This is an optimization exercise on Yosys and OpenROAD, whose aim is small area and a short achievable clock period, not a production implementation. At most, simulation tests tie the RTL to the original design; equivalence was not proved. Some runs may be left out. An edit can pass the tests and still lose a function that they never use. No functional check of the RTL was part of runs 5 to 11 and 15. Power figures rest on the tool's default switching activity, not on a simulated workload.

==> design/flow/design.v <==
`timescale 1ns/1ps
module alu_top(
			   src1,        
               src2,        
               less,        
               A_invert,    
               B_invert,    
               cin,         
               operation,   
               result,      
               cout         
               );
input         src1;
input         src2;
input         less;
input         A_invert;
input         B_invert;
input         cin;
input [3-1:0] operation;                                                     
output        result;
output        cout;
reg           result, cout;
parameter AND = 3'b001, 
          OR  = 3'b010,
          ADD = 3'b011,
		  SUB = 3'b100,
		  NOR = 3'b101,
		  SLT = 3'b110;
always@(*)																	 
begin
	case(operation)
		AND: 
			begin
				result = src1 & src2;
				cout = 1'b0;
			end
		OR: 
			begin
				result = src1 | src2;
				cout = 1'b0;
			end
		ADD: 
			begin
				result = src1 ^ src2 ^ cin;
				cout = (src1 & src2) | (cin & (src1 | src2));
			end
		SUB:  																 
			begin
				result = src1 ^ B_invert ^ cin;
				cout = (src1 & B_invert) | (cin & (src1 | B_invert));
			end
		NOR:																 
			begin
				result = A_invert & B_invert;
				cout = 1'b0;
			end
		SLT:																 
			begin
				result = less;
				cout = (src1 & B_invert) | (cin & (src1 | B_invert));
			end
		default:
			begin
				result = 1'b0;
				cout = 1'b0;
			end
	endcase
end
endmodule
`timescale 1ns/1ps
module alu_bottom(
			   src1,        
               src2,        
               less,        
               A_invert,    
               B_invert,    
               cin,         
               operation,   
               result,      
               cout,        
			   set,         
			   overflow     
               );
input         src1;
input         src2;
input         less;
input         A_invert;
input         B_invert;
input         cin;
input [3-1:0] operation;
output        result;
output        cout;
output        set;
output        overflow;
reg           result, cout, set, overflow;
parameter AND = 3'b001, 
          OR  = 3'b010,
          ADD = 3'b011,
		  SUB = 3'b100,
		  NOR = 3'b101,
		  SLT = 3'b110;
always@(*)
begin
	case(operation)
		AND: 
			begin
				result = src1 & src2;
				cout = 1'b0;
				set = 1'b0;
				overflow = 1'b0;
			end
		OR: 
			begin
				result = src1 | src2;
				cout = 1'b0;
				set = 1'b0;
				overflow = 1'b0;
			end
		ADD: 
			begin
				result = src1 ^ src2 ^ cin;
				cout = (src1 & src2) | (cin & (src1 | src2));
				set = 1'b0;
				overflow = (src1 ^ src2)? 1'b0:                             
				           (src1 ^ src2 ^ cin == src1)? 1'b0:               
						   1'b1;
			end
		SUB:                                                                
			begin
				result = src1 ^ B_invert ^ cin;
				cout = (src1 & B_invert) | (cin & (src1 | B_invert));
				set = 1'b0;
				overflow = (src1 ^ B_invert)? 1'b0:
				           (src1 ^ B_invert ^ cin == src1)? 1'b0:
						   1'b1;
			end
		NOR:
			begin
				result = A_invert & B_invert;
				cout = 1'b0;
				set = 1'b0;
				overflow = 1'b0;
			end
		SLT:
			begin
				result = less;
				cout = 1'b0;
				set = (src1 ^ src2)? ~(src1 < src2):                        
									 src1 ^ B_invert ^ cin;                 
				overflow = 1'b0;
			end
		default:
			begin
				result = 1'b0;
				cout = 1'b0;
				set = 1'b0;
				overflow = 1'b0;
			end
	endcase
end
endmodule
`timescale 1ns/1ps
module alu(
           clk,            
           rst_n,          
           src1,           
           src2,           
           ALU_control,    
           result,         
           zero,           
           cout,           
           overflow        
           );
input           clk;
input           rst_n;
input  [32-1:0] src1;
input  [32-1:0] src2;
input   [4-1:0] ALU_control;
output [32-1:0] result;
output          zero;
output          cout;
output          overflow;
wire    [32-1:0] result;
wire             zero;
wire             cout;
wire             overflow;
parameter And = 4'b0000, Or  = 4'b0001, Add = 4'b0010,
          Sub = 4'b0110, Nor = 4'b1100, Slt = 4'b0111;
wire [31-1:0] t_cout;                                  
wire [32-1:0] cin;									   
wire          set;									   
reg   [3-1:0] operation;
reg  [32-1:0] r_src1, r_src2;                          
reg           cin0;                                    
assign cin = t_cout << 1;							   
assign zero = ~(| result);							   
always@( posedge clk or negedge rst_n ) 
begin
	if(!rst_n) begin								   
		operation = 3'b000;
		r_src1 = 0;
		r_src2 = 0;
		cin0 = 0;
	end
	else begin
		case(ALU_control)
			And: 
			begin
				operation = 3'b001;
				cin0 = 0;
			end
			Or:  
			begin
				operation = 3'b010;
				cin0 = 0;
			end
			Add: 
			begin
				operation = 3'b011;
				cin0 = 0;
			end
			Sub: 
			begin
				operation = 3'b100;
				cin0 = 1;							   
			end
			Nor: 
			begin
				operation = 3'b101;
				cin0 = 0;
			end
			Slt: 
			begin
				operation = 3'b110;
				cin0 = 1;
			end
			default: operation = 3'b111;
		endcase
		r_src1 = src1;
		r_src2 = src2;
	end
end
genvar idx;
generate
	for (idx = 0; idx < 32; idx = idx + 1)
	begin: BLOCK
		if(idx == 0)								  
			begin
				alu_top alu_topI(				
					.src1(r_src1[idx]),
					.src2(r_src2[idx]),
					.less(set),
					.A_invert(~r_src1[idx]),
					.B_invert(~r_src2[idx]),
					.cin(cin0),
					.operation(operation),
					.result(result[idx]),
					.cout(t_cout[idx])
				);
			end
		else if(idx == 31)							  
			begin
				alu_bottom alu_bottomI(
					.src1(r_src1[idx]),
					.src2(r_src2[idx]),
					.less(1'b0),
					.A_invert(~r_src1[idx]),
					.B_invert(~r_src2[idx]),
					.cin(cin[idx]),
					.operation(operation),
					.result(result[idx]),
					.cout(cout),
					.set(set),
					.overflow(overflow)
				);
			end
		else										  
			begin
				alu_top alu_topI(
					.src1(r_src1[idx]),
					.src2(r_src2[idx]),
					.less(1'b0),
					.A_invert(~r_src1[idx]),
					.B_invert(~r_src2[idx]),
					.cin(cin[idx]),
					.operation(operation),
					.result(result[idx]),
					.cout(t_cout[idx])
				);
			end
	end
endgenerate
endmodule
==> design/flow/run.sh <==
#!/bin/bash
# synth_recipe.tcl (not shown) runs the flow's synth.tcl, then flattens the netlist and writes it again
# the make line also repeats each setting of config.mk as NAME=value (left out here)
make -C /OpenROAD-flow-scripts/flow DESIGN_CONFIG=/design/flow/config.mk WORK_HOME=/design/flow/orfs CLKGATE_MAP_FILE= SYNTH_SCRIPT=/design/flow/synth_recipe.tcl finish
==> design/flow/config.mk <==
export PLATFORM = sky130hd
export DESIGN_NAME = alu
export DESIGN_NICKNAME = alu
export VERILOG_FILES = /design/flow/design.v
export SDC_FILE = /design/flow/constraint.sdc
export NUM_CORES = 4
export LEC_CHECK = 0
export CAP_MARGIN = 20
export CORE_MARGIN = 2
export CORE_UTILIZATION = 40
export SLEW_MARGIN = 20
==> design/flow/constraint.sdc <==
create_clock -name core_clock -period 11.0 [get_ports {clk}]
set_input_delay 2.2000 -clock core_clock [delete_from_list [all_inputs] [get_ports {clk}]]
set_output_delay 2.2000 -clock core_clock [all_outputs]
set_load 0.01 [all_outputs]
Figure 1. Cell area per tile (run 1).
(3 px per um) The die is cut into 14 by 14 equal tiles; white is low, dark blue is high, 0 to 100% covered.
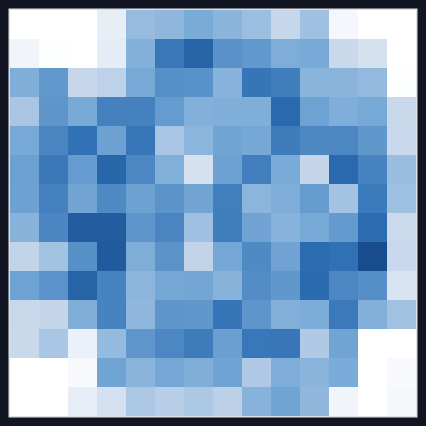
fullest tile: 89%
densest ninth of the die: middle left
mean over tiles: 45%
nearly empty tiles: 8.7%
tiles over 75% full: 6.1%

Figure 2. IR drop over the die (run 1).
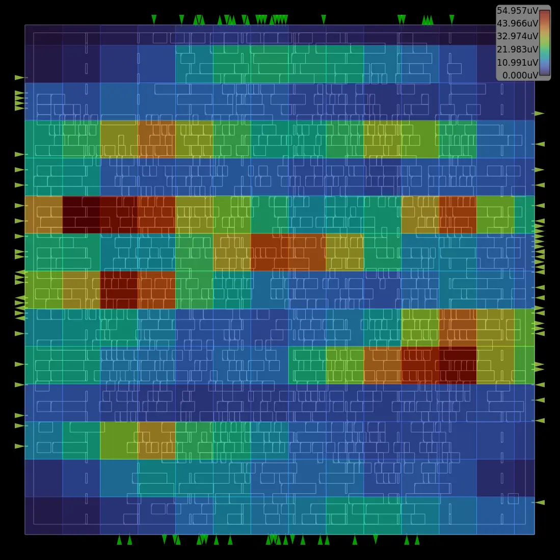
net switching power figure: 297 uW
PnR Total Power: 914 uW
Pint: 618 uW
pwr dens: 107 nW/um2

==> summary.txt, run 1 <==
Worst setup path
  • Critical path depth: 34
  • Setup crit start kind: flop
  • Critical-path maximum fanout: 10
  • Worst Setup SP: operation[0]
  • Arrival @ worst endpoint: between 8000 and 9000 ps
  • Critical path buffers and inverters: 6

Die
  • Boundary Pins: about 110
  • Die ar.: 18300 um2
  • DIE WIDTH: 135 um
  • CORE AREA: 17100 um2
  • Initial core utilization: 0.405

Synthesis
  • Largest family of logic cells by synthesized area: compound AO/OA/AOI/OAI gates
  • Synth warnings: 3
  • Commonest cells post-synth: nor2_1, nand2_1, a21oi_1
  • Cell taking the most area after synthesis: dfrtp_1
  • Synth Instances: between 900 and 1k
  • Post-synthesis cell area: 6900 um2
  • Number of flops mapped to enable cells by yosys: 0
  • Multiplexer area fraction after synthesis: 0.0466
  • Synthesized flop and latch total: 68
  • Post-synthesis sequential area ratio: 0.247
  • Simple-gate share of the synthesized area: 0.202

Clock network
  • Hold-fix buffers at CTS: 0
  • Max Root-Sink Buffers: 2
  • Clock Sinks: between 60 and 70
  • CTS tree: built
  • CTS buffer count: 9
  • Root Buffer: clkbuf_16
  • Skew-Pair Late Insertion Delay: about 350 ps

Timing
  • Tcrit/Tclk final: 0.971
  • Worst hold slack: 659 ps
  • Max Clock Freq: 93.6 MHz
  • Final setup vio count: 0
  • Final hold vios: 0
  • Slew Limit Fails: 0
  • Final period demand of the worst path: between 10000 and 15000 ps
  • Final worst slack: 322 ps

Routing
  • Met3 wire len: 2.02 mm
  • Router iterations before antenna repair: 5
  • Initial DRC count: 647
  • Met2 Wirelength: 10.8 mm
  • # DRC: 0
  • Top Layer Used: met4

Pwr
  • Flop pwr share: 0.316
  • Sequential power: approximately 290 uW
  • LEAKAGE: 0.00339 uW
  • Clock power share: 0.375
  • Clock group power: 343 uW

Final layout
  • Reg area: 1700 um2
  • Clock buf count: 10
  • Filler Cell Count: 1676
  • Clock-cell share: 0.0409
  • Sequential cells: 68
  • Buffers outside the clock class: 156
  • Number of non-clock inverters in the layout: 41
  • Non-clock buffer share of cell area: 0.167
  • Commonest non-fill, non-tap cell in the layout: clkdlybuf4s50_1

Placement
  • Gp weighted congestion: 0.901

Status
  • Status: no timing/DRC/antenna violations

Min path
  • End of the worst hold path: cin0

Global route
  • Total GRT Usage: 0.261

Flow run
  • Max-cap violation count: 0
Figure 3. Cells coloured by class (run 1).
(4 px per um) Fill, decap, tap and diode cells in grey.
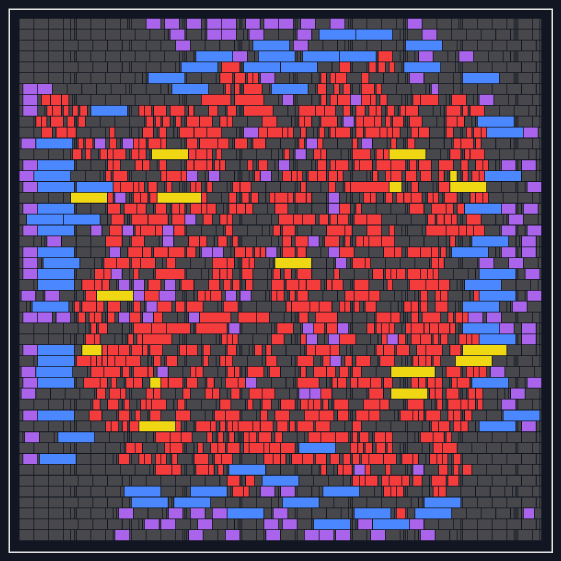
[clock drivers and dummy loads] yellow | cells: 16
[other buffers and delay cells] purple | cells: 156
[combinational and other logic] red | cells: 751
[flops] blue | cells: 68
final core occ: 0.502
fraction of area in registers: 0.199

Figure 4. Metal 2 (run 1).
(3 px per um) Cells faint in the background.
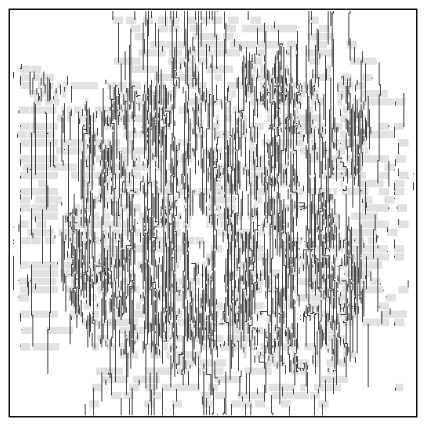
nets with wire on the layer: 853
share of all routed wire: 45%
wire length on this layer: 10800 um
main direction: vertical
routing usage on met2: 0.412
Detailed Route WL: 23.9 mm
routed vias: 7472

Figure 5. Routed clock nets over the placement (run 1).
(3 px per um)
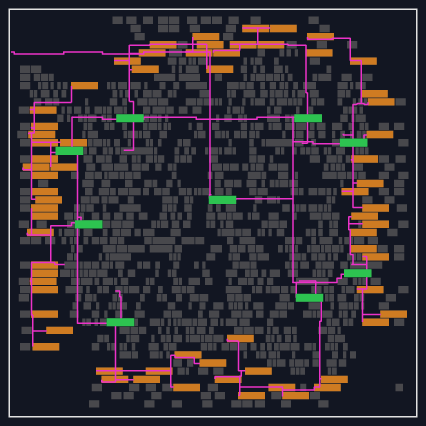

--- run 2 (diff from run 1) ---
==> design/flow/design.v (replaced) <==
`timescale 1ns/1ps
module alu(
           clk,
           rst_n,
           src1,
           src2,
           ALU_control,
           result,
           zero,
           cout,
           overflow
           );
input           clk;
input           rst_n;
input  [32-1:0] src1;
input  [32-1:0] src2;
input   [4-1:0] ALU_control;
output [32-1:0] result;
output          zero;
output          cout;
output          overflow;
wire is_and = (ALU_control == 4'b0000);
wire is_or  = (ALU_control == 4'b0001);
wire is_add = (ALU_control == 4'b0010);
wire is_sub = (ALU_control == 4'b0110);
wire is_slt = (ALU_control == 4'b0111);
wire is_nor = (ALU_control == 4'b1100);
wire        inv  = is_sub | is_slt;
wire [31:0] b    = src2 ^ {32{inv}};
wire [32:0] sum  = {1'b0, src1} + {1'b0, b} + {32'b0, inv};
wire        ovf  = (src1[31] == b[31]) & (sum[31] != src1[31]);
wire        lt   = sum[31] ^ ovf;
wire [31:0] orv  = src1 | src2;
wire [31:0] res  = ({32{is_and}} & (src1 & src2))
                 | ({32{is_or}}  & orv)
                 | ({32{is_nor}} & ~orv)
                 | ({32{is_add | is_sub}} & sum[31:0])
                 | {31'b0, is_slt & lt};
reg  [31:0] r_result;
reg         r_cout;
reg         r_ovf;
always @(posedge clk or negedge rst_n) begin
	if (!rst_n) begin
		r_result <= 32'b0;
		r_cout   <= 1'b0;
		r_ovf    <= 1'b0;
	end else begin
		r_result <= res;
		r_cout   <= (is_add | is_sub) & sum[32];
		r_ovf    <= (is_add | is_sub) & ovf;
	end
end
assign result   = r_result;
assign zero     = ~(|r_result);
assign cout     = r_cout;
assign overflow = r_ovf;
endmodule
==> design/flow/flow/run.sh (new file) <==
#!/bin/bash
set -euo pipefail
export BUFFER_PORTS_ARGS="-buffer_cell sky130_fd_sc_hd__buf_1"
bash standard.sh > standard_flow.log 2>&1
==> design/flow/standard.sh (new file) <==
#!/bin/bash
# synth_recipe.tcl (not shown) runs the flow's synth.tcl, then flattens the netlist and writes it again
# the make line also repeats each setting of config.mk as NAME=value (left out here)
make -C /OpenROAD-flow-scripts/flow DESIGN_CONFIG=/design/flow/config.mk WORK_HOME=/design/flow/orfs CLKGATE_MAP_FILE= SYNTH_SCRIPT=/design/flow/synth_recipe.tcl "${@:-finish}"
removed: design/flow/run.sh
Figure 6. Routed clock nets over the placement (run 2).
(3 px per um)
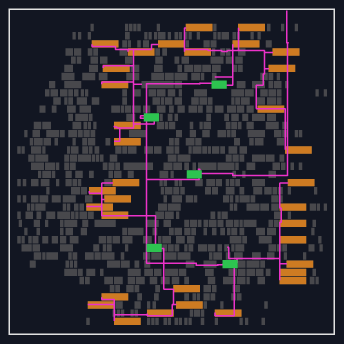
[flip-flops] orange | count: 34
[clock drivers] green | count: 5
[clock wires] magenta | length: 655 um
routed clock nets: 6

==> summary.txt, run 2 <==
Global route
  • Routing usage on met2: 0.407 (-0.00529)
  • Total GRT Usage: 0.236 (-0.0247)

Clock network
  • Max Root-Sink Buffers: 2 (unchanged)
  • CTS tree: built
  • CTS buffer count: 5 (-4)
  • Hold-fix buffers at CTS: 0 (unchanged)
  • Number of setup buffers added after CTS: 0
  • Root Buffer: clkbuf_8
  • Clock Sinks: 34 (-50%)

Synthesis
  • Commonest cells post-synth: o211ai_1, a21oi_1, xnor2_1
  • Synthesized flop and latch total: 34 (-50%)
  • Synth Instances: 540 (-41%)
  • Post-synthesis xor/xnor area fraction: 0.106
  • Syn avg cell area: 7.99 um2
  • Number of flops mapped to enable cells by yosys: 0 (unchanged)
  • Post-synthesis sequential area ratio: 0.197 (-0.0493)
  • Cell taking the most area after synthesis: dfrtp_1
  • Multiplexer area fraction after synthesis: 0.00232 (-0.0443)
  • Simple-gate share of the synthesized area: 0.180 (-0.0225)
  • Synth warnings: 1 (-2)
  • Ys async rst share: 1.00

Timing
  • Tcrit/Tclk final: 0.520 (-0.451)
  • Final setup vio count: 0 (unchanged)
  • Max Clock Freq: 175 MHz (+87%)
  • Worst hold slack: 2010 ps (+1350 ps)
  • Final hold vios: 0 (unchanged)
  • Final period demand of the worst path: 5720 ps (-4960 ps)
  • Slew Limit Fails: 0 (unchanged)
  • Final worst slack: 5280 ps (+4960 ps)

Routing
  • Initial DRC count: 191 (-70%)
  • Detailed Route WL: 13.5 mm (-44%)
  • Router iterations before antenna repair: 4 (-1)
  • Routed vias: 4576 (-39%)
  • Top Layer Used: met4
  • Met2 Wirelength: 6.75 mm (-38%)
  • Met3 wire len: 664 um (-67%)
  • Metal1 wirelength: between 5 and 6 mm
  • # DRC: 0 (unchanged)

Worst setup path
  • Crit path max-delay family: compound AO/OA/AOI/OAI gates
  • Critical path depth: 12 (-65%)
  • Arrival @ worst endpoint: 5920 ps (-2560 ps)
  • Critical path buffers and inverters: 1 (-5)
  • Worst Setup SP: ALU_control[1]

Pwr
  • Flop pwr share: 0.275 (-0.041)
  • Net switching power figure: 221 uW (-26%)
  • PnR Total Power: 522 uW (-43%)
  • Clock group power: 122 uW (-64%)
  • Pwr dens: 107 nW/um2 (-0.13%)
  • VDD IR max: 0.0476 mV
  • Pint: 301 uW (-51%)
  • Clock power share: 0.234 (-0.141)

Final layout
  • Fraction of layout cells with a size suffix above 1: 0.0543
  • Multi-input gate share of total cell area: 0.667
  • Fraction of area in registers: 0.174 (-0.0247)
  • Filler Cell Count: 1055 (-37%)
  • Largest register FFs: 32
  • Clock-cell share: 0.0223 (-0.0187)
  • Number of non-clock inverters in the layout: 18 (-56%)
  • Final core occ: 0.469 (-0.0326)
  • Reg area: 851 um2 (-50%)
  • Commonest non-fill, non-tap cell in the layout: buf_1
  • Clock buf count: 5 (-5)
  • Non-clock buffer share of cell area: 0.0878 (-0.0790)
  • Sequential cells: 34 (-50%)

Die
  • CORE AREA: 10400 um2 (-39%)
  • Die ar.: 11600 um2 (-37%)
  • Boundary Pins: 105 (unchanged)
  • DIE WIDTH: 108 um (-20%)
  • Initial core utilization: 0.414 (+0.00954)

Placement
  • Placed cells: 754
  • Gp weighted congestion: 0.869 (-3.5%)
  • Post-DP Area: between 4000 and 5000 um2

Status
  • Status: no timing/DRC/antenna violations

Flow run
  • Max-cap violation count: 0 (unchanged)
Figure 7. Metal 2 (run 2).
(3 px per um) Cells faint in the background.
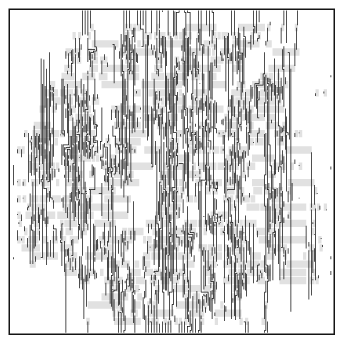
nets with wire on the layer: 629
main direction: vertical
wire length on this layer: 6750 um
share of all routed wire: 50%

Figure 8. Cells coloured by class (run 2).
(6 px per um) Fill, decap, tap and diode cells in grey.
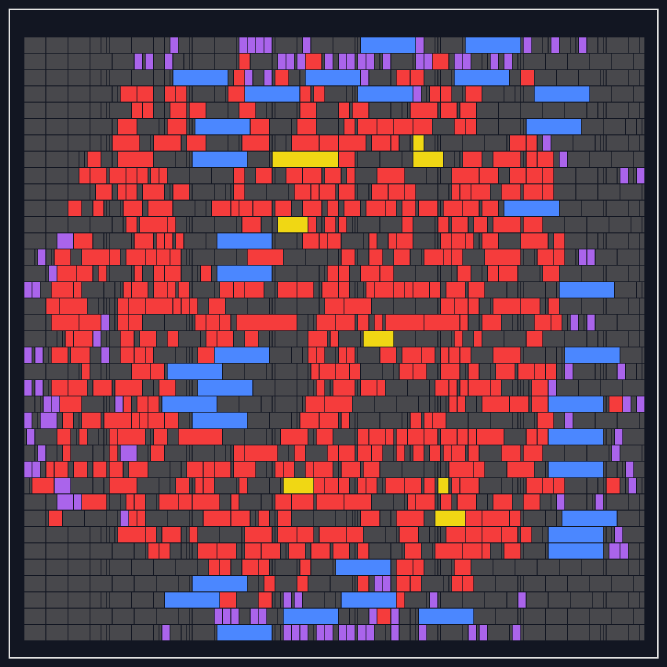

--- run 3 (diff from run 2) ---
==> design/flow/flow/run.sh (replaced) <==
#!/bin/bash
set -euo pipefail
export BUFFER_PORTS_ARGS="-buffer_cell sky130_fd_sc_hd__buf_1"
export SETUP_SLACK_MARGIN=6
bash standard.sh > standard_flow.log 2>&1
Figure 9. Cells coloured by class (run 3).
(6 px per um) Fill, decap, tap and diode cells in grey.
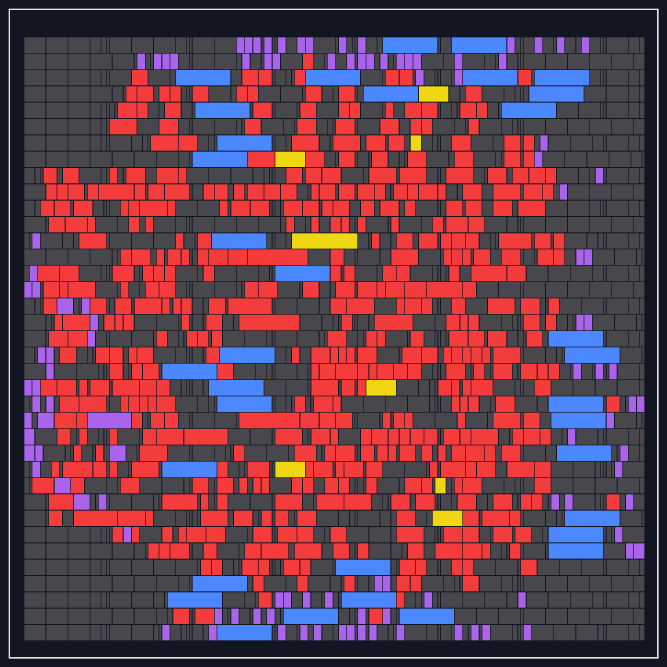
[clock drivers and dummy loads] yellow | cells: 8
[flops] blue | cells: 34
[combinational and other logic] red | cells: 476
[other buffers and delay cells] purple | cells: 110

==> summary.txt, run 3 <==
Final layout
  • Clock-cell share: 0.0217 (-0.000555)
  • Final Non-Filler Cells: about 760
  • Multi-input gate share of total cell area: 0.671 (+0.00381)
  • Number of non-clock inverters in the layout: 18 (unchanged)
  • Final core occ: 0.481 (+0.0120)
  • Non-clock buffer share of cell area: 0.0901 (+0.00230)
  • Reg area: 851 um2 (unchanged)
  • Filler Cell Count: 1056 (+0.095%)
  • Most frequent cells in the layout: buf_1, o211ai_1, a21oi_1
  • Fraction of area in registers: 0.170 (-0.00434)
  • Commonest non-fill, non-tap cell in the layout: buf_1
  • Sequential cells: 34 (unchanged)
  • Fraction of layout cells with a size suffix above 1: 0.0748 (+0.0205)
  • Clock buf count: 5 (unchanged)
  • Largest register FFs: 32 (unchanged)

Synthesis
  • Cell taking the most area after synthesis: dfrtp_1
  • Syn avg cell area: 7.99 um2 (unchanged)
  • Synthesized flop and latch total: 34 (unchanged)
  • Ys async rst share: 1.00 (unchanged)
  • Commonest cells post-synth: o211ai_1, a21oi_1, xnor2_1
  • Share of the synthesized area in the top cell type: 0.197
  • Multiplexer area fraction after synthesis: 0.00232 (unchanged)
  • Post-synthesis sequential area ratio: 0.197 (unchanged)
  • Synth Instances: 540 (unchanged)
  • Post-synthesis xor/xnor area fraction: 0.106 (unchanged)
  • Simple-gate share of the synthesized area: 0.180 (unchanged)
  • Number of flops mapped to enable cells by yosys: 0 (unchanged)

Pwr
  • Pwr dens: 106 nW/um2 (-0.93%)
  • VDD IR max: 0.0442 mV (-7.2%)
  • PnR Total Power: 530 uW (+1.6%)
  • Net switching power figure: 225 uW (+1.9%)
  • Clock power share: 0.229 (-0.005)
  • LEAKAGE: 0.00188 uW
  • Flop pwr share: 0.271 (-0.004)
  • Clock group power: 121 uW (about the same)

Worst setup path
  • Crit path max-delay family: simple AND/OR/NAND/NOR gates
  • Critical path depth: 12 (unchanged)
  • Critical path buffers and inverters: 1 (unchanged)
  • CP Class: in2reg
  • Worst Setup SP: ALU_control[3]

Status
  • Status: no timing/DRC/antenna violations

Routing
  • Initial DRC count: 245 (+28%)
  • Top Layer Used: met4
  • Router iterations before antenna repair: 5 (+1)
  • Routed vias: 4619 (+0.94%)
  • Met2 Wirelength: 6.97 mm (+3.3%)
  • # DRC: 0 (unchanged)
  • Met3 wire len: 620 um (-6.6%)

Die
  • Die height: ~110 um
  • Initial core utilization: 0.414 (unchanged)
  • Boundary Pins: 105 (unchanged)
  • CORE AREA: 10400 um2 (unchanged)
  • Die ar.: 11600 um2 (unchanged)
  • DIE WIDTH: 108 um (unchanged)

Timing
  • Final hold vios: 0 (unchanged)
  • Final worst slack: 6160 ps (+879 ps)
  • Worst hold slack: 2010 ps (-0.870 ps)
  • Final setup vio count: 0 (unchanged)
  • Tcrit/Tclk final: 0.440 (-0.0799)
  • Max Clock Freq: 207 MHz (+18%)
  • Final period demand of the worst path: 4840 ps (-879 ps)

Clock network
  • Number of setup buffers added after CTS: 1 (+1)
  • Root Buffer: clkbuf_8
  • CTS tree: built
  • Clock Sinks: 34 (unchanged)
  • CTS buffer count: 5 (unchanged)
  • Hold-fix buffers at CTS: 0 (unchanged)
  • Max Root-Sink Buffers: 2 (unchanged)
  • # H-tree levels: 2

Global route
  • Total GRT Usage: 0.241 (+0.00510)
  • Routing usage on met2: 0.420 (+0.0126)

Placement
  • Post-DP Area: 4780 um2 (unchanged)
  • Placed cells: 754 (unchanged)

Flow run
  • Max-cap violation count: 0 (unchanged)
Figure 10. Wires after detailed routing (run 3).
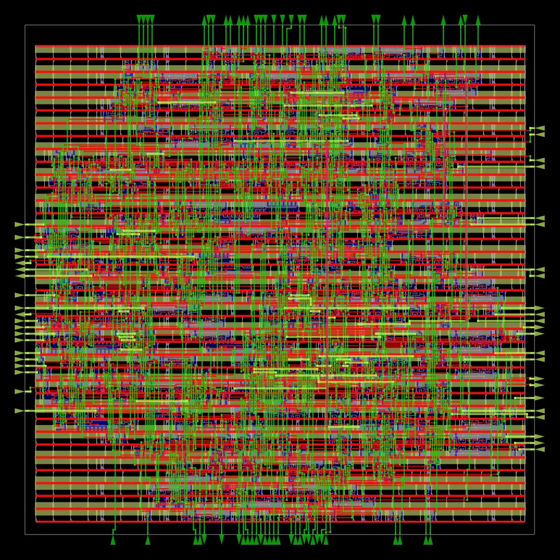
Detailed Route WL: 13.9 mm
metal1 wirelength: 6.20 mm

Figure 11. Routed clock nets over the placement (run 3).
(3 px per um)
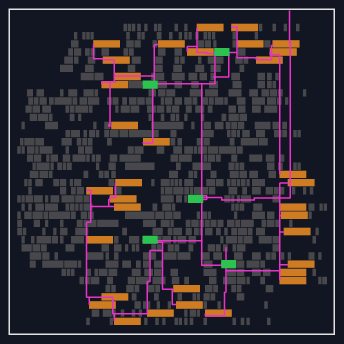

--- run 4 (diff from run 3) ---
==> design/flow/run.sh (new file) <==
#!/bin/bash
# synth_recipe.tcl (not shown) runs the flow's synth.tcl, then flattens the netlist and writes it again
# the make line also repeats each setting of config.mk as NAME=value (left out here)
make -C /OpenROAD-flow-scripts/flow DESIGN_CONFIG=/design/flow/config.mk WORK_HOME=/design/flow/orfs CLKGATE_MAP_FILE= SYNTH_SCRIPT=/design/flow/synth_recipe.tcl finish
removed: design/flow/flow/run.sh
removed: design/flow/standard.sh
Figure 12. Routed clock nets over the placement (run 4).
(3 px per um)
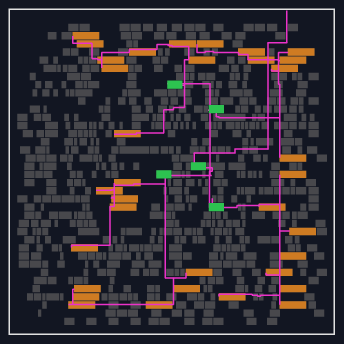
[clock drivers] green | count: 5
[flip-flops] orange | count: 34
[clock wires] magenta | length: 629 um
routed clock nets: 6

==> summary.txt, run 4 <==
Synthesis
  • Synth Instances: 540 (unchanged)
  • Simple-gate share of the synthesized area: 0.180 (unchanged)
  • Post-synthesis sequential area ratio: 0.197 (unchanged)
  • Synthesized flop and latch total: 34 (unchanged)
  • Syn avg cell area: 7.99 um2 (unchanged)
  • Commonest cells post-synth: o211ai_1, a21oi_1, xnor2_1
  • Share of the synthesized area in the top cell type: 0.197 (unchanged)
  • Ys async rst share: 1.00 (unchanged)
  • Post-synthesis xor/xnor area fraction: 0.106 (unchanged)

Global route
  • Total GRT Usage: 0.243 (+0.00229)
  • Initial antenna violation count: 0
  • Pin count of the biggest net entering global routing: 37
  • Routing usage on met2: 0.421 (+0.00180)

Final layout
  • Number of non-clock inverters in the layout: 18 (unchanged)
  • Filler Cell Count: 1038 (-1.7%)
  • Largest register FFs: 32 (unchanged)
  • Commonest non-fill, non-tap cell in the layout: clkdlybuf4s50_1
  • Non-clock buffer share of cell area: 0.196 (+0.106)
  • Fraction of layout cells with a size suffix above 1: 0.0542 (-0.0206)
  • Clock buf count: 5 (unchanged)
  • Multi-input gate share of total cell area: 0.588 (-0.0828)
  • Final Non-Filler Cells: 763 (-0.13%)
  • Sequential cells: 34 (unchanged)
  • Reg area: 851 um2 (unchanged)
  • Clock-cell share: 0.0196 (-0.00208)

Timing
  • Worst hold slack: 2330 ps (+321 ps)
  • Final hold vios: 0 (unchanged)
  • Final period demand of the worst path: 6070 ps (+1230 ps)
  • Tcrit/Tclk final: 0.552 (+0.112)
  • Final worst slack: 4930 ps (-1230 ps)

Clock network
  • Number of setup buffers added after CTS: 0 (-1)
  • Max Root-Sink Buffers: 2 (unchanged)
  • Root Buffer: clkbuf_8

Placement
  • Placed cells: 755 (+0.13%)
  • Post-DP Area: 5440 um2 (+14%)

Pwr
  • Net switching power figure: 221 uW (-1.9%)
  • Flop pwr share: 0.260 (-0.011)
  • VDD IR max: 0.0510 mV (+15%)
  • PnR Total Power: 553 uW (+4.3%)
  • Clock power share: 0.218 (-0.011)
  • Sw frac: 0.399
  • Pwr dens: 99.6 nW/um2 (-5.7%)

Routing
  • # DRC: 0 (unchanged)
  • Router iterations before antenna repair: 5 (unchanged)
  • Detailed Route WL: 14.0 mm (+0.48%)
  • Met2 Wirelength: 6.84 mm (-1.8%)
  • Met3 wire len: 708 um (+14%)
  • Routed vias: 4552 (-1.5%)
  • Top Layer Used: met4

Die
  • Die ar.: 11600 um2 (unchanged)
  • Initial core utilization: 0.414 (unchanged)
  • DIE WIDTH: 108 um (unchanged)
  • Die height: 108 um (unchanged)
  • Boundary Pins: 105 (unchanged)

Worst setup path
  • Crit path max-delay family: simple AND/OR/NAND/NOR gates
  • Critical path buffers and inverters: 2 (+1)
  • Critical path depth: 13 (+1)
  • CP Class: in2reg

Flow run
  • Max-cap violation count: 0 (unchanged)

Status
  • Status: no timing/DRC/antenna violations
Figure 13. Cells coloured by class (run 4).
(6 px per um) Fill, decap, tap and diode cells in grey.
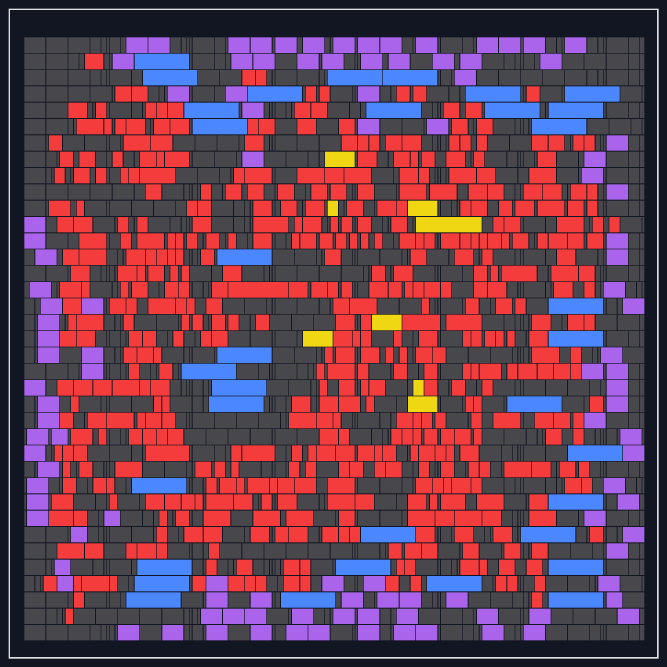
[other buffers and delay cells] purple | cells: 110
[flops] blue | cells: 34
[combinational and other logic] red | cells: 475
[clock drivers and dummy loads] yellow | cells: 8
final core occ: 0.532
fraction of area in registers: 0.153
cell area after layout: 5550 um2
CORE AREA: 10400 um2
num rows: 37

Figure 14. Metal 2 (run 4).
(3 px per um) Cells faint in the background.
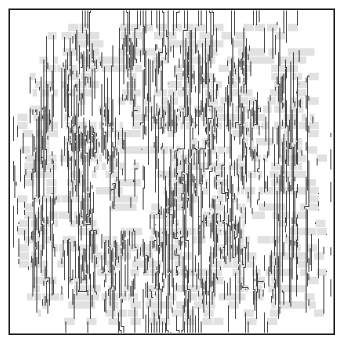

--- run 5 (changed files replaced; the others as in run 4) ---
removed: design/flow/run.sh
==> design/flow/design.v <==
`timescale 1ns/1ps
module alu(
           clk,
           rst_n,
           src1,
           src2,
           ALU_control,
           result,
           zero,
           cout,
           overflow
           );
input           clk;
input           rst_n;
input  [32-1:0] src1;
input  [32-1:0] src2;
input   [4-1:0] ALU_control;
output [32-1:0] result;
output          zero;
output          cout;
output          overflow;
  wire is_and = (ALU_control == 4'b0000);
  wire is_or  = (ALU_control == 4'b0001);
  wire is_add = (ALU_control == 4'b0010);
  wire is_sub = (ALU_control == 4'b0110);
  wire is_slt = (ALU_control == 4'b0111);
  wire is_nor = (ALU_control == 4'b1100);
  wire arith  = is_add | is_sub;
  wire        inv = is_sub | is_slt;
  wire [31:0] b   = src2 ^ {32{inv}};
  wire [31:0] p   = src1 ^ b;
  wire [31:0] g   = src1 & b;
  wire [31:0] g0 = {g[31:1], g[0] | (p[0] & inv)};
  wire [31:0] p0 = p;
  wire G0_1 = g0[1] | (p0[1] & g0[0]);
  wire G0_3 = g0[3] | (p0[3] & g0[2]);
  wire P0_3 = p0[3] & p0[2];
  wire G0_5 = g0[5] | (p0[5] & g0[4]);
  wire P0_5 = p0[5] & p0[4];
  wire G0_7 = g0[7] | (p0[7] & g0[6]);
  wire P0_7 = p0[7] & p0[6];
  wire G0_9 = g0[9] | (p0[9] & g0[8]);
  wire P0_9 = p0[9] & p0[8];
  wire G0_11 = g0[11] | (p0[11] & g0[10]);
  wire P0_11 = p0[11] & p0[10];
  wire G0_13 = g0[13] | (p0[13] & g0[12]);
  wire P0_13 = p0[13] & p0[12];
  wire G0_15 = g0[15] | (p0[15] & g0[14]);
  wire P0_15 = p0[15] & p0[14];
  wire G0_17 = g0[17] | (p0[17] & g0[16]);
  wire P0_17 = p0[17] & p0[16];
  wire G0_19 = g0[19] | (p0[19] & g0[18]);
  wire P0_19 = p0[19] & p0[18];
  wire G0_21 = g0[21] | (p0[21] & g0[20]);
  wire P0_21 = p0[21] & p0[20];
  wire G0_23 = g0[23] | (p0[23] & g0[22]);
  wire P0_23 = p0[23] & p0[22];
  wire G0_25 = g0[25] | (p0[25] & g0[24]);
  wire P0_25 = p0[25] & p0[24];
  wire G0_27 = g0[27] | (p0[27] & g0[26]);
  wire P0_27 = p0[27] & p0[26];
  wire G0_29 = g0[29] | (p0[29] & g0[28]);
  wire P0_29 = p0[29] & p0[28];
  wire G0_31 = g0[31] | (p0[31] & g0[30]);
  wire P0_31 = p0[31] & p0[30];
  wire G1_2 = g0[2] | (p0[2] & G0_1);
  wire G1_3 = G0_3 | (P0_3 & G0_1);
  wire G1_6 = g0[6] | (p0[6] & G0_5);
  wire P1_6 = p0[6] & P0_5;
  wire G1_7 = G0_7 | (P0_7 & G0_5);
  wire P1_7 = P0_7 & P0_5;
  wire G1_10 = g0[10] | (p0[10] & G0_9);
  wire P1_10 = p0[10] & P0_9;
  wire G1_11 = G0_11 | (P0_11 & G0_9);
  wire P1_11 = P0_11 & P0_9;
  wire G1_14 = g0[14] | (p0[14] & G0_13);
  wire P1_14 = p0[14] & P0_13;
  wire G1_15 = G0_15 | (P0_15 & G0_13);
  wire P1_15 = P0_15 & P0_13;
  wire G1_18 = g0[18] | (p0[18] & G0_17);
  wire P1_18 = p0[18] & P0_17;
  wire G1_19 = G0_19 | (P0_19 & G0_17);
  wire P1_19 = P0_19 & P0_17;
  wire G1_22 = g0[22] | (p0[22] & G0_21);
  wire P1_22 = p0[22] & P0_21;
  wire G1_23 = G0_23 | (P0_23 & G0_21);
  wire P1_23 = P0_23 & P0_21;
  wire G1_26 = g0[26] | (p0[26] & G0_25);
  wire P1_26 = p0[26] & P0_25;
  wire G1_27 = G0_27 | (P0_27 & G0_25);
  wire P1_27 = P0_27 & P0_25;
  wire G1_30 = g0[30] | (p0[30] & G0_29);
  wire P1_30 = p0[30] & P0_29;
  wire G1_31 = G0_31 | (P0_31 & G0_29);
  wire P1_31 = P0_31 & P0_29;
  wire G2_4 = g0[4] | (p0[4] & G1_3);
  wire G2_5 = G0_5 | (P0_5 & G1_3);
  wire G2_6 = G1_6 | (P1_6 & G1_3);
  wire G2_7 = G1_7 | (P1_7 & G1_3);
  wire G2_12 = g0[12] | (p0[12] & G1_11);
  wire P2_12 = p0[12] & P1_11;
  wire G2_13 = G0_13 | (P0_13 & G1_11);
  wire P2_13 = P0_13 & P1_11;
  wire G2_14 = G1_14 | (P1_14 & G1_11);
  wire P2_14 = P1_14 & P1_11;
  wire G2_15 = G1_15 | (P1_15 & G1_11);
  wire P2_15 = P1_15 & P1_11;
  wire G2_20 = g0[20] | (p0[20] & G1_19);
  wire P2_20 = p0[20] & P1_19;
  wire G2_21 = G0_21 | (P0_21 & G1_19);
  wire P2_21 = P0_21 & P1_19;
  wire G2_22 = G1_22 | (P1_22 & G1_19);
  wire P2_22 = P1_22 & P1_19;
  wire G2_23 = G1_23 | (P1_23 & G1_19);
  wire P2_23 = P1_23 & P1_19;
  wire G2_28 = g0[28] | (p0[28] & G1_27);
  wire P2_28 = p0[28] & P1_27;
  wire G2_29 = G0_29 | (P0_29 & G1_27);
  wire P2_29 = P0_29 & P1_27;
  wire G2_30 = G1_30 | (P1_30 & G1_27);
  wire P2_30 = P1_30 & P1_27;
  wire G2_31 = G1_31 | (P1_31 & G1_27);
  wire P2_31 = P1_31 & P1_27;
  wire G3_8 = g0[8] | (p0[8] & G2_7);
  wire G3_9 = G0_9 | (P0_9 & G2_7);
  wire G3_10 = G1_10 | (P1_10 & G2_7);
  wire G3_11 = G1_11 | (P1_11 & G2_7);
  wire G3_12 = G2_12 | (P2_12 & G2_7);
  wire G3_13 = G2_13 | (P2_13 & G2_7);
  wire G3_14 = G2_14 | (P2_14 & G2_7);
  wire G3_15 = G2_15 | (P2_15 & G2_7);
  wire G3_24 = g0[24] | (p0[24] & G2_23);
  wire P3_24 = p0[24] & P2_23;
  wire G3_25 = G0_25 | (P0_25 & G2_23);
  wire P3_25 = P0_25 & P2_23;
  wire G3_26 = G1_26 | (P1_26 & G2_23);
  wire P3_26 = P1_26 & P2_23;
  wire G3_27 = G1_27 | (P1_27 & G2_23);
  wire P3_27 = P1_27 & P2_23;
  wire G3_28 = G2_28 | (P2_28 & G2_23);
  wire P3_28 = P2_28 & P2_23;
  wire G3_29 = G2_29 | (P2_29 & G2_23);
  wire P3_29 = P2_29 & P2_23;
  wire G3_30 = G2_30 | (P2_30 & G2_23);
  wire P3_30 = P2_30 & P2_23;
  wire G3_31 = G2_31 | (P2_31 & G2_23);
  wire P3_31 = P2_31 & P2_23;
  wire G4_16 = g0[16] | (p0[16] & G3_15);
  wire G4_17 = G0_17 | (P0_17 & G3_15);
  wire G4_18 = G1_18 | (P1_18 & G3_15);
  wire G4_19 = G1_19 | (P1_19 & G3_15);
  wire G4_20 = G2_20 | (P2_20 & G3_15);
  wire G4_21 = G2_21 | (P2_21 & G3_15);
  wire G4_22 = G2_22 | (P2_22 & G3_15);
  wire G4_23 = G2_23 | (P2_23 & G3_15);
  wire G4_24 = G3_24 | (P3_24 & G3_15);
  wire G4_25 = G3_25 | (P3_25 & G3_15);
  wire G4_26 = G3_26 | (P3_26 & G3_15);
  wire G4_27 = G3_27 | (P3_27 & G3_15);
  wire G4_28 = G3_28 | (P3_28 & G3_15);
  wire G4_29 = G3_29 | (P3_29 & G3_15);
  wire G4_30 = G3_30 | (P3_30 & G3_15);
  wire G4_31 = G3_31 | (P3_31 & G3_15);
  wire [32:0] c;
  assign c[0] = inv;
  assign c[1] = g0[0];
  assign c[2] = G0_1;
  assign c[3] = G1_2;
  assign c[4] = G1_3;
  assign c[5] = G2_4;
  assign c[6] = G2_5;
  assign c[7] = G2_6;
  assign c[8] = G2_7;
  assign c[9] = G3_8;
  assign c[10] = G3_9;
  assign c[11] = G3_10;
  assign c[12] = G3_11;
  assign c[13] = G3_12;
  assign c[14] = G3_13;
  assign c[15] = G3_14;
  assign c[16] = G3_15;
  assign c[17] = G4_16;
  assign c[18] = G4_17;
  assign c[19] = G4_18;
  assign c[20] = G4_19;
  assign c[21] = G4_20;
  assign c[22] = G4_21;
  assign c[23] = G4_22;
  assign c[24] = G4_23;
  assign c[25] = G4_24;
  assign c[26] = G4_25;
  assign c[27] = G4_26;
  assign c[28] = G4_27;
  assign c[29] = G4_28;
  assign c[30] = G4_29;
  assign c[31] = G4_30;
  assign c[32] = G4_31;
  wire [31:0] sum = p ^ c[31:0];
  wire        ovf = c[31] ^ c[32];
  wire        lt  = sum[31] ^ ovf;
  wire [31:0] orv = src1 | src2;
  wire [31:0] res = ({32{is_and}} & (src1 & src2))
                  | ({32{is_or}}  & orv)
                  | ({32{is_nor}} & ~orv)
                  | ({32{arith}}  & sum)
                  | {31'b0, is_slt & lt};
  reg  [31:0] r_result;
  reg         r_cout;
  reg         r_ovf;
  always @(posedge clk or negedge rst_n) begin
    if (!rst_n) begin
      r_result <= 32'b0;
      r_cout   <= 1'b0;
      r_ovf    <= 1'b0;
    end else begin
      r_result <= res;
      r_cout   <= arith & c[32];
      r_ovf    <= arith & ovf;
    end
  end
  assign result   = r_result;
  assign zero     = ~(|r_result);
  assign cout     = r_cout;
  assign overflow = r_ovf;
endmodule
==> design/flow/flow/run.sh <==
#!/bin/bash
set -euo pipefail
export BUFFER_PORTS_ARGS="-buffer_cell sky130_fd_sc_hd__buf_1"
export SETUP_SLACK_MARGIN=6
bash standard.sh > standard_flow.log 2>&1
==> design/flow/standard.sh <==
#!/bin/bash
# synth_recipe.tcl (not shown) runs the flow's synth.tcl, then flattens the netlist and writes it again
# the make line also repeats each setting of config.mk as NAME=value (left out here)
make -C /OpenROAD-flow-scripts/flow DESIGN_CONFIG=/design/flow/config.mk WORK_HOME=/design/flow/orfs CLKGATE_MAP_FILE= SYNTH_SCRIPT=/design/flow/synth_recipe.tcl "${@:-finish}"
Figure 15. Metal 2 (run 5).
(4 px per um) Cells faint in the background.
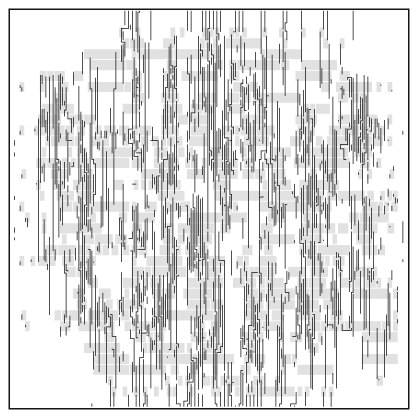
nets with wire on the layer: 554
longest straight run: 62.2 um
share of all routed wire: 49%
routed vias: 3729
Detailed Route WL: 11.0 mm
routing usage on met2: 0.394

==> summary.txt, run 5 <==
Status
  • Status: no timing/DRC/antenna violations

Synthesis
  • Post-synthesis xor/xnor area fraction: 0.106 (+0.000128)
  • Simple-gate share of the synthesized area: 0.167 (-0.0127)
  • Multiplexer area fraction after synthesis: 0.0261
  • Cell taking the most area after synthesis: dfrtp_1
  • Post-synthesis cell area: 3650 um2
  • Share of the synthesized area in the top cell type: 0.233 (+0.0361)
  • Post-synthesis compound-gate area fraction: 0.288
  • Syn avg cell area: 8.46 um2 (+5.9%)
  • Main area contributors after synthesis: dfrtp_1, ha_1, xnor2_1
  • Most common cell in the netlist: o211ai_1
  • Adder-cell share of the synthesized area: 0.137
  • Ys async rst share: 1.00 (unchanged)
  • Number of flops mapped to enable cells by yosys: 0
  • Largest family of logic cells by synthesized area: compound AO/OA/AOI/OAI gates
  • Most used flip-flop cell after synthesis: dfrtp_1
  • Synthesized flop and latch total: 34 (unchanged)
  • Commonest cells post-synth: o211ai_1, xnor2_1, dfrtp_1
  • Synth warnings: 1
  • Post-synthesis sequential area ratio: 0.233 (+0.0361)
  • Yosys cell types: between 50 and 60
  • Syn Nets: 538
  • Synth Instances: 431 (-20%)

Timing
  • Tcrit/Tclk final: 0.444 (-0.107)
  • RSZ-0062 raised after global routing: yes
  • Setup TNS: 0 ps
  • Worst-Margin Slew: 1000 ps
  • Final period demand of the worst path: 4890 ps (-1180 ps)
  • Slew HR: 0.332
  • Final worst slack: 6110 ps (+1180 ps)
  • Worst hold slack: 2040 ps (-284 ps)
  • Final setup vio count: 0
  • Slew Limit Fails: 0
  • Max Clock Freq: 205 MHz
  • Final hold vios: 0 (unchanged)

Clock network
  • Clock Sinks: 34
  • Resized cells post-CTS: 5
  • CTS buffer count: 5
  • Max Root-Sink Buffers: 2 (unchanged)
  • CTS tree: built
  • Clock transition at path regs: 70 ps
  • Root Buffer: clkbuf_8
  • # H-tree levels: 2
  • Number of setup buffers added after CTS: 1 (+1)
  • Hold-fix buffers at CTS: 0

Final layout
  • Fraction of area in registers: 0.193 (+0.0398)
  • Final Non-Filler Cells: 645 (-15%)
  • Multi-input gate share of total cell area: 0.614 (+0.0259)
  • Final net count: 643
  • Final core occ: 0.503 (-0.0299)
  • Sequential cells: 34 (unchanged)
  • Clock buf count: 7 (+2)
  • Area of the multi-input gates: 2710 um2
  • Fraction of layout cells with a size suffix above 1: 0.104 (+0.0501)
  • Most frequent cells in the layout: buf_1, o211ai_1, xnor2_1
  • Cell area after layout: 4400 um2 (-21%)
  • Reg area: 851 um2 (unchanged)
  • Syn-to-layout area delta: 20.8%
  • Largest register FFs: 32 (unchanged)
  • Most flop-heavy register: r_result
  • Filler Cell Count: 906 (-13%)
  • Non-clock buffer share of cell area: 0.125 (-0.0708)
  • Clock-cell share: 0.0207 (+0.00111)
  • Buffers outside the clock class: 120
  • Inserted Diodes: 0
  • Multi-In Gates: 356
  • Commonest non-fill, non-tap cell in the layout: buf_1
  • Number of non-clock inverters in the layout: 19 (+1)
  • Area-dominant class: multi-input gates

Die
  • CORE AREA: 8760 um2 (-16%)
  • DIE WIDTH: 99.5 um (-7.8%)
  • Num rows: 34 (-8.1%)
  • Die height: 99.5 um (-7.8%)
  • Initial core utilization: 0.416 (+0.00187)
  • Boundary Pins: 105 (unchanged)
  • Die ar.: 9890 um2 (-15%)
  • # Taps: 108

Routing
  • Metal1 wirelength: 4.95 mm
  • # DRC: 0 (unchanged)
  • Initial DRC count: roughly 160
  • Router iterations before antenna repair: 4 (-1)
  • Met2 Wirelength: 5.44 mm (-21%)
  • Top Layer Used: met4
  • Routed Antenna Nets: 0
  • WL per Instance: 17.1 um
  • Via density: 5.78
  • Met3 wire len: 516 um (-27%)

Flow run
  • Max-cap violation count: 0 (unchanged)

Global route
  • M3 GR Usage: 0.0267
  • Initial antenna violation count: 0 (unchanged)
  • Vias in the first global route: roughly 3.7k
  • Total GRT Usage: 0.223 (-0.0205)
  • Pin count of the biggest net entering global routing: 36 (-2.7%)
  • Global route overflow: 0
  • M1 GR Usage: 0.287
  • GRT busiest layer: met2
  • First-pass GRT wire length: ~18 mm

Placement
  • Post-DP Area: 4150 um2 (-24%)
  • Placed cells: 627 (-17%)
  • Gp weighted congestion: 0.819
  • HPWL Detailed: 7.77 mm
  • IO buf count: approximately 100
  • Dpl ws: 5300 ps

Worst setup path
  • Slowest CP cell: fa_2
  • CP Class: in2reg
  • Critical Path Sink Type: flop
  • Cell mode on critical path: o21ai_1
  • Critical path depth: 13 (unchanged)
  • Critical-path maximum fanout: 17
  • Maximum single-stage delay on the critical path: a little under 400 ps
  • Worst Setup SP: ALU_control[3]
  • Arrival @ worst endpoint: 5030 ps
  • Worst Path Required: 11140 ps
  • Crit-path cells: buf_2, nand3b_1, buf_12, xnor2_1, fa_2, a211oi_2, o211ai_2, a32o_2, a21boi_0, o21ai_1, o21ai_1, mux2i_1, o21ai_0
  • Setup crit start kind: primary input
  • Critical path buffers and inverters: 2 (unchanged)
  • Crit path max-delay family: compound AO/OA/AOI/OAI gates
  • CP Capture Point: r_result[26]

Pwr
  • Sw frac: 0.387 (-0.0121)
  • Combinational Power: 206 uW
  • Sequential power: roughly 140 uW
  • LEAKAGE: 0.00175 uW
  • Pint: 274 uW
  • Flop pwr share: 0.320 (+0.060)
  • VDD IR max: 0.0402 mV (-21%)
  • Comb pwr share: 0.460
  • PnR Total Power: 448 uW (-19%)
  • Net switching power figure: 173 uW (-21%)
  • Pwr dens: 102 nW/um2 (+2.0%)
  • Top pwr grp: combinational cells

Min path
  • Hold crit path type: in2async
Figure 16. Routed clock nets over the placement (run 5).
(4 px per um)
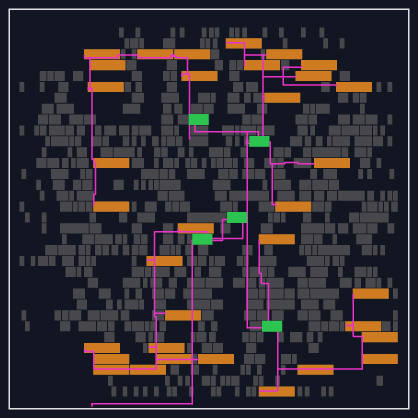
[clock drivers] green | count: 5
[flip-flops] orange | count: 34
[clock wires] magenta | length: 563 um
routed clock nets: 6
flops lie: widely spread
clock group power: 98.3 uW
clock power share: 0.220

Figure 17. Cells coloured by class (run 5).
(6 px per um) Fill, decap, tap and diode cells in grey.
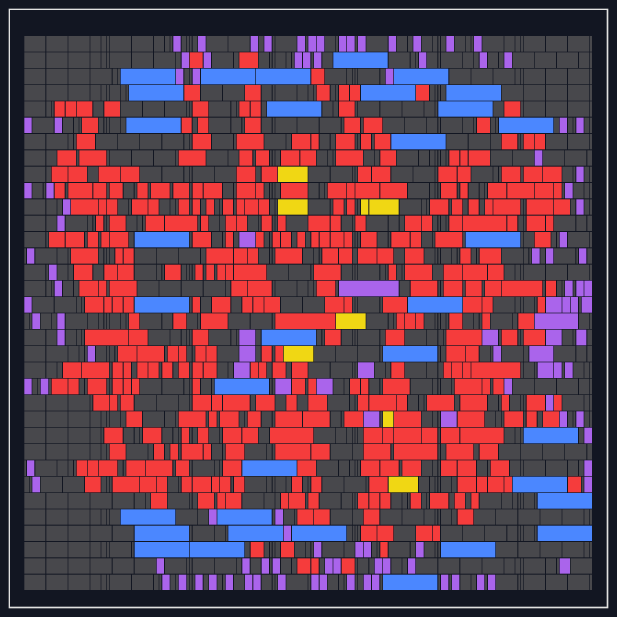

--- run 6 (diff from run 5) ---
==> design/flow/flow/run.sh (replaced) <==
#!/bin/bash
set -euo pipefail
export BUFFER_PORTS_ARGS="-buffer_cell sky130_fd_sc_hd__buf_1"
export SETUP_SLACK_MARGIN=0
bash standard.sh > standard_flow.log 2>&1
Figure 18. Cells coloured by class (run 6).
(6 px per um) Fill, decap, tap and diode cells in grey.
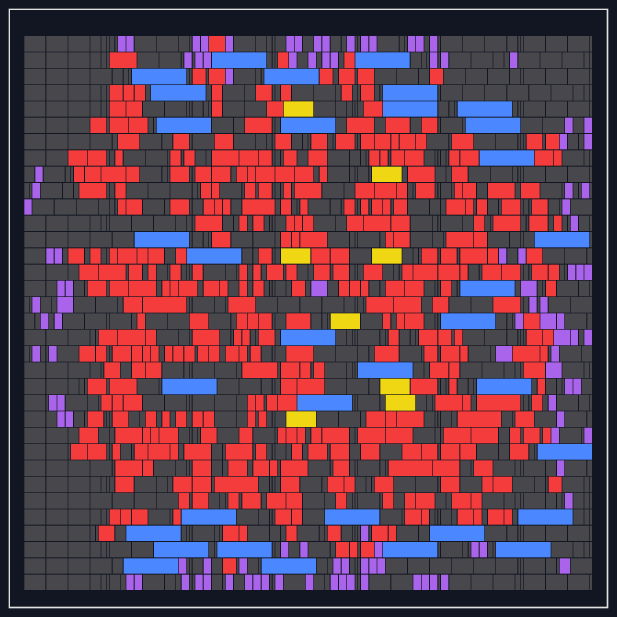
[clock drivers and dummy loads] yellow | cells: 8
[other buffers and delay cells] purple | cells: 111
[combinational and other logic] red | cells: 375
[flops] blue | cells: 34

==> summary.txt, run 6 <==
Pwr
  • Pint: 278 uW (+1.4%)
  • Clock power share: 0.251 (+0.031)
  • Comb pwr share: 0.428 (-0.032)
  • Combinational Power: 191 uW (-7%)
  • Sequential power: 143 uW (about the same)
  • Flop pwr share: 0.321 (about the same)

Final layout
  • Cell area after layout: 4260 um2 (-3.2%)
  • Reg area: 851 um2 (unchanged)
  • Area-dominant class: multi-input gates
  • Sequential cells: 34 (unchanged)
  • Most flop-heavy register: r_result
  • Area of the multi-input gates: 2650 um2 (-2.0%)
  • Final core occ: 0.486 (-0.0161)
  • Multi-input gate share of total cell area: 0.622 (+0.00775)
  • Syn-to-layout area delta: 16.9%
  • Fraction of layout cells with a size suffix above 1: 0.0739 (-0.0304)
  • Non-clock buffer share of cell area: 0.104 (-0.0208)
  • Buffers outside the clock class: 111 (-7.5%)

Timing
  • Final setup vio count: 0 (unchanged)
  • Tcrit/Tclk final: 0.483 (+0.0387)
  • RSZ-0062 raised after global routing: no
  • Slew Limit Fails: 0 (unchanged)
  • Worst hold slack: 2040 ps (-1.20 ps)
  • Slew HR: 0.386 (+0.0537)

Clock network
  • CTS tree: built
  • Hold-fix buffers at CTS: 0 (unchanged)
  • Number of setup buffers added after CTS: 0 (-1)
  • # H-tree levels: 2 (unchanged)
  • Root Buffer: clkbuf_8

Die
  • Die height: 99.5 um (unchanged)
  • Num rows: 34 (unchanged)

Worst setup path
  • Worst Setup SP: ALU_control[3]
  • Critical path depth: 14 (+1)
  • Slowest CP cell: buf_4
  • CP Class: in2reg
  • Arrival @ worst endpoint: 5490 ps (+460 ps)
  • Worst Path Required: 11170 ps (+30 ps)
  • Crit-path cells: buf_1, nand3b_1, buf_4, o21ai_0, fa_1, a211oi_2, o21ai_0, a21oi_1, o21bai_1, fa_1, xnor2_1, o32ai_1, a21oi_1, nand2_1
  • Maximum single-stage delay on the critical path: 490 ps (+100 ps)
  • Setup crit start kind: primary input
  • Critical Path Sink Type: flop
  • Critical-path maximum fanout: 34 (+17)

Routing
  • Met2 Wirelength: 5.20 mm (-4.5%)
  • Initial DRC count: 174 (+11%)
  • Routed Antenna Nets: 0 (unchanged)
  • Metal1 wirelength: 4.86 mm (-1.8%)
  • Router iterations before antenna repair: 4 (unchanged)

Global route
  • M1 GR Usage: 0.305 (+0.0181)
  • GRT busiest layer: met2

Placement
  • Dpl ws: 5400 ps (+92.0 ps)
  • Post-DP Area: 4150 um2 (about the same)
  • HPWL Detailed: 7.60 mm (-2.2%)

Synthesis
  • Synth Instances: 431 (unchanged)
  • Cell taking the most area after synthesis: dfrtp_1
  • Main area contributors after synthesis: dfrtp_1, ha_1, xnor2_1
  • Syn avg cell area: 8.46 um2 (unchanged)
  • Simple-gate share of the synthesized area: 0.167 (unchanged)
  • Commonest cells post-synth: o211ai_1, xnor2_1, dfrtp_1
  • Ys async rst share: 1.00 (unchanged)
  • Synthesized flop and latch total: 34 (unchanged)
  • Post-synthesis cell area: 3650 um2 (unchanged)
  • Post-synthesis xor/xnor area fraction: 0.106 (unchanged)
  • Number of flops mapped to enable cells by yosys: 0 (unchanged)
  • Synth warnings: 1 (unchanged)

Status
  • Status: no timing/DRC/antenna violations
Figure 19. Wires after detailed routing (run 6).
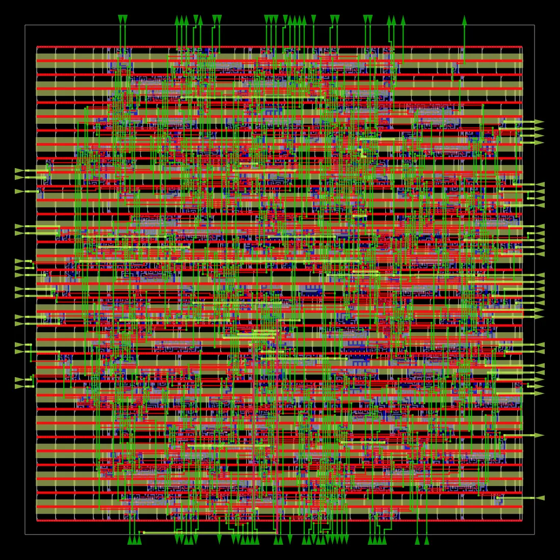
Detailed Route WL: 10.7 mm
Total GRT Usage: 0.219
routed vias: 3726
met3 wire len: 547 um
WL per Instance: 16.8 um

Figure 20. IR drop over the die (run 6).
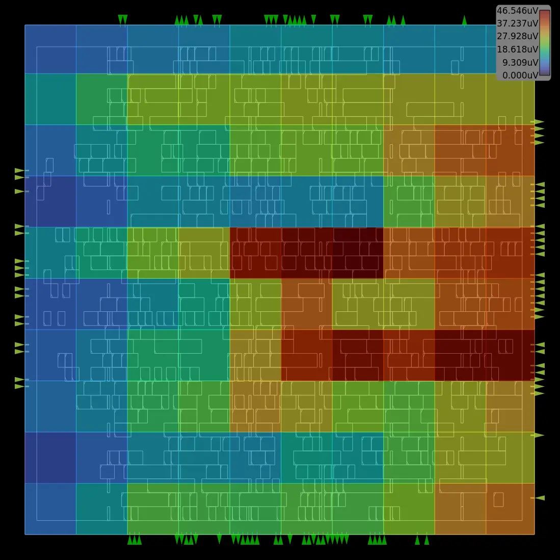

--- run 7 (diff from run 6) ---
==> design/flow/flow/run.sh (replaced) <==
#!/bin/bash
set -euo pipefail
export BUFFER_PORTS_ARGS="-buffer_cell sky130_fd_sc_hd__buf_1"
export SETUP_SLACK_MARGIN=0
export ABC_AREA=1
bash standard.sh > standard_flow.log 2>&1
Figure 21. IR drop over the die (run 7).
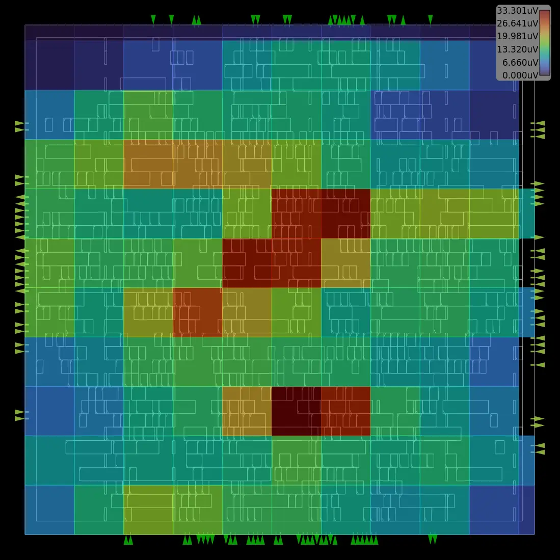
net switching power figure: 180 uW
PnR Total Power: 435 uW
pwr dens: 95.0 nW/um2
Pint: 254 uW

Figure 22. Cells coloured by class (run 7).
(6 px per um) Fill, decap, tap and diode cells in grey.
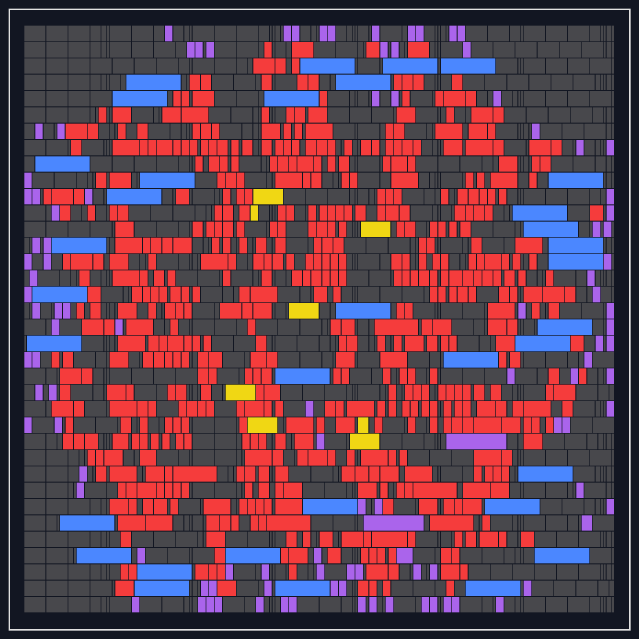
[combinational and other logic] red | cells: 546
[clock drivers and dummy loads] yellow | cells: 8
[flops] blue | cells: 34
[other buffers and delay cells] purple | cells: 107

==> summary.txt, run 7 <==
Die
  • Die height: 103 um (+3.7%)
  • Boundary Pins: between 100 and 150
  • DIE WIDTH: roughly 100 um
  • Die ar.: 10600 um2
  • Num rows: 36 (+5.9%)
  • CORE AREA: between 9000 and 10000 um2
  • Initial core utilization: 0.408

Placement
  • Post-DP Area: 4430 um2 (+6.7%)
  • Gp weighted congestion: between 0.8 and 0.9
  • Placed cells: between 800 and 900
  • HPWL Detailed: 8.53 mm (+12%)
  • Dpl ws: 4790 ps (-609 ps)

Worst setup path
  • Crit-path cells: buf_1, inv_2, nand3_2, buf_16, o21ai_0, fa_1, nand2_1, nand2_1, nand3_1, nand2_1, nand2_1, nand2_2, inv_1, fa_1, or2_2, nand3_1, o2111ai_1
  • Critical-path maximum fanout: 19 (-44%)
  • Setup crit start kind: primary input
  • Worst Setup SP: ALU_control[3]
  • Maximum single-stage delay on the critical path: 430 ps (-60 ps)
  • CP Class: in2reg
  • Worst Path Required: 11150 ps (-20 ps)
  • Cell mode on critical path: nand2_1
  • Slowest CP cell: nand3_2
  • Critical Path Sink Type: flop
  • Arrival @ worst endpoint: 5580 ps (+90 ps)
  • Critical path depth: 17 (+3)

Timing
  • Tcrit/Tclk final: 0.493 (+0.0103)
  • Final setup vio count: 0 (unchanged)
  • Worst-Margin Slew: a little under 1000 ps
  • Worst hold slack: 2050 ps (+9.55 ps)
  • Final hold vios: 0
  • RSZ-0062 raised after global routing: no
  • Slew Limit Fails: 0 (unchanged)
  • Final period demand of the worst path: 5430 ps
  • Final worst slack: 5570 ps
  • Max Clock Freq: 184 MHz
  • Slew HR: 0.347 (-0.0383)

Final layout
  • Inserted Diodes: 0
  • Final net count: roughly 800
  • Sequential cells: 34 (unchanged)
  • Number of non-clock inverters in the layout: 77
  • Most flop-heavy register: r_result
  • Buffers outside the clock class: 107 (-3.6%)
  • Largest register FFs: 32
  • Cell area after layout: 4580 um2 (+7.4%)
  • Fraction of area in registers: 0.186
  • Non-clock buffer share of cell area: 0.0992 (-0.00499)
  • Filler Cell Count: between 1k and 1.5k
  • Most frequent cells in the layout: nand2_1, buf_1, inv_1
  • Clock-cell share: 0.0200
  • Final Non-Filler Cells: approximately 830
  • Clock buf count: 7
  • Fraction of layout cells with a size suffix above 1: 0.0331 (-0.0408)
  • Final core occ: 0.475 (-0.0115)
  • Multi-input gate share of total cell area: 0.596 (-0.0264)
  • Area-dominant class: multi-input gates
  • Reg area: 851 um2 (unchanged)
  • Multi-In Gates: 469
  • Commonest non-fill, non-tap cell in the layout: nand2_1
  • Syn-to-layout area delta: 16.3%
  • Area of the multi-input gates: 2730 um2 (+2.8%)

Clock network
  • CTS tree: built
  • Max Root-Sink Buffers: 2
  • Number of setup buffers added after CTS: 0 (unchanged)
  • Root Buffer: clkbuf_8
  • Clock Sinks: 34
  • Hold-fix buffers at CTS: 0 (unchanged)
  • # H-tree levels: 2 (unchanged)
  • Resized cells post-CTS: 0

Routing
  • Top Layer Used: met4
  • Router iterations before antenna repair: 4 (unchanged)
  • Met3 wire len: 571 um (+4.4%)
  • Routed Antenna Nets: 0 (unchanged)
  • WL per Instance: 13.9 um (-17%)
  • Metal1 wirelength: 5.33 mm (+9.8%)
  • Initial DRC count: 138 (-21%)
  • Detailed Route WL: 11.5 mm (+7.8%)
  • Met2 Wirelength: 5.46 mm (+5.0%)
  • Routed vias: 4283 (+15%)

Global route
  • Global route overflow: 0
  • M1 GR Usage: 0.289 (-0.0158)
  • First-pass GRT wire length: 18.7 mm
  • M3 GR Usage: 0.0316
  • Pin count of the biggest net entering global routing: 35
  • GRT busiest layer: met2
  • Total GRT Usage: 0.223 (+0.00454)
  • Routing usage on met2: 0.394

Pwr
  • Flop pwr share: 0.325 (+0.004)
  • Clock power share: 0.240 (-0.011)
  • Comb pwr share: 0.435 (+0.007)
  • Combinational Power: 189 uW (about the same)
  • Sw frac: 0.415
  • Sequential power: 141 uW (about the same)
  • Top pwr grp: combinational cells
  • Clock group power: 105 uW
  • LEAKAGE: roughly 0.0022 uW
  • VDD IR max: about 0.039 mV

Synthesis
  • Cell taking the most area after synthesis: dfrtp_1
  • Synth Instances: 596 (+38%)
  • Simple-gate share of the synthesized area: 0.337 (+0.170)
  • Synthesized flop and latch total: 34 (unchanged)
  • Ys async rst share: 1.00 (unchanged)
  • Syn avg cell area: 6.60 um2 (-22%)
  • Most common cell in the netlist: nand2_1
  • Post-synthesis cell area: 3940 um2 (+7.9%)
  • Main area contributors after synthesis: dfrtp_1, nand2_1, ha_1
  • Synth warnings: 1 (unchanged)
  • Syn Nets: 703
  • Adder-cell share of the synthesized area: 0.127
  • Commonest cells post-synth: nand2_1, inv_1, nand3_1
  • Post-synthesis sequential area ratio: 0.216
  • Largest family of logic cells by synthesized area: simple AND/OR/NAND/NOR gates
  • Number of flops mapped to enable cells by yosys: 0 (unchanged)
  • Post-synthesis xor/xnor area fraction: 0.0690 (-0.0367)

Status
  • Status: no timing/DRC/antenna violations

Min path
  • Hold crit path type: in2async
Figure 23. Cell area per tile (run 7).
(4 px per um) The die is cut into 10 by 10 equal tiles; white is low, dark blue is high, 0 to 100% covered.
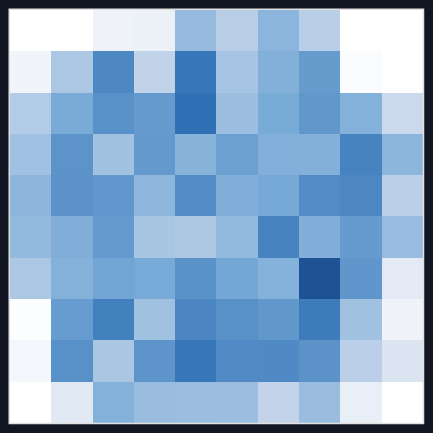

--- run 8 (diff from run 7) ---
==> design/flow/flow/run.sh (replaced) <==
#!/bin/bash
set -euo pipefail
export BUFFER_PORTS_ARGS="-buffer_cell sky130_fd_sc_hd__buf_1"
export SETUP_SLACK_MARGIN=7
bash standard.sh > standard_flow.log 2>&1
Figure 24. Cell area per tile (run 8).
(4 px per um) The die is cut into 10 by 10 equal tiles; white is low, dark blue is high, 0 to 100% covered.
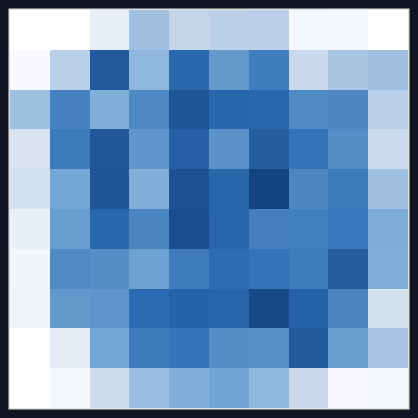
mean over tiles: 51%
fullest tile: 92%
tiles over 75% full: 23%
nearly empty tiles: 5.0%
emptiest ninth of the die: lower left
densest ninth of the die: centre

Figure 25. Wires after detailed routing (run 8).
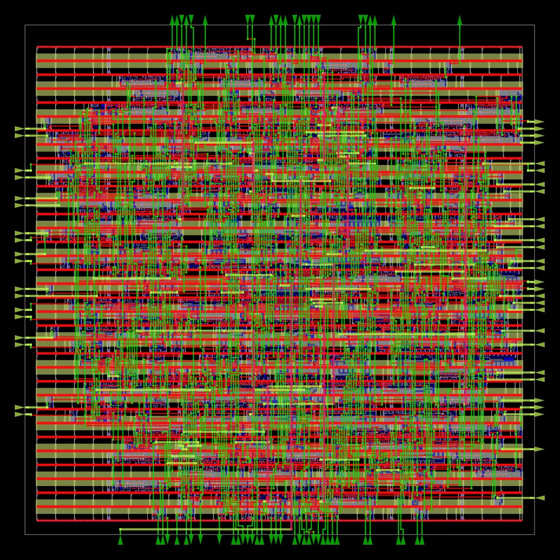
Met2 Wirelength: 6.17 mm
WL per Instance: 18.6 um
Detailed Route WL: 12.5 mm

==> summary.txt, run 8 <==
Global route
  • Total GRT Usage: 0.240 (+0.0168)
  • Pin count of the biggest net entering global routing: 36 (+2.9%)
  • M3 GR Usage: 0.0281 (-0.00348)
  • Routing usage on met2: 0.411 (+0.0170)
  • GRT busiest layer: met2
  • M1 GR Usage: 0.313 (+0.0244)
  • Global route overflow: 0 (unchanged)
  • First-pass GRT wire length: 19.3 mm (+3.1%)

Final layout
  • Non-clock buffer share of cell area: 0.164 (+0.0648)
  • Inserted Diodes: 0 (unchanged)
  • Sequential cells: 34 (unchanged)
  • Area-dominant class: multi-input gates
  • Commonest non-fill, non-tap cell in the layout: buf_1
  • Clock buf count: 7 (unchanged)
  • Syn-to-layout area delta: 40.6%
  • Buffers outside the clock class: 148 (+38%)
  • Most frequent cells in the layout: buf_1, o211ai_1, buf_4
  • Final Non-Filler Cells: 673 (-19%)
  • Fraction of area in registers: 0.166 (-0.0199)
  • Most flop-heavy register: r_result
  • Final net count: 671 (-16%)
  • Multi-input gate share of total cell area: 0.612 (+0.0165)
  • Final core occ: 0.585 (+0.110)

Synthesis
  • Post-synthesis sequential area ratio: 0.233 (+0.0171)
  • Post-synthesis xor/xnor area fraction: 0.106 (+0.0367)
  • Main area contributors after synthesis: dfrtp_1, ha_1, xnor2_1
  • Most common cell in the netlist: o211ai_1
  • Commonest cells post-synth: o211ai_1, xnor2_1, dfrtp_1
  • Syn avg cell area: 8.46 um2 (+28%)
  • Syn Nets: 538 (-23%)
  • Largest family of logic cells by synthesized area: compound AO/OA/AOI/OAI gates
  • Post-synthesis cell area: 3650 um2 (-7.3%)
  • Synth warnings: 1 (unchanged)

Timing
  • Slew Limit Fails: 0 (unchanged)
  • Slew HR: 0.364 (+0.0162)
  • Final worst slack: 6310 ps (+736 ps)
  • Final hold vios: 0 (unchanged)
  • Final period demand of the worst path: 4690 ps (-736 ps)
  • Worst hold slack: 2030 ps (-16.8 ps)
  • Final setup vio count: 0 (unchanged)

Routing
  • Routed vias: 4010 (-6.4%)
  • Metal1 wirelength: 5.42 mm (+1.7%)
  • Met3 wire len: 622 um (+8.9%)
  • Initial DRC count: 147 (+6.5%)
  • Router iterations before antenna repair: 5 (+1)

Placement
  • Gp weighted congestion: 0.800 (-9.0%)
  • Placed cells: 628 (-23%)
  • HPWL Detailed: 7.67 mm (-10%)
  • Dpl ws: 5540 ps (+752 ps)

Pwr
  • Clock group power: 102 uW (about the same)
  • Top pwr grp: combinational cells
  • Comb pwr share: 0.520 (+0.085)
  • LEAKAGE: 0.00207 uW (-7.7%)
  • PnR Total Power: 512 uW (+18%)
  • Pint: 310 uW (+22%)
  • Flop pwr share: 0.280 (-0.045)
  • Net switching power figure: 202 uW (+12%)
  • Sequential power: 143 uW (about the same)

Worst setup path
  • Critical Path Sink Type: flop
  • Worst Path Required: 11180 ps (+30 ps)
  • Critical-path maximum fanout: 6 (-13)
  • Maximum single-stage delay on the critical path: 400 ps (-30 ps)
  • Slowest CP cell: ha_1
  • Worst Setup SP: ALU_control[3]
  • CP Class: in2reg
  • Setup crit start kind: primary input
  • Crit-path cells: buf_8, nand3b_1, buf_6, buf_8, buf_16, xnor2_1, ha_1, nand3_2, nor2_2, and3_4, a211oi_4, a21oi_4, o21ai_4, a211oi_2, mux2_1

Clock network
  • Resized cells post-CTS: 49 (+49)
  • CTS tree: built
  • # H-tree levels: 2 (unchanged)
  • Number of setup buffers added after CTS: 24 (+24)
  • Hold-fix buffers at CTS: 0 (unchanged)

Die
  • CORE AREA: 8760 um2 (-9.1%)
  • Initial core utilization: 0.416 (+0.00782)
  • Num rows: 34 (-5.6%)
  • Die height: 99.5 um (-3.6%)
  • DIE WIDTH: 99.5 um (-3.6%)
  • Boundary Pins: 105 (unchanged)
  • Die ar.: 9890 um2 (-7.1%)

Status
  • Status: no timing/DRC/antenna violations

Min path
  • Hold crit path type: in2async
Figure 26. IR drop over the die (run 8).
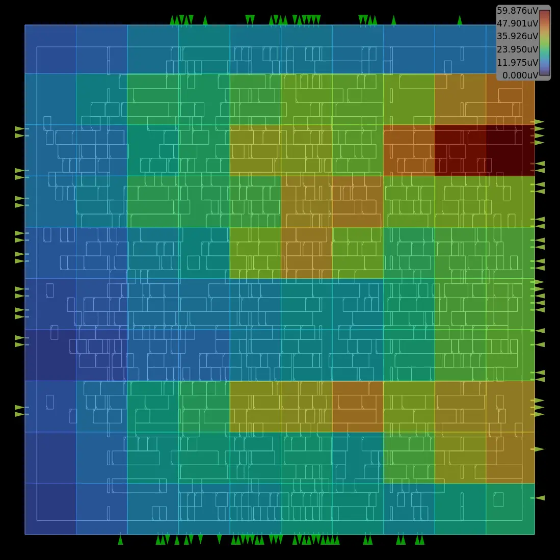

--- run 9 (diff from run 8) ---
==> design/flow/flow/run.sh (replaced) <==
#!/bin/bash
set -euo pipefail
export BUFFER_PORTS_ARGS="-buffer_cell sky130_fd_sc_hd__buf_1"
export SETUP_SLACK_MARGIN=6.5
export ABC_AREA=1
bash standard.sh > standard_flow.log 2>&1
Figure 27. IR drop over the die (run 9).
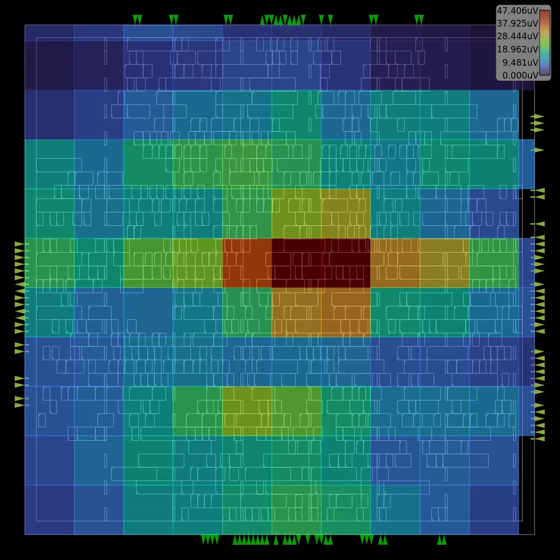
pwr dens: 97.4 nW/um2
PnR Total Power: 472 uW
Pint: 284 uW
net switching power figure: 188 uW

==> summary.txt, run 9 <==
Worst setup path
  • Critical-path maximum fanout: 8 (+2)
  • Slowest CP cell: ha_1
  • CP Class: in2reg
  • Worst Path Required: 11160 ps (-20 ps)
  • Crit-path cells: buf_4, inv_8, nand3_4, clkbuf_16, xnor2_1, ha_1, nand2_2, inv_1, a21oi_2, nand2_2, buf_4, fa_2, or2_2, nand3_1, o2111ai_1
  • Maximum single-stage delay on the critical path: 340 ps (-60 ps)
  • Worst Setup SP: ALU_control[3]
  • Setup crit start kind: primary input
  • Critical Path Sink Type: flop

Die
  • Die ar.: 10600 um2 (+7.6%)
  • Initial core utilization: 0.408 (-0.00782)
  • Num rows: 36 (+5.9%)
  • Boundary Pins: 105 (unchanged)
  • CORE AREA: 9640 um2 (+10%)

Final layout
  • Clock buf count: 7 (unchanged)
  • Multi-input gate share of total cell area: 0.590 (-0.0221)
  • Final net count: 815 (+21%)
  • Syn-to-layout area delta: 23.2%
  • Largest register FFs: 32
  • Most flop-heavy register: r_result
  • Buffers outside the clock class: 120 (-19%)
  • Final Non-Filler Cells: 842 (+25%)
  • Most frequent cells in the layout: nand2_1, buf_1, inv_1
  • Fraction of area in registers: 0.175 (+0.00955)
  • Final core occ: 0.503 (-0.0821)
  • Area-dominant class: multi-input gates
  • Sequential cells: 34 (unchanged)
  • Filler Cell Count: between 1k and 1.5k
  • Reg area: 851 um2
  • Commonest non-fill, non-tap cell in the layout: nand2_1

Synthesis
  • Synth warnings: 1 (unchanged)
  • Syn avg cell area: 6.60 um2 (-22%)
  • Syn Nets: 703 (+31%)
  • Post-synthesis sequential area ratio: 0.216 (-0.0171)
  • Number of flops mapped to enable cells by yosys: 0
  • Adder-cell share of the synthesized area: 0.127
  • Post-synthesis xor/xnor area fraction: 0.0690 (-0.0367)
  • Largest family of logic cells by synthesized area: simple AND/OR/NAND/NOR gates
  • Main area contributors after synthesis: dfrtp_1, nand2_1, ha_1
  • Most common cell in the netlist: nand2_1
  • Multiplexer area fraction after synthesis: 0
  • Post-synthesis cell area: 3940 um2 (+7.9%)
  • Commonest cells post-synth: nand2_1, inv_1, nand3_1

Global route
  • First-pass GRT wire length: 18.1 mm (-6.1%)
  • Initial antenna violation count: 0
  • Global route overflow: 0 (unchanged)
  • M3 GR Usage: 0.0255 (-0.00257)
  • Routing usage on met2: 0.383 (-0.0285)
  • Pin count of the biggest net entering global routing: 35 (-2.8%)
  • M1 GR Usage: 0.293 (-0.0200)
  • GRT busiest layer: met2
  • Total GRT Usage: 0.219 (-0.0213)

Pwr
  • Clock group power: 121 uW (+19%)
  • Comb pwr share: 0.444 (-0.076)
  • Flop pwr share: 0.299 (+0.019)
  • Sequential power: 141 uW (about the same)

Timing
  • Final period demand of the worst path: 4460 ps (-231 ps)
  • Final worst slack: 6540 ps (+231 ps)
  • Final setup vio count: 0 (unchanged)
  • Slew HR: 0.374 (+0.00993)
  • Slew Limit Fails: 0 (unchanged)
  • Worst hold slack: 2020 ps (-8.17 ps)

Routing
  • Top Layer Used: met4
  • WL per Instance: 14.0 um (-25%)
  • Initial DRC count: 149 (+1.4%)
  • Router iterations before antenna repair: 5 (unchanged)
  • Met3 wire len: 604 um (-2.9%)
  • Detailed Route WL: 11.8 mm (-5.9%)
  • Via density: 5.19

Placement
  • Placed cells: 818 (+30%)
  • HPWL Detailed: 8.39 mm (+9.5%)
  • Gp weighted congestion: 0.836 (+4.6%)
  • Dpl ws: 5510 ps (-23.7 ps)

Clock network
  • Resized cells post-CTS: 6 (-88%)
  • Hold-fix buffers at CTS: 0 (unchanged)
  • Number of setup buffers added after CTS: 1 (-96%)
  • CTS tree: built
  • Root Buffer: clkbuf_8
  • # H-tree levels: 2 (unchanged)

Min path
  • Hold crit path type: in2async

Status
  • Status: no timing/DRC/antenna violations
Figure 28. Wires after detailed routing (run 9).
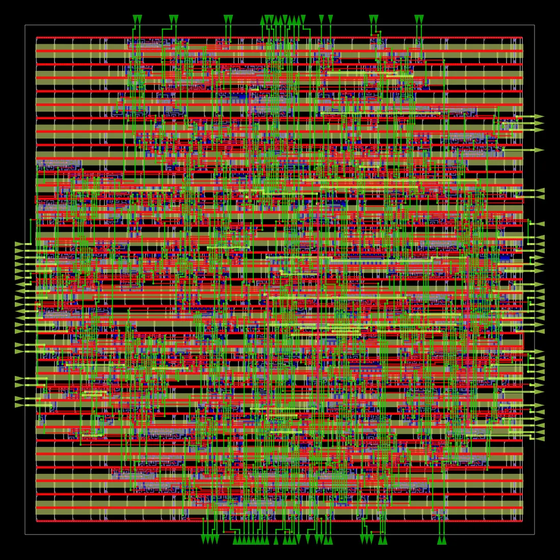
routed vias: 4370
Met2 Wirelength: 5.65 mm
metal1 wirelength: 5.40 mm

Figure 29. Cell area per tile (run 9).
(4 px per um) The die is cut into 10 by 10 equal tiles; white is low, dark blue is high, 0 to 100% covered.
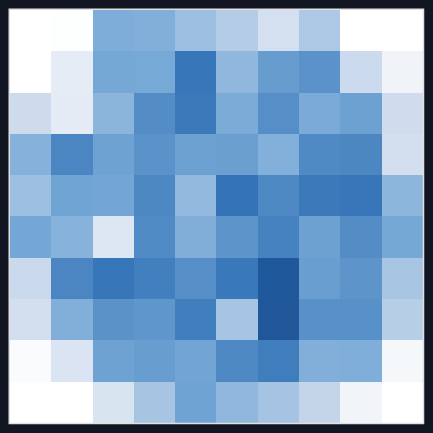

--- run 10 (diff from run 9) ---
==> design/flow/flow/run.sh (replaced) <==
#!/bin/bash
set -euo pipefail
export BUFFER_PORTS_ARGS="-buffer_cell sky130_fd_sc_hd__buf_1"
export SETUP_SLACK_MARGIN=6

bash standard.sh > standard_flow.log 2>&1
--- a/design/flow/config.mk
+++ b/design/flow/config.mk
@@ -7,5 +7,5 @@
 export LEC_CHECK = 0
 export CAP_MARGIN = 20
 export CORE_MARGIN = 2
-export CORE_UTILIZATION = 40
+export CORE_UTILIZATION = 60
 export SLEW_MARGIN = 20
Figure 30. Cell area per tile (run 10).
(4 px per um) The die is cut into 8 by 8 equal tiles; white is low, dark blue is high, 0 to 100% covered.
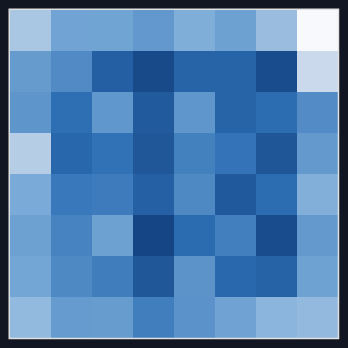
mean over tiles: 63%
fullest tile: 92%
tiles over 75% full: 31%
final core occ: 0.739
initial core utilization: 0.619
CORE AREA: 5890 um2

==> summary.txt, run 10 <==
Status
  • Status: no timing/DRC/antenna violations

Synthesis
  • Adder-cell share of the synthesized area: 0.137 (+0.0101)
  • Syn Nets: 538 (-23%)
  • Main area contributors after synthesis: dfrtp_1, ha_1, xnor2_1
  • Most common cell in the netlist: o211ai_1
  • Multiplexer area fraction after synthesis: 0.0261 (+0.0261)
  • Post-synthesis sequential area ratio: 0.233 (+0.0171)
  • Synth warnings: 1 (unchanged)
  • Post-synthesis cell area: 3650 um2 (-7.3%)
  • Commonest cells post-synth: o211ai_1, xnor2_1, dfrtp_1
  • Number of flops mapped to enable cells by yosys: 0 (unchanged)
  • Post-synthesis xor/xnor area fraction: 0.106 (+0.0367)

Final layout
  • Buffers outside the clock class: 122 (+1.7%)
  • Final Non-Filler Cells: 614 (-27%)
  • Multi-input gate share of total cell area: 0.616 (+0.0262)
  • Filler Cell Count: 485 (-54%)
  • Fraction of area in registers: 0.196 (+0.0202)
  • Sequential cells: 34 (unchanged)
  • Clock buf count: 7 (unchanged)
  • Reg area: 851 um2 (unchanged)
  • Area-dominant class: multi-input gates
  • Syn-to-layout area delta: 19.3%
  • Most frequent cells in the layout: buf_1, o211ai_1, xnor2_1

Global route
  • M3 GR Usage: 0.0516 (+0.0261)
  • Pin count of the biggest net entering global routing: 36 (+2.9%)
  • Total GRT Usage: 0.319 (+0.100)
  • Initial antenna violation count: 0 (unchanged)
  • Global route overflow: 0 (unchanged)
  • First-pass GRT wire length: 16.5 mm (-9.0%)

Clock network
  • Root Buffer: clkbuf_8
  • # H-tree levels: 2 (unchanged)
  • Hold-fix buffers at CTS: 0 (unchanged)

Placement
  • Placed cells: 595 (-27%)
  • HPWL Detailed: 7.20 mm (-14%)

Worst setup path
  • Maximum single-stage delay on the critical path: 360 ps (+20 ps)
  • Worst Path Required: 11180 ps (+20 ps)
  • Worst Setup SP: ALU_control[3]
  • Setup crit start kind: primary input
  • Critical-path maximum fanout: 17 (+9)
  • Slowest CP cell: ha_1
  • Crit-path cells: clkbuf_2, nand3b_1, buf_4, buf_16, xnor2_1, ha_1, nand2_1, o21a_1, o21ai_1, a211oi_2, a21oi_2, o21ai_2, a211oi_2, mux2_4
  • CP Class: in2reg

Die
  • Boundary Pins: 105 (unchanged)
  • Die ar.: 6720 um2 (-37%)
  • Num rows: 28 (-22%)

Pwr
  • Pwr dens: 103 nW/um2 (+5.6%)
  • PnR Total Power: 447 uW (-5.3%)
  • Flop pwr share: 0.320 (+0.021)
  • Clock group power: 100 uW (-17%)

Routing
  • Top Layer Used: met4
  • Met3 wire len: 922 um (+53%)
  • Initial DRC count: 175 (+17%)
  • WL per Instance: 17.4 um (+25%)
  • Met2 Wirelength: 5.24 mm (-7.3%)

Timing
  • Slew HR: 0.386 (+0.0125)
  • Final period demand of the worst path: 4850 ps (+389 ps)
  • Worst hold slack: 2030 ps (+4.90 ps)
  • Final setup vio count: 0 (unchanged)

Min path
  • Hold crit path type: in2async
Figure 31. Metal 2 (run 10).
(4 px per um) Cells faint in the background.
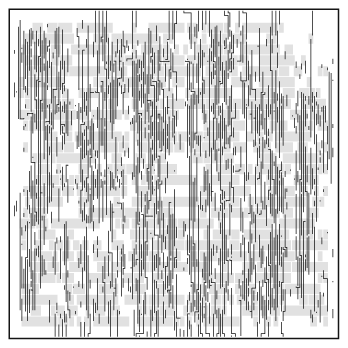
nets with wire on the layer: 556
share of all routed wire: 49%
longest straight run: 46.9 um
routed vias: 3841
routing usage on met2: 0.538

Figure 32. IR drop over the die (run 10).
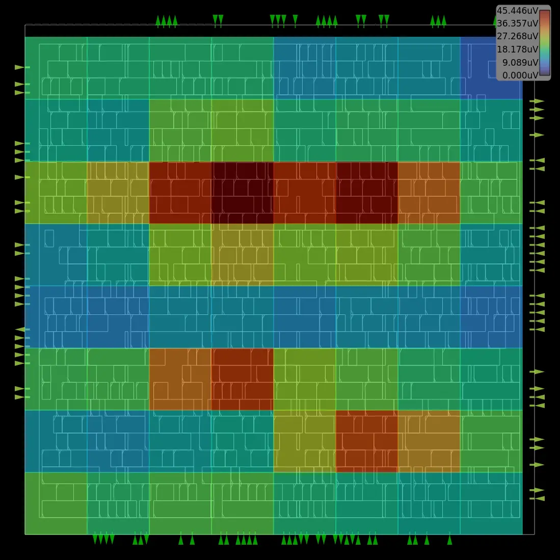

--- run 11 (diff from run 10) ---
--- a/design/flow/config.mk
+++ b/design/flow/config.mk
@@ -7,5 +7,6 @@
 export LEC_CHECK = 0
 export CAP_MARGIN = 20
 export CORE_MARGIN = 2
-export CORE_UTILIZATION = 60
+export CORE_UTILIZATION = 75
+export PLACE_DENSITY = 0.8
 export SLEW_MARGIN = 20
Figure 33. IR drop over the die (run 11).
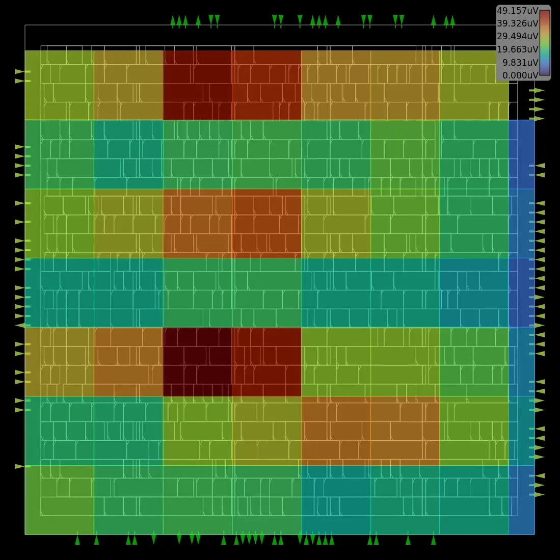
PnR Total Power: 491 uW
Pint: 279 uW
pwr dens: 110 nW/um2

Figure 34. Cells coloured by class (run 11).
(8 px per um) Fill, decap, tap and diode cells in grey.
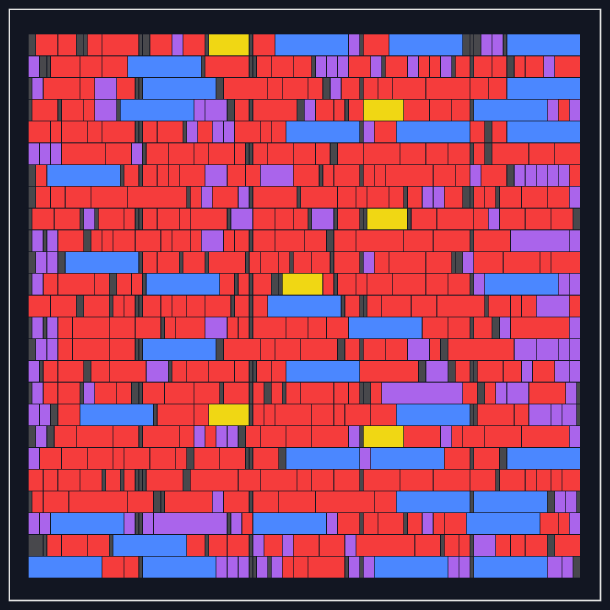
[combinational and other logic] red | cells: 375
[other buffers and delay cells] purple | cells: 125
[clock drivers and dummy loads] yellow | cells: 6
[flops] blue | cells: 34

==> summary.txt, run 11 <==
Global route
  • M1 GR Usage: 0.545
  • Vias in the first global route: 4041
  • Routing usage on met2: 0.762 (+0.224)
  • Total GRT Usage: 0.453 (+0.134)
  • First-pass GRT wire length: 19.0 mm (+15%)
  • Initial antenna violation count: 2 (+2)
  • GRT busiest layer: met2
  • Pin count of the biggest net entering global routing: 36 (unchanged)
  • Global route overflow: 0 (unchanged)
  • M3 GR Usage: 0.0933 (+0.0416)

Final layout
  • Clock buf count: 6 (-1)
  • Largest register FFs: 32
  • Multi-input gate share of total cell area: 0.621 (+0.00502)
  • Non-clock buffer share of cell area: 0.137
  • Filler Cell Count: 140 (-71%)
  • Sequential cells: 34 (unchanged)
  • Commonest non-fill, non-tap cell in the layout: buf_1
  • Multi-In Gates: 356
  • Final core occ: 0.949 (+0.210)
  • Fraction of area in registers: 0.191 (-0.00456)
  • Reg area: 851 um2 (unchanged)
  • Final Non-Filler Cells: 596 (-2.9%)
  • Buffers outside the clock class: 125 (+2.5%)
  • Most flop-heavy register: r_result
  • Most frequent cells in the layout: buf_1, o211ai_1, xnor2_1
  • Area-dominant class: multi-input gates
  • Inserted Diodes: 2
  • Final net count: approximately 650
  • Syn-to-layout area delta: 22.1%

Worst setup path
  • CP Class: in2reg
  • Crit path max-delay family: compound AO/OA/AOI/OAI gates
  • Setup crit start kind: primary input
  • Cell mode on critical path: o21ai_0
  • Critical-path maximum fanout: 17 (unchanged)
  • Worst Setup SP: ALU_control[3]
  • CP Capture Point: r_result[16]
  • Critical Path Sink Type: flop
  • Slowest CP cell: fa_1
  • Crit-path cells: clkbuf_2, nand3b_1, buf_6, buf_16, xnor2_1, ha_1, o21ai_0, nor2_1, a32oi_2, o21bai_1, inv_1, fa_1, o32ai_1, a21oi_1, o21ai_0
  • Arrival @ worst endpoint: between 5000 and 6000 ps
  • Critical path depth: 15
  • Worst Path Required: 11170 ps (about the same)
  • Critical path buffers and inverters: 4
  • Maximum single-stage delay on the critical path: 540 ps (+180 ps)

Synthesis
  • Share of the synthesized area in the top cell type: 0.233
  • Ys async rst share: 1.00
  • Main area contributors after synthesis: dfrtp_1, ha_1, xnor2_1
  • Cell taking the most area after synthesis: dfrtp_1
  • Adder-cell share of the synthesized area: 0.137 (unchanged)
  • Post-synthesis compound-gate area fraction: 0.288
  • Number of flops mapped to enable cells by yosys: 0 (unchanged)
  • Simple-gate share of the synthesized area: 0.167
  • Post-synthesis sequential area ratio: 0.233 (unchanged)
  • Synth Instances: 431
  • Post-synthesis cell area: 3650 um2 (unchanged)
  • Syn Nets: 538 (unchanged)
  • Most common cell in the netlist: o211ai_1
  • Synthesized flop and latch total: 34
  • Synth warnings: 1 (unchanged)
  • Most used flip-flop cell after synthesis: dfrtp_1
  • Commonest cells post-synth: o211ai_1, xnor2_1, dfrtp_1
  • Multiplexer area fraction after synthesis: 0.0261 (unchanged)
  • Post-synthesis xor/xnor area fraction: 0.106 (unchanged)

Clock network
  • Max Root-Sink Buffers: 2
  • CTS buffer count: 5
  • # H-tree levels: 2 (unchanged)
  • Resized cells post-CTS: 5
  • Root Buffer: clkbuf_8
  • Clock transition at path regs: roughly 80 ps
  • Hold-fix buffers at CTS: 0 (unchanged)

Timing
  • Max Clock Freq: between 150 and 200 MHz
  • Tcrit/Tclk final: 0.469
  • Worst hold slack: 2040 ps (+8.63 ps)
  • Setup TNS: 0 ps
  • Final worst slack: just under 6000 ps
  • Final hold vios: 0
  • Final period demand of the worst path: 5160 ps (+309 ps)
  • Slew HR: 0.347 (-0.0393)
  • Slew Limit Fails: 0
  • Final setup vio count: 0 (unchanged)
  • Worst-Margin Slew: between 900 and 1000 ps

Routing
  • Met2 Wirelength: 6.68 mm (+27%)
  • Routed vias: 4887 (+27%)
  • # DRC: 0
  • Met3 wire len: 2.55 mm (+180%)
  • Top Layer Used: met4
  • WL per Instance: 26.4 um (+51%)
  • Routed Antenna Nets: 0
  • Initial DRC count: 1008 (+480%)
  • Detailed Route WL: 15.7 mm

Pwr
  • Combinational Power: 245 uW
  • Sequential power: ~150 uW
  • Sw frac: 0.433
  • Clock power share: 0.205
  • VDD IR max: 0.0789 mV
  • Flop pwr share: 0.298 (-0.022)
  • LEAKAGE: about 0.0018 uW
  • Net switching power figure: between 200 and 250 uW
  • Clock group power: 101 uW (about the same)

Flow run
  • Max-cap violation count: 0

Placement
  • IO buf count: about 100
  • Placed cells: 573 (-3.7%)
  • HPWL Detailed: 7.70 mm (+6.9%)
  • Dpl ws: roughly 5300 ps
  • Gp weighted congestion: 0.872

Min path
  • Hold crit path type: in2async

Die
  • Boundary Pins: 105 (unchanged)
  • Initial core utilization: 0.777 (+0.158)
  • CORE AREA: 4690 um2 (-20%)
  • Die ar.: 5440 um2 (-19%)
  • Die height: 73.7 um
  • Num rows: 25 (-11%)

Status
  • Status: no timing/DRC/antenna violations
Figure 35. Wires after detailed routing (run 11).
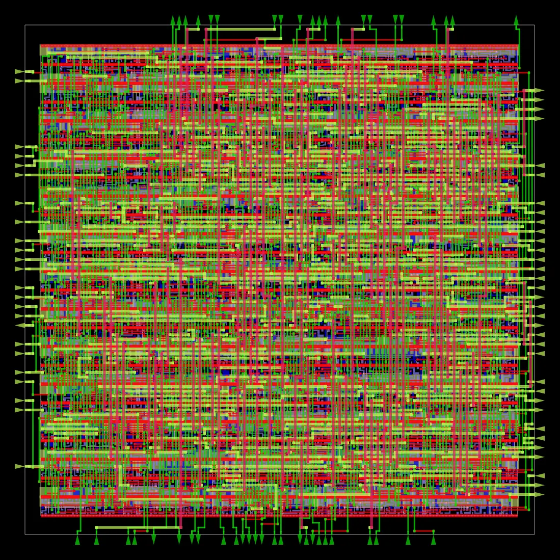

--- run 12 (diff from run 11) ---
--- a/design/flow/design.v
+++ b/design/flow/design.v
@@ -26,7 +26,7 @@
   wire is_slt = (ALU_control == 4'b0111);
   wire is_nor = (ALU_control == 4'b1100);
   wire arith  = is_add | is_sub;
-  wire        inv = is_sub | is_slt;
+  wire        inv = ALU_control[2];
   wire [31:0] b   = src2 ^ {32{inv}};
   wire [31:0] p   = src1 ^ b;
   wire [31:0] g   = src1 & b;
--- a/design/flow/config.mk
+++ b/design/flow/config.mk
@@ -7,6 +7,5 @@
 export LEC_CHECK = 0
 export CAP_MARGIN = 20
 export CORE_MARGIN = 2
-export CORE_UTILIZATION = 75
-export PLACE_DENSITY = 0.8
+export CORE_UTILIZATION = 60
 export SLEW_MARGIN = 20
Figure 36. Wires after detailed routing (run 12).
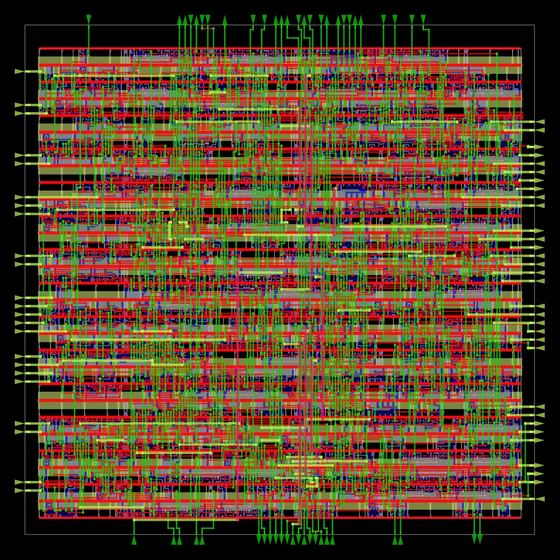
Detailed Route WL: 10.0 mm
Met2 Wirelength: 4.76 mm

Figure 37. Cells coloured by class (run 12).
(6 px per um) Fill, decap, tap and diode cells in grey.
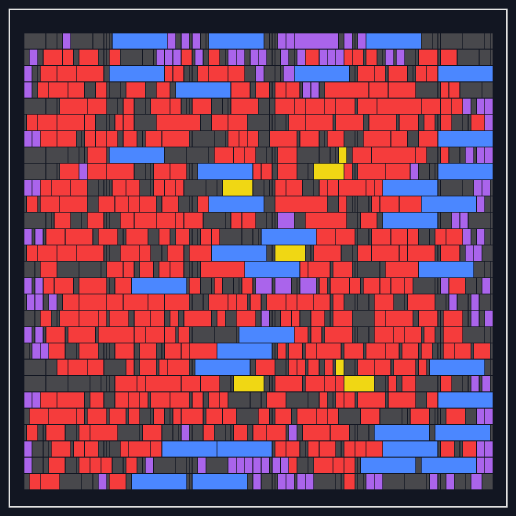
[other buffers and delay cells] purple | cells: 109
[flops] blue | cells: 34
[combinational and other logic] red | cells: 380
[clock drivers and dummy loads] yellow | cells: 7
CORE AREA: 5960 um2
num rows: 28
final core occ: 0.720

==> summary.txt, run 12 <==
Status
  • Status: no timing/DRC/antenna violations

Synthesis
  • Simple-gate share of the synthesized area: 0.173 (+0.00600)
  • Adder-cell share of the synthesized area: 0.135 (-0.00254)
  • Commonest cells post-synth: xor2_1, nor3_1, dfrtp_1
  • Number of flops mapped to enable cells by yosys: 0 (unchanged)
  • Synth warnings: 1 (unchanged)
  • Post-synthesis cell area: 3710 um2 (+1.9%)
  • Cell taking the most area after synthesis: dfrtp_1
  • Ys async rst share: 1.00 (unchanged)
  • Synthesized flop and latch total: 34 (unchanged)
  • Most used flip-flop cell after synthesis: dfrtp_1

Timing
  • Final period demand of the worst path: 4800 ps (-354 ps)
  • Worst-Margin Slew: 1120 ps (+137 ps)
  • Worst hold slack: 2040 ps (-1.57 ps)
  • Tcrit/Tclk final: 0.437 (-0.0322)
  • Setup TNS: 0 ps (unchanged)
  • Final setup vio count: 0 (unchanged)
  • Max Clock Freq: 208 MHz (+7.4%)

Final layout
  • Non-clock buffer share of cell area: 0.103 (-0.0336)
  • Multi-In Gates: 363 (+2.0%)
  • Inserted Diodes: 0 (-2)
  • Largest register FFs: 32 (unchanged)
  • Commonest non-fill, non-tap cell in the layout: buf_1
  • Sequential cells: 34 (unchanged)
  • Clock buf count: 7 (+1)
  • Most flop-heavy register: r_result
  • Fraction of area in registers: 0.198 (+0.00731)
  • Final net count: 637 (-1.7%)
  • Filler Cell Count: 501 (+260%)

Pwr
  • PnR Total Power: 440 uW (-10%)
  • Flop pwr share: 0.329 (+0.031)
  • VDD IR max: 0.0652 mV (-17%)
  • Sw frac: 0.391 (-0.0414)
  • Combinational Power: 206 uW (-16%)
  • Sequential power: 144 uW (about the same)
  • LEAKAGE: 0.00196 uW (+9.5%)
  • Pint: 268 uW (-3.9%)
  • Clock power share: 0.202 (-0.003)

Routing
  • Initial DRC count: 180 (-82%)
  • Top Layer Used: met4
  • WL per Instance: 16.6 um (-37%)
  • Met3 wire len: 590 um (-77%)
  • Routed Antenna Nets: 0 (unchanged)

Placement
  • Gp weighted congestion: 0.863 (-1.0%)
  • IO buf count: 104 (unchanged)

Worst setup path
  • Crit path max-delay family: compound AO/OA/AOI/OAI gates
  • CP Capture Point: r_result[27]
  • Setup crit start kind: primary input
  • Critical path depth: 12 (-3)
  • CP Class: in2reg
  • Maximum single-stage delay on the critical path: 460 ps (-80 ps)

Clock network
  • CTS buffer count: 5 (unchanged)
  • Root Buffer: clkbuf_8
  • # H-tree levels: 2 (unchanged)
  • Hold-fix buffers at CTS: 0 (unchanged)

Global route
  • Routing usage on met2: 0.490 (-0.272)
  • GRT busiest layer: met2
  • Vias in the first global route: 3387 (-16%)
  • Global route overflow: 0 (unchanged)
  • First-pass GRT wire length: 15.9 mm (-16%)

Die
  • Die height: 82.7 um (+12%)
  • Boundary Pins: 105 (unchanged)

Flow run
  • Max-cap violation count: 0 (unchanged)
Figure 38. Routed clock nets over the placement (run 12).
(4 px per um)
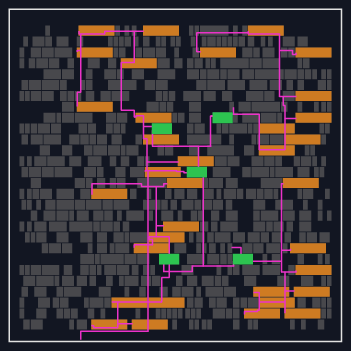

--- run 13 (diff from run 12) ---
==> design/flow/flow/run.sh (replaced) <==
#!/bin/bash
set -euo pipefail
export BUFFER_PORTS_ARGS="-buffer_cell sky130_fd_sc_hd__buf_1"
export SETUP_SLACK_MARGIN=0

bash standard.sh > standard_flow.log 2>&1
Figure 39. Routed clock nets over the placement (run 13).
(4 px per um)
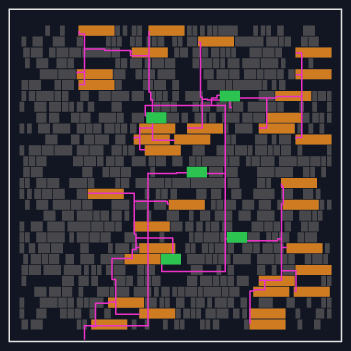
[clock wires] magenta | length: 499 um
[flip-flops] orange | count: 34
[clock drivers] green | count: 5
routed clock nets: 6
clock group power: 88.4 uW
clock power share: 0.202

Figure 40. Cells coloured by class (run 13).
(6 px per um) Fill, decap, tap and diode cells in grey.
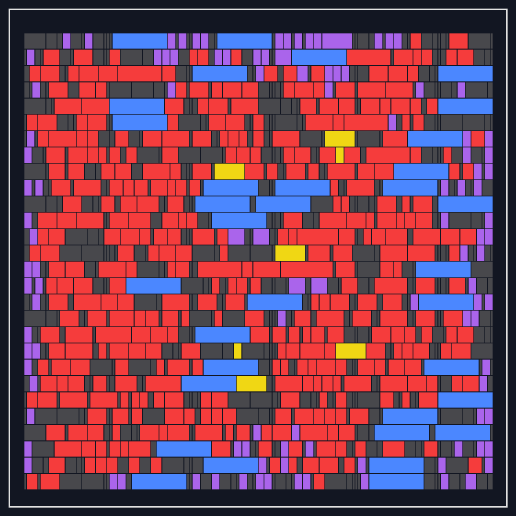
[flops] blue | cells: 34
[other buffers and delay cells] purple | cells: 110
[clock drivers and dummy loads] yellow | cells: 7
[combinational and other logic] red | cells: 380
final core occ: 0.719
cell area after layout: 4280 um2

==> summary.txt, run 13 <==
Clock network
  • Clock transition at path regs: 70 ps
  • Root Buffer: clkbuf_8
  • Hold-fix buffers at CTS: 0 (unchanged)
  • CTS buffer count: 5 (unchanged)
  • Max Root-Sink Buffers: 2
  • Resized cells post-CTS: 0
  • # H-tree levels: 2 (unchanged)
  • Number of setup buffers added after CTS: 0
  • CTS tree: built
  • Clock Sinks: 34

Final layout
  • Final net count: 638 (+0.16%)
  • Area-dominant class: multi-input gates
  • Most flop-heavy register: r_result
  • Buffers outside the clock class: 110
  • Most frequent cells in the layout: buf_1, xor2_1, nor3_1
  • Filler Cell Count: 535 (+6.8%)
  • Commonest non-fill, non-tap cell in the layout: buf_1
  • Syn-to-layout area delta: 15.2%
  • Fraction of area in registers: 0.199 (+0.000348)
  • Reg area: 851 um2
  • Final Non-Filler Cells: 606
  • Number of non-clock inverters in the layout: 17
  • Fraction of layout cells with a size suffix above 1: 0.0603
  • Sequential cells: 34 (unchanged)
  • Clock buf count: 7 (unchanged)
  • Area of the multi-input gates: between 2000 and 3000 um2
  • Non-clock buffer share of cell area: 0.104 (+0.000473)
  • Multi-In Gates: 363 (unchanged)
  • Inserted Diodes: 0 (unchanged)
  • Largest register FFs: 32 (unchanged)
  • Clock-cell share: 0.0178

Worst setup path
  • Critical path buffers and inverters: 2
  • Critical-path maximum fanout: 36
  • Maximum single-stage delay on the critical path: 470 ps (about the same)
  • Slowest CP cell: fa_1
  • Worst Setup SP: ALU_control[2]
  • Arrival @ worst endpoint: 5310 ps
  • Worst Path Required: 11160 ps
  • Critical Path Sink Type: flop
  • CP Capture Point: r_result[8]
  • Setup crit start kind: primary input
  • Critical path depth: 11 (-1)
  • CP Class: in2reg
  • Crit path max-delay family: compound AO/OA/AOI/OAI gates

Global route
  • Pin count of the biggest net entering global routing: 42
  • Initial antenna violation count: 0
  • First-pass GRT wire length: 15.3 mm (-3.7%)
  • GRT busiest layer: met2
  • M3 GR Usage: 0.0402
  • M1 GR Usage: 0.393
  • Vias in the first global route: 3269 (-3.5%)
  • Global route overflow: 0 (unchanged)
  • Routing usage on met2: 0.495 (+0.00565)

Pwr
  • Pint: 267 uW (-0.38%)
  • Net switching power figure: 170 uW
  • LEAKAGE: 0.00197 uW (+0.31%)
  • Flop pwr share: 0.330 (about the same)
  • Sw frac: 0.389 (-0.00209)
  • Sequential power: 144 uW (about the same)
  • Combinational Power: 204 uW (about the same)
  • Pwr dens: between 100 and 150 nW/um2
  • PnR Total Power: 437 uW (-0.72%)
  • VDD IR max: 0.0558 mV (-15%)

Synthesis
  • Syn avg cell area: 8.56 um2
  • Adder-cell share of the synthesized area: 0.135 (unchanged)
  • Yosys cell types: 54
  • Synth Instances: around 430
  • Most used flip-flop cell after synthesis: dfrtp_1
  • Multiplexer area fraction after synthesis: 0.0263
  • Syn Nets: 541
  • Ys async rst share: 1.00 (unchanged)
  • Post-synthesis sequential area ratio: 0.229
  • Commonest cells post-synth: xor2_1, nor3_1, dfrtp_1
  • Most common cell in the netlist: xor2_1
  • Share of the synthesized area in the top cell type: 0.229
  • Cell taking the most area after synthesis: dfrtp_1
  • Number of flops mapped to enable cells by yosys: 0 (unchanged)
  • Post-synthesis cell area: 3710 um2 (unchanged)
  • Synth warnings: 1 (unchanged)
  • Main area contributors after synthesis: dfrtp_1, ha_1, xor2_1
  • Simple-gate share of the synthesized area: 0.173 (unchanged)
  • Synthesized flop and latch total: 34 (unchanged)

Routing
  • WL per Instance: 16.6 um (about the same)
  • Detailed Route WL: 10.1 mm (+0.12%)
  • Routed Antenna Nets: 0 (unchanged)
  • Met2 Wirelength: 4.81 mm (+0.99%)
  • Routed vias: ~3.8k
  • Initial DRC count: 219 (+22%)
  • Met3 wire len: 586 um (-0.68%)
  • Via density: around 6.3
  • Metal1 wirelength: between 4 and 5 mm
  • Router iterations before antenna repair: 4
  • Top Layer Used: met4

Timing
  • Tcrit/Tclk final: 0.468 (+0.0312)
  • Slew HR: 0.400
  • Final period demand of the worst path: 5150 ps (+343 ps)
  • Slew Limit Fails: 0
  • Setup TNS: 0 ps (unchanged)
  • Worst hold slack: 2030 ps (-8.51 ps)
  • Max Clock Freq: 194 MHz (-6.7%)
  • Worst-Margin Slew: 900 ps (-217 ps)
  • Final worst slack: ~5900 ps
  • Final setup vio count: 0 (unchanged)

Placement
  • IO buf count: 104 (unchanged)
  • HPWL Detailed: between 7 and 8 mm
  • Post-DP Area: 4180 um2
  • Gp weighted congestion: 0.847 (-1.8%)
  • Dpl ws: 5630 ps

Die
  • # Taps: 75
  • DIE WIDTH: 82.7 um
  • Die ar.: 6840 um2
  • Num rows: 28 (unchanged)
  • Initial core utilization: 0.624
  • CORE AREA: 5960 um2 (unchanged)
  • Die height: 82.7 um (unchanged)
  • Boundary Pins: 105 (unchanged)

Flow run
  • Max-cap violation count: 0 (unchanged)

Status
  • Status: no timing/DRC/antenna violations

Min path
  • Hold crit path type: in2async
--- run 14 (diff from run 13) ---
==> design/flow/flow/run.sh (replaced) <==
#!/bin/bash
set -euo pipefail
export BUFFER_PORTS_ARGS="-buffer_cell sky130_fd_sc_hd__buf_1"
export SETUP_SLACK_MARGIN=5.5

bash standard.sh > standard_flow.log 2>&1
Figure 41. Cell area per tile (run 14).
(4 px per um) The die is cut into 8 by 8 equal tiles; white is low, dark blue is high, 0 to 100% covered.
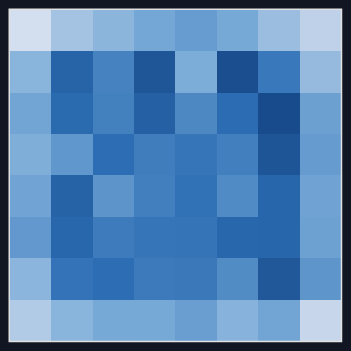
fullest tile: 89%
tiles over 75% full: 25%
mean over tiles: 61%

Figure 42. IR drop over the die (run 14).
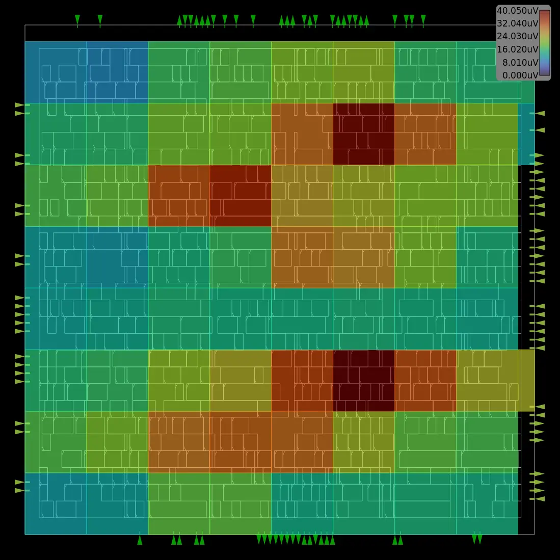
net switching power figure: 170 uW
pwr dens: 102 nW/um2
PnR Total Power: 437 uW
Pint: 267 uW

==> summary.txt, run 14 <==
Worst setup path
  • Worst Path Required: 11160 ps (about the same)
  • Critical path buffers and inverters: 2 (unchanged)
  • Setup crit start kind: primary input
  • Critical path depth: 11 (unchanged)
  • Arrival @ worst endpoint: 5310 ps (about the same)
  • Worst Setup SP: ALU_control[2]
  • CP Capture Point: r_result[8]
  • Critical-path maximum fanout: 36 (unchanged)

Routing
  • WL per Instance: 16.6 um (unchanged)
  • Met2 Wirelength: 4.81 mm (unchanged)
  • Via density: 6.27 (unchanged)
  • Routed Antenna Nets: 0 (unchanged)
  • Top Layer Used: met4
  • Initial DRC count: 219 (unchanged)

Die
  • Die height: 82.7 um (unchanged)
  • Initial core utilization: 0.624 (unchanged)
  • # Taps: 75 (unchanged)
  • Die ar.: 6840 um2 (unchanged)

Final layout
  • Buffers outside the clock class: 110 (unchanged)
  • Multi-In Gates: 363 (unchanged)
  • Fraction of layout cells with a size suffix above 1: 0.0603 (unchanged)
  • Non-clock buffer share of cell area: 0.104 (unchanged)
  • Syn-to-layout area delta: 15.2% (unchanged)
  • Number of non-clock inverters in the layout: 17 (unchanged)
  • Final core occ: 0.719 (unchanged)
  • Final net count: 638 (unchanged)
  • Area-dominant class: multi-input gates

Synthesis
  • Number of flops mapped to enable cells by yosys: 0 (unchanged)
  • Synth Instances: 434 (unchanged)
  • Simple-gate share of the synthesized area: 0.173 (unchanged)
  • Most used flip-flop cell after synthesis: dfrtp_1
  • Main area contributors after synthesis: dfrtp_1, ha_1, xor2_1
  • Syn avg cell area: 8.56 um2 (unchanged)
  • Share of the synthesized area in the top cell type: 0.229 (unchanged)
  • Multiplexer area fraction after synthesis: 0.0263 (unchanged)
  • Yosys cell types: 54 (unchanged)
  • Synthesized flop and latch total: 34 (unchanged)
  • Post-synthesis sequential area ratio: 0.229 (unchanged)
  • Adder-cell share of the synthesized area: 0.135 (unchanged)
  • Synth warnings: 1 (unchanged)
  • Most common cell in the netlist: xor2_1

Clock network
  • Clock Sinks: 34 (unchanged)
  • Max Root-Sink Buffers: 2 (unchanged)
  • Root Buffer: clkbuf_8
  • Number of setup buffers added after CTS: 0 (unchanged)
  • CTS tree: built
  • Hold-fix buffers at CTS: 0 (unchanged)
  • CTS buffer count: 5 (unchanged)
  • # H-tree levels: 2 (unchanged)

Global route
  • Vias in the first global route: 3269 (unchanged)
  • First-pass GRT wire length: 15.3 mm (unchanged)
  • M3 GR Usage: 0.0402 (unchanged)
  • Initial antenna violation count: 0 (unchanged)
  • Routing usage on met2: 0.495 (unchanged)
  • Global route overflow: 0 (unchanged)
  • Pin count of the biggest net entering global routing: 42 (unchanged)

Pwr
  • Sw frac: 0.389 (unchanged)
  • Sequential power: 144 uW (about the same)
  • Flop pwr share: 0.330 (about the same)

Timing
  • Final period demand of the worst path: 5150 ps (unchanged)

Min path
  • Hold crit path type: in2async

Placement
  • Dpl ws: 5630 ps (unchanged)
  • IO buf count: 104 (unchanged)
  • HPWL Detailed: 7.42 mm (unchanged)
  • Post-DP Area: 4180 um2 (unchanged)

Status
  • Status: no timing/DRC/antenna violations
Figure 43. Metal 2 (run 14).
(4 px per um) Cells faint in the background.
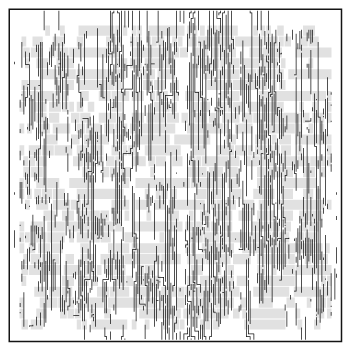

--- run 15 (diff from run 14) ---
--- a/design/flow/design.v
+++ b/design/flow/design.v
@@ -26,7 +26,7 @@
   wire is_slt = (ALU_control == 4'b0111);
   wire is_nor = (ALU_control == 4'b1100);
   wire arith  = is_add | is_sub;
-  wire        inv = ALU_control[2];
+  wire        inv = is_sub | is_slt;
   wire [31:0] b   = src2 ^ {32{inv}};
   wire [31:0] p   = src1 ^ b;
   wire [31:0] g   = src1 & b;
==> design/flow/flow/run.sh (replaced) <==
#!/bin/bash
set -euo pipefail
export BUFFER_PORTS_ARGS="-buffer_cell sky130_fd_sc_hd__buf_1"
export SETUP_SLACK_MARGIN=6.25

bash standard.sh > standard_flow.log 2>&1
--- a/design/flow/config.mk
+++ b/design/flow/config.mk
@@ -7,5 +7,5 @@
 export LEC_CHECK = 0
 export CAP_MARGIN = 20
 export CORE_MARGIN = 2
-export CORE_UTILIZATION = 60
+export CORE_UTILIZATION = 40
 export SLEW_MARGIN = 20
Figure 44. Metal 2 (run 15).
(4 px per um) Cells faint in the background.
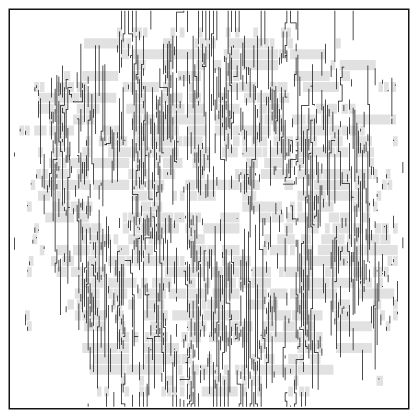
wire length on this layer: 5310 um
longest straight run: 48.3 um
Detailed Route WL: 11.2 mm
routing usage on met2: 0.368
routed vias: 3821

==> summary.txt, run 15 <==
Status
  • Status: no timing/DRC/antenna violations

Timing
  • Final period demand of the worst path: 4800 ps (-351 ps)
  • Final hold vios: 0
  • Worst-Margin Slew: 948 ps
  • RSZ-0062 raised after global routing: yes
  • Final worst slack: 6200 ps
  • Worst hold slack: 2040 ps
  • Final setup vio count: 0
  • Slew Limit Fails: 0
  • Slew HR: 0.368
  • Tcrit/Tclk final: 0.436
  • Setup TNS: 0 ps

Synthesis
  • Syn avg cell area: 8.46 um2 (-1.2%)
  • Number of flops mapped to enable cells by yosys: 0 (unchanged)
  • Synth warnings: 1 (unchanged)
  • Synth Instances: 431 (-0.69%)
  • Share of the synthesized area in the top cell type: 0.233 (+0.00432)
  • Main area contributors after synthesis: dfrtp_1, ha_1, xnor2_1
  • Most used flip-flop cell after synthesis: dfrtp_1
  • Post-synthesis xor/xnor area fraction: 0.106
  • Yosys cell types: 52 (-3.7%)
  • Syn Nets: 538
  • Adder-cell share of the synthesized area: 0.137 (+0.00254)
  • Simple-gate share of the synthesized area: 0.167 (-0.00600)
  • Synthesized flop and latch total: 34 (unchanged)
  • Post-synthesis sequential area ratio: 0.233 (+0.00432)
  • Most common cell in the netlist: o211ai_1
  • Multiplexer area fraction after synthesis: 0.0261 (-0.000190)
  • Commonest cells post-synth: o211ai_1, xnor2_1, dfrtp_1
  • Cell taking the most area after synthesis: dfrtp_1
  • Ys async rst share: 1.00
  • Post-synthesis compound-gate area fraction: 0.288
  • Largest family of logic cells by synthesized area: compound AO/OA/AOI/OAI gates

Pwr
  • Sw frac: 0.379 (-0.0104)
  • Pwr dens: 104 nW/um2 (+1.7%)
  • Sequential power: 143 uW (about the same)
  • PnR Total Power: 469 uW (+7.5%)
  • Net switching power figure: 178 uW (+4.6%)
  • Pint: 291 uW (+9.3%)
  • Combinational Power: 213 uW
  • Top pwr grp: combinational cells
  • LEAKAGE: 0.00181 uW
  • VDD IR max: 0.0437 mV
  • Clock group power: 113 uW
  • Comb pwr share: 0.453
  • Flop pwr share: 0.305 (-0.025)

Final layout
  • Largest register FFs: 32
  • Area of the multi-input gates: 2750 um2
  • Filler Cell Count: 861
  • Clock buf count: 8
  • Inserted Diodes: 0
  • Area-dominant class: multi-input gates
  • Syn-to-layout area delta: 24.1%
  • Cell area after layout: 4520 um2
  • Buffers outside the clock class: 126 (+15%)
  • Sequential cells: 34
  • Reg area: 851 um2
  • Fraction of layout cells with a size suffix above 1: 0.133 (+0.0723)
  • Clock-cell share: 0.0243
  • Multi-In Gates: 356 (-1.9%)
  • Final net count: 649 (+1.7%)
  • Fraction of area in registers: 0.188
  • Number of non-clock inverters in the layout: 19 (+2)
  • Most frequent cells in the layout: buf_1, o211ai_1, xnor2_1
  • Non-clock buffer share of cell area: 0.134 (+0.0298)
  • Multi-input gate share of total cell area: 0.608
  • Most flop-heavy register: r_result
  • Commonest non-fill, non-tap cell in the layout: buf_1

Global route
  • GRT busiest layer: met2
  • M3 GR Usage: 0.0260 (-0.0142)
  • Pin count of the biggest net entering global routing: 36 (-14%)
  • M1 GR Usage: 0.296
  • First-pass GRT wire length: 17.7 mm (+16%)
  • Initial antenna violation count: 0 (unchanged)
  • Vias in the first global route: 3618 (+11%)
  • Total GRT Usage: 0.220
  • Global route overflow: 0 (unchanged)

Placement
  • Placed cells: 628
  • Dpl ws: 5590 ps (-44.7 ps)
  • HPWL Detailed: 7.68 mm (+3.5%)
  • IO buf count: 104 (unchanged)
  • Gp weighted congestion: 0.852
  • Post-DP Area: 4160 um2 (-0.60%)

Worst setup path
  • Worst Path Required: 11180 ps (+20 ps)
  • CP Capture Point: r_ovf
  • Slowest CP cell: ha_2
  • Crit-path cells: buf_2, nand3b_1, buf_4, buf_16, xnor2_2, ha_2, nand4_1, nor2_1, and3_1, a211oi_2, a21oi_2, o21ai_2, a211oi_2, mux2_1
  • Setup crit start kind: primary input
  • Maximum single-stage delay on the critical path: 370 ps
  • Critical-path maximum fanout: 17 (-53%)
  • Arrival @ worst endpoint: 4970 ps (-340 ps)
  • Critical path buffers and inverters: 3 (+1)
  • Worst Setup SP: ALU_control[3]
  • Critical Path Sink Type: flop
  • Cell mode on critical path: a211oi_2
  • Critical path depth: 14 (+3)
  • Crit path max-delay family: simple AND/OR/NAND/NOR gates

Routing
  • # DRC: 0
  • Top Layer Used: met4
  • Metal1 wirelength: 4.96 mm
  • Via density: 5.87 (-6.3%)
  • WL per Instance: 17.1 um (+3.3%)
  • Met3 wire len: roughly 700 um
  • Routed Antenna Nets: 0 (unchanged)
  • Router iterations before antenna repair: 4
  • Initial DRC count: 153 (-30%)
  • Met2 Wirelength: 5.31 mm (+10%)

Clock network
  • CTS buffer count: 5 (unchanged)
  • # H-tree levels: 2 (unchanged)
  • Resized cells post-CTS: 12
  • CTS tree: built
  • Clock Sinks: 34 (unchanged)
  • Hold-fix buffers at CTS: 0 (unchanged)
  • Clock transition at path regs: 80 ps
  • Number of setup buffers added after CTS: 6 (+6)
  • Root Buffer: clkbuf_8
  • Max Root-Sink Buffers: 2 (unchanged)

Die
  • Die height: 99.5 um (+20%)
  • Boundary Pins: 105
  • # Taps: 108 (+44%)
  • Die ar.: 9890 um2 (+45%)
  • Num rows: 34
  • DIE WIDTH: 99.5 um

Flow run
  • Max-cap violation count: 0

Min path
  • Hold crit path type: in2async
Figure 45. Cell area per tile (run 15).
(4 px per um) The die is cut into 10 by 10 equal tiles; white is low, dark blue is high, 0 to 100% covered.
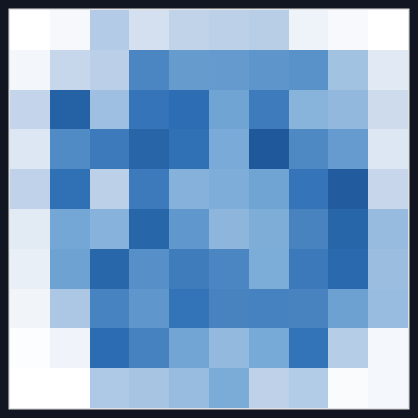
fullest tile: 84%
nearly empty tiles: 5.0%
tiles over 75% full: 10%
mean over tiles: 44%
final core occ: 0.516
CORE AREA: 8760 um2
initial core utilization: 0.416


==> gallery <==
Metal 2.
(4 px per um) Cells faint in the background.
(a)
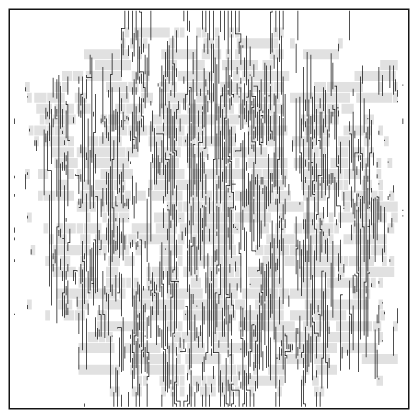
(b)
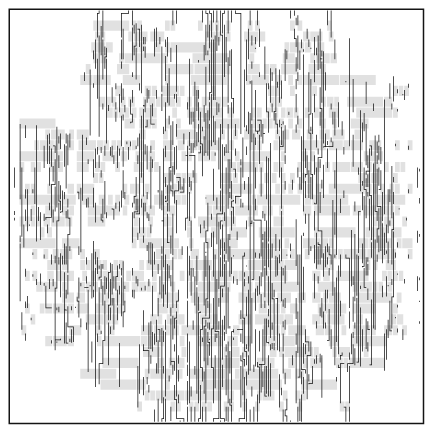
(c)
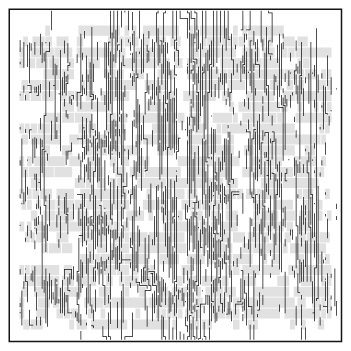
(d)
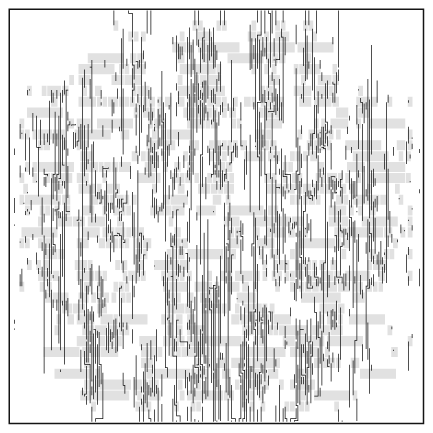
- smallest die: (c)
(a): run 8
(b): run 9
(d): run 7
(c): run 12


==> notes/layouts.md <==
Pictures saved along the way, in no particular order.

Wires after detailed routing.
panel A
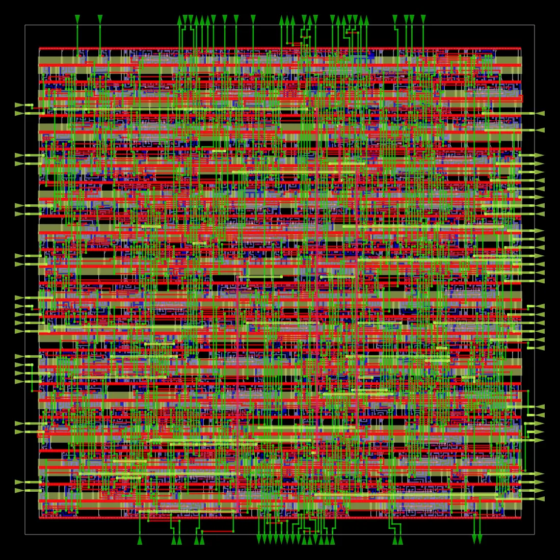
panel B
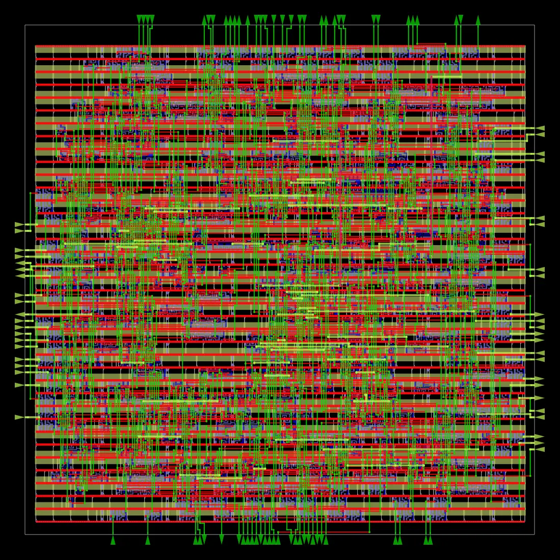
panel C
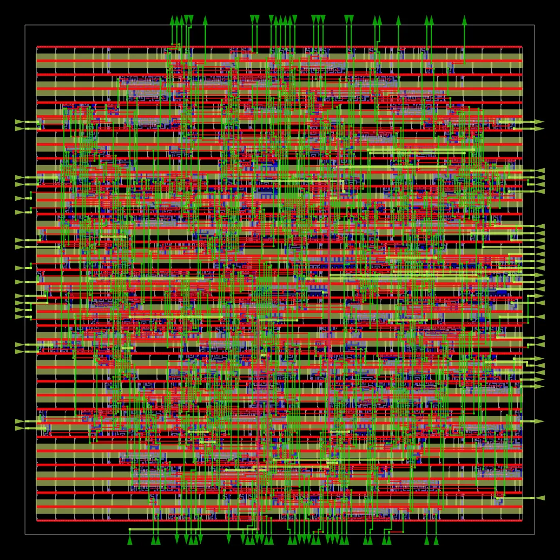
panel D
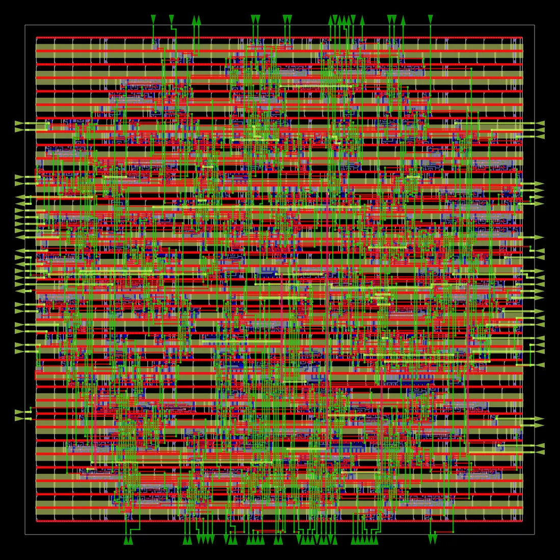
panel E
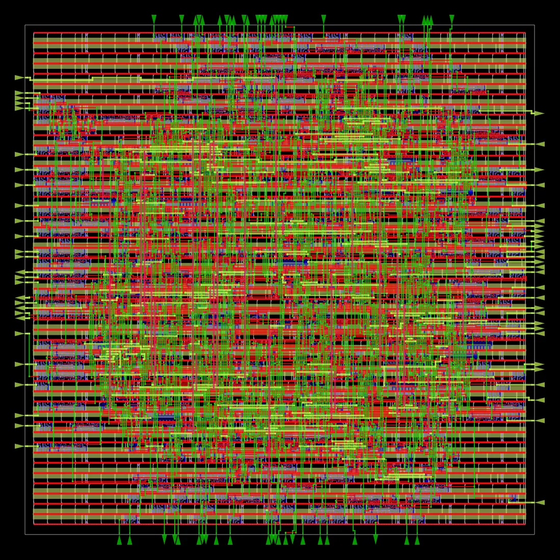
panel F
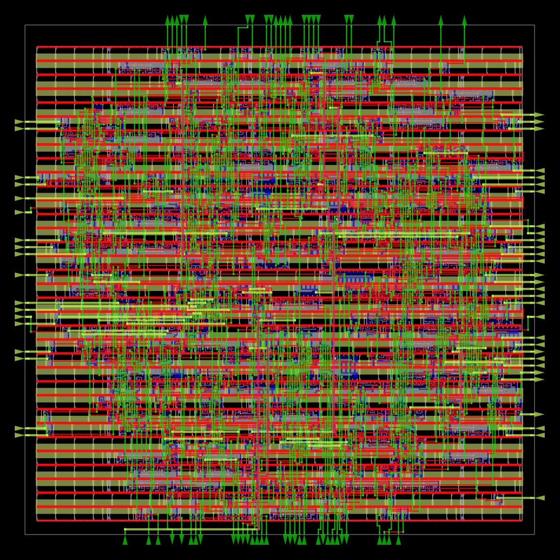
- panel B = run 4
- panel F = run 15
- panel C = run 5
- panel A = run 14
- panel D = run 7
- panel E = run 1

re-timing with driven ports:
No port has a modelled driver above. Below, the same layouts with a new extraction and two added sets of constraints. Step 1, drivers: a clkbuf_16 drives clk and a buf_2 each remaining input, both assumed. Step 2 times the ports against the registers' clock, not the clock port: input delays grow and output delays shrink by t, the midpoint of the rising clock arrivals with the driver on. Slacks: no drivers / after step 1 / after step 2; pairs: no drivers / after step 1.
run	t (ns)	setup slack, ns	worst slew at a driven data input, ns
run 1	0.391	0.322 / 0.281 / 0.672	0.04
run 2	0.339	5.284 / 5.297 / 4.958	0.04
run 3	0.340	6.163 / 6.175 / 5.835	0.04
run 4	0.326	4.933 / 4.941 / 4.615	0.04
run 5	0.320	6.111 / 6.122 / 5.802	0.04
run 6	0.309	5.685 / 5.689 / 5.380	0.04
run 7	0.326	5.572 / 5.577 / 5.251	0.05
run 8	0.326	6.308 / 6.297 / 5.971	0.05
run 9	0.331	6.539 / 6.551 / 6.220	0.05
run 10	0.319	6.150 / 6.160 / 5.841	0.04
run 11	0.326	5.842 / 5.847 / 5.521	0.07
run 12	0.312	6.196 / 6.200 / 5.887	0.06
run 13	0.315	5.853 / 5.855 / 5.540	0.05
run 14	0.315	5.853 / 5.855 / 5.540	0.05
run 15	0.319	6.204 / 6.213 / 5.894	0.04
After both steps setup and hold are still met in every run listed. For run 8, which loses most, drivers alone change the setup slack by -0.011 ns; drivers and shift together by -0.337 ns.
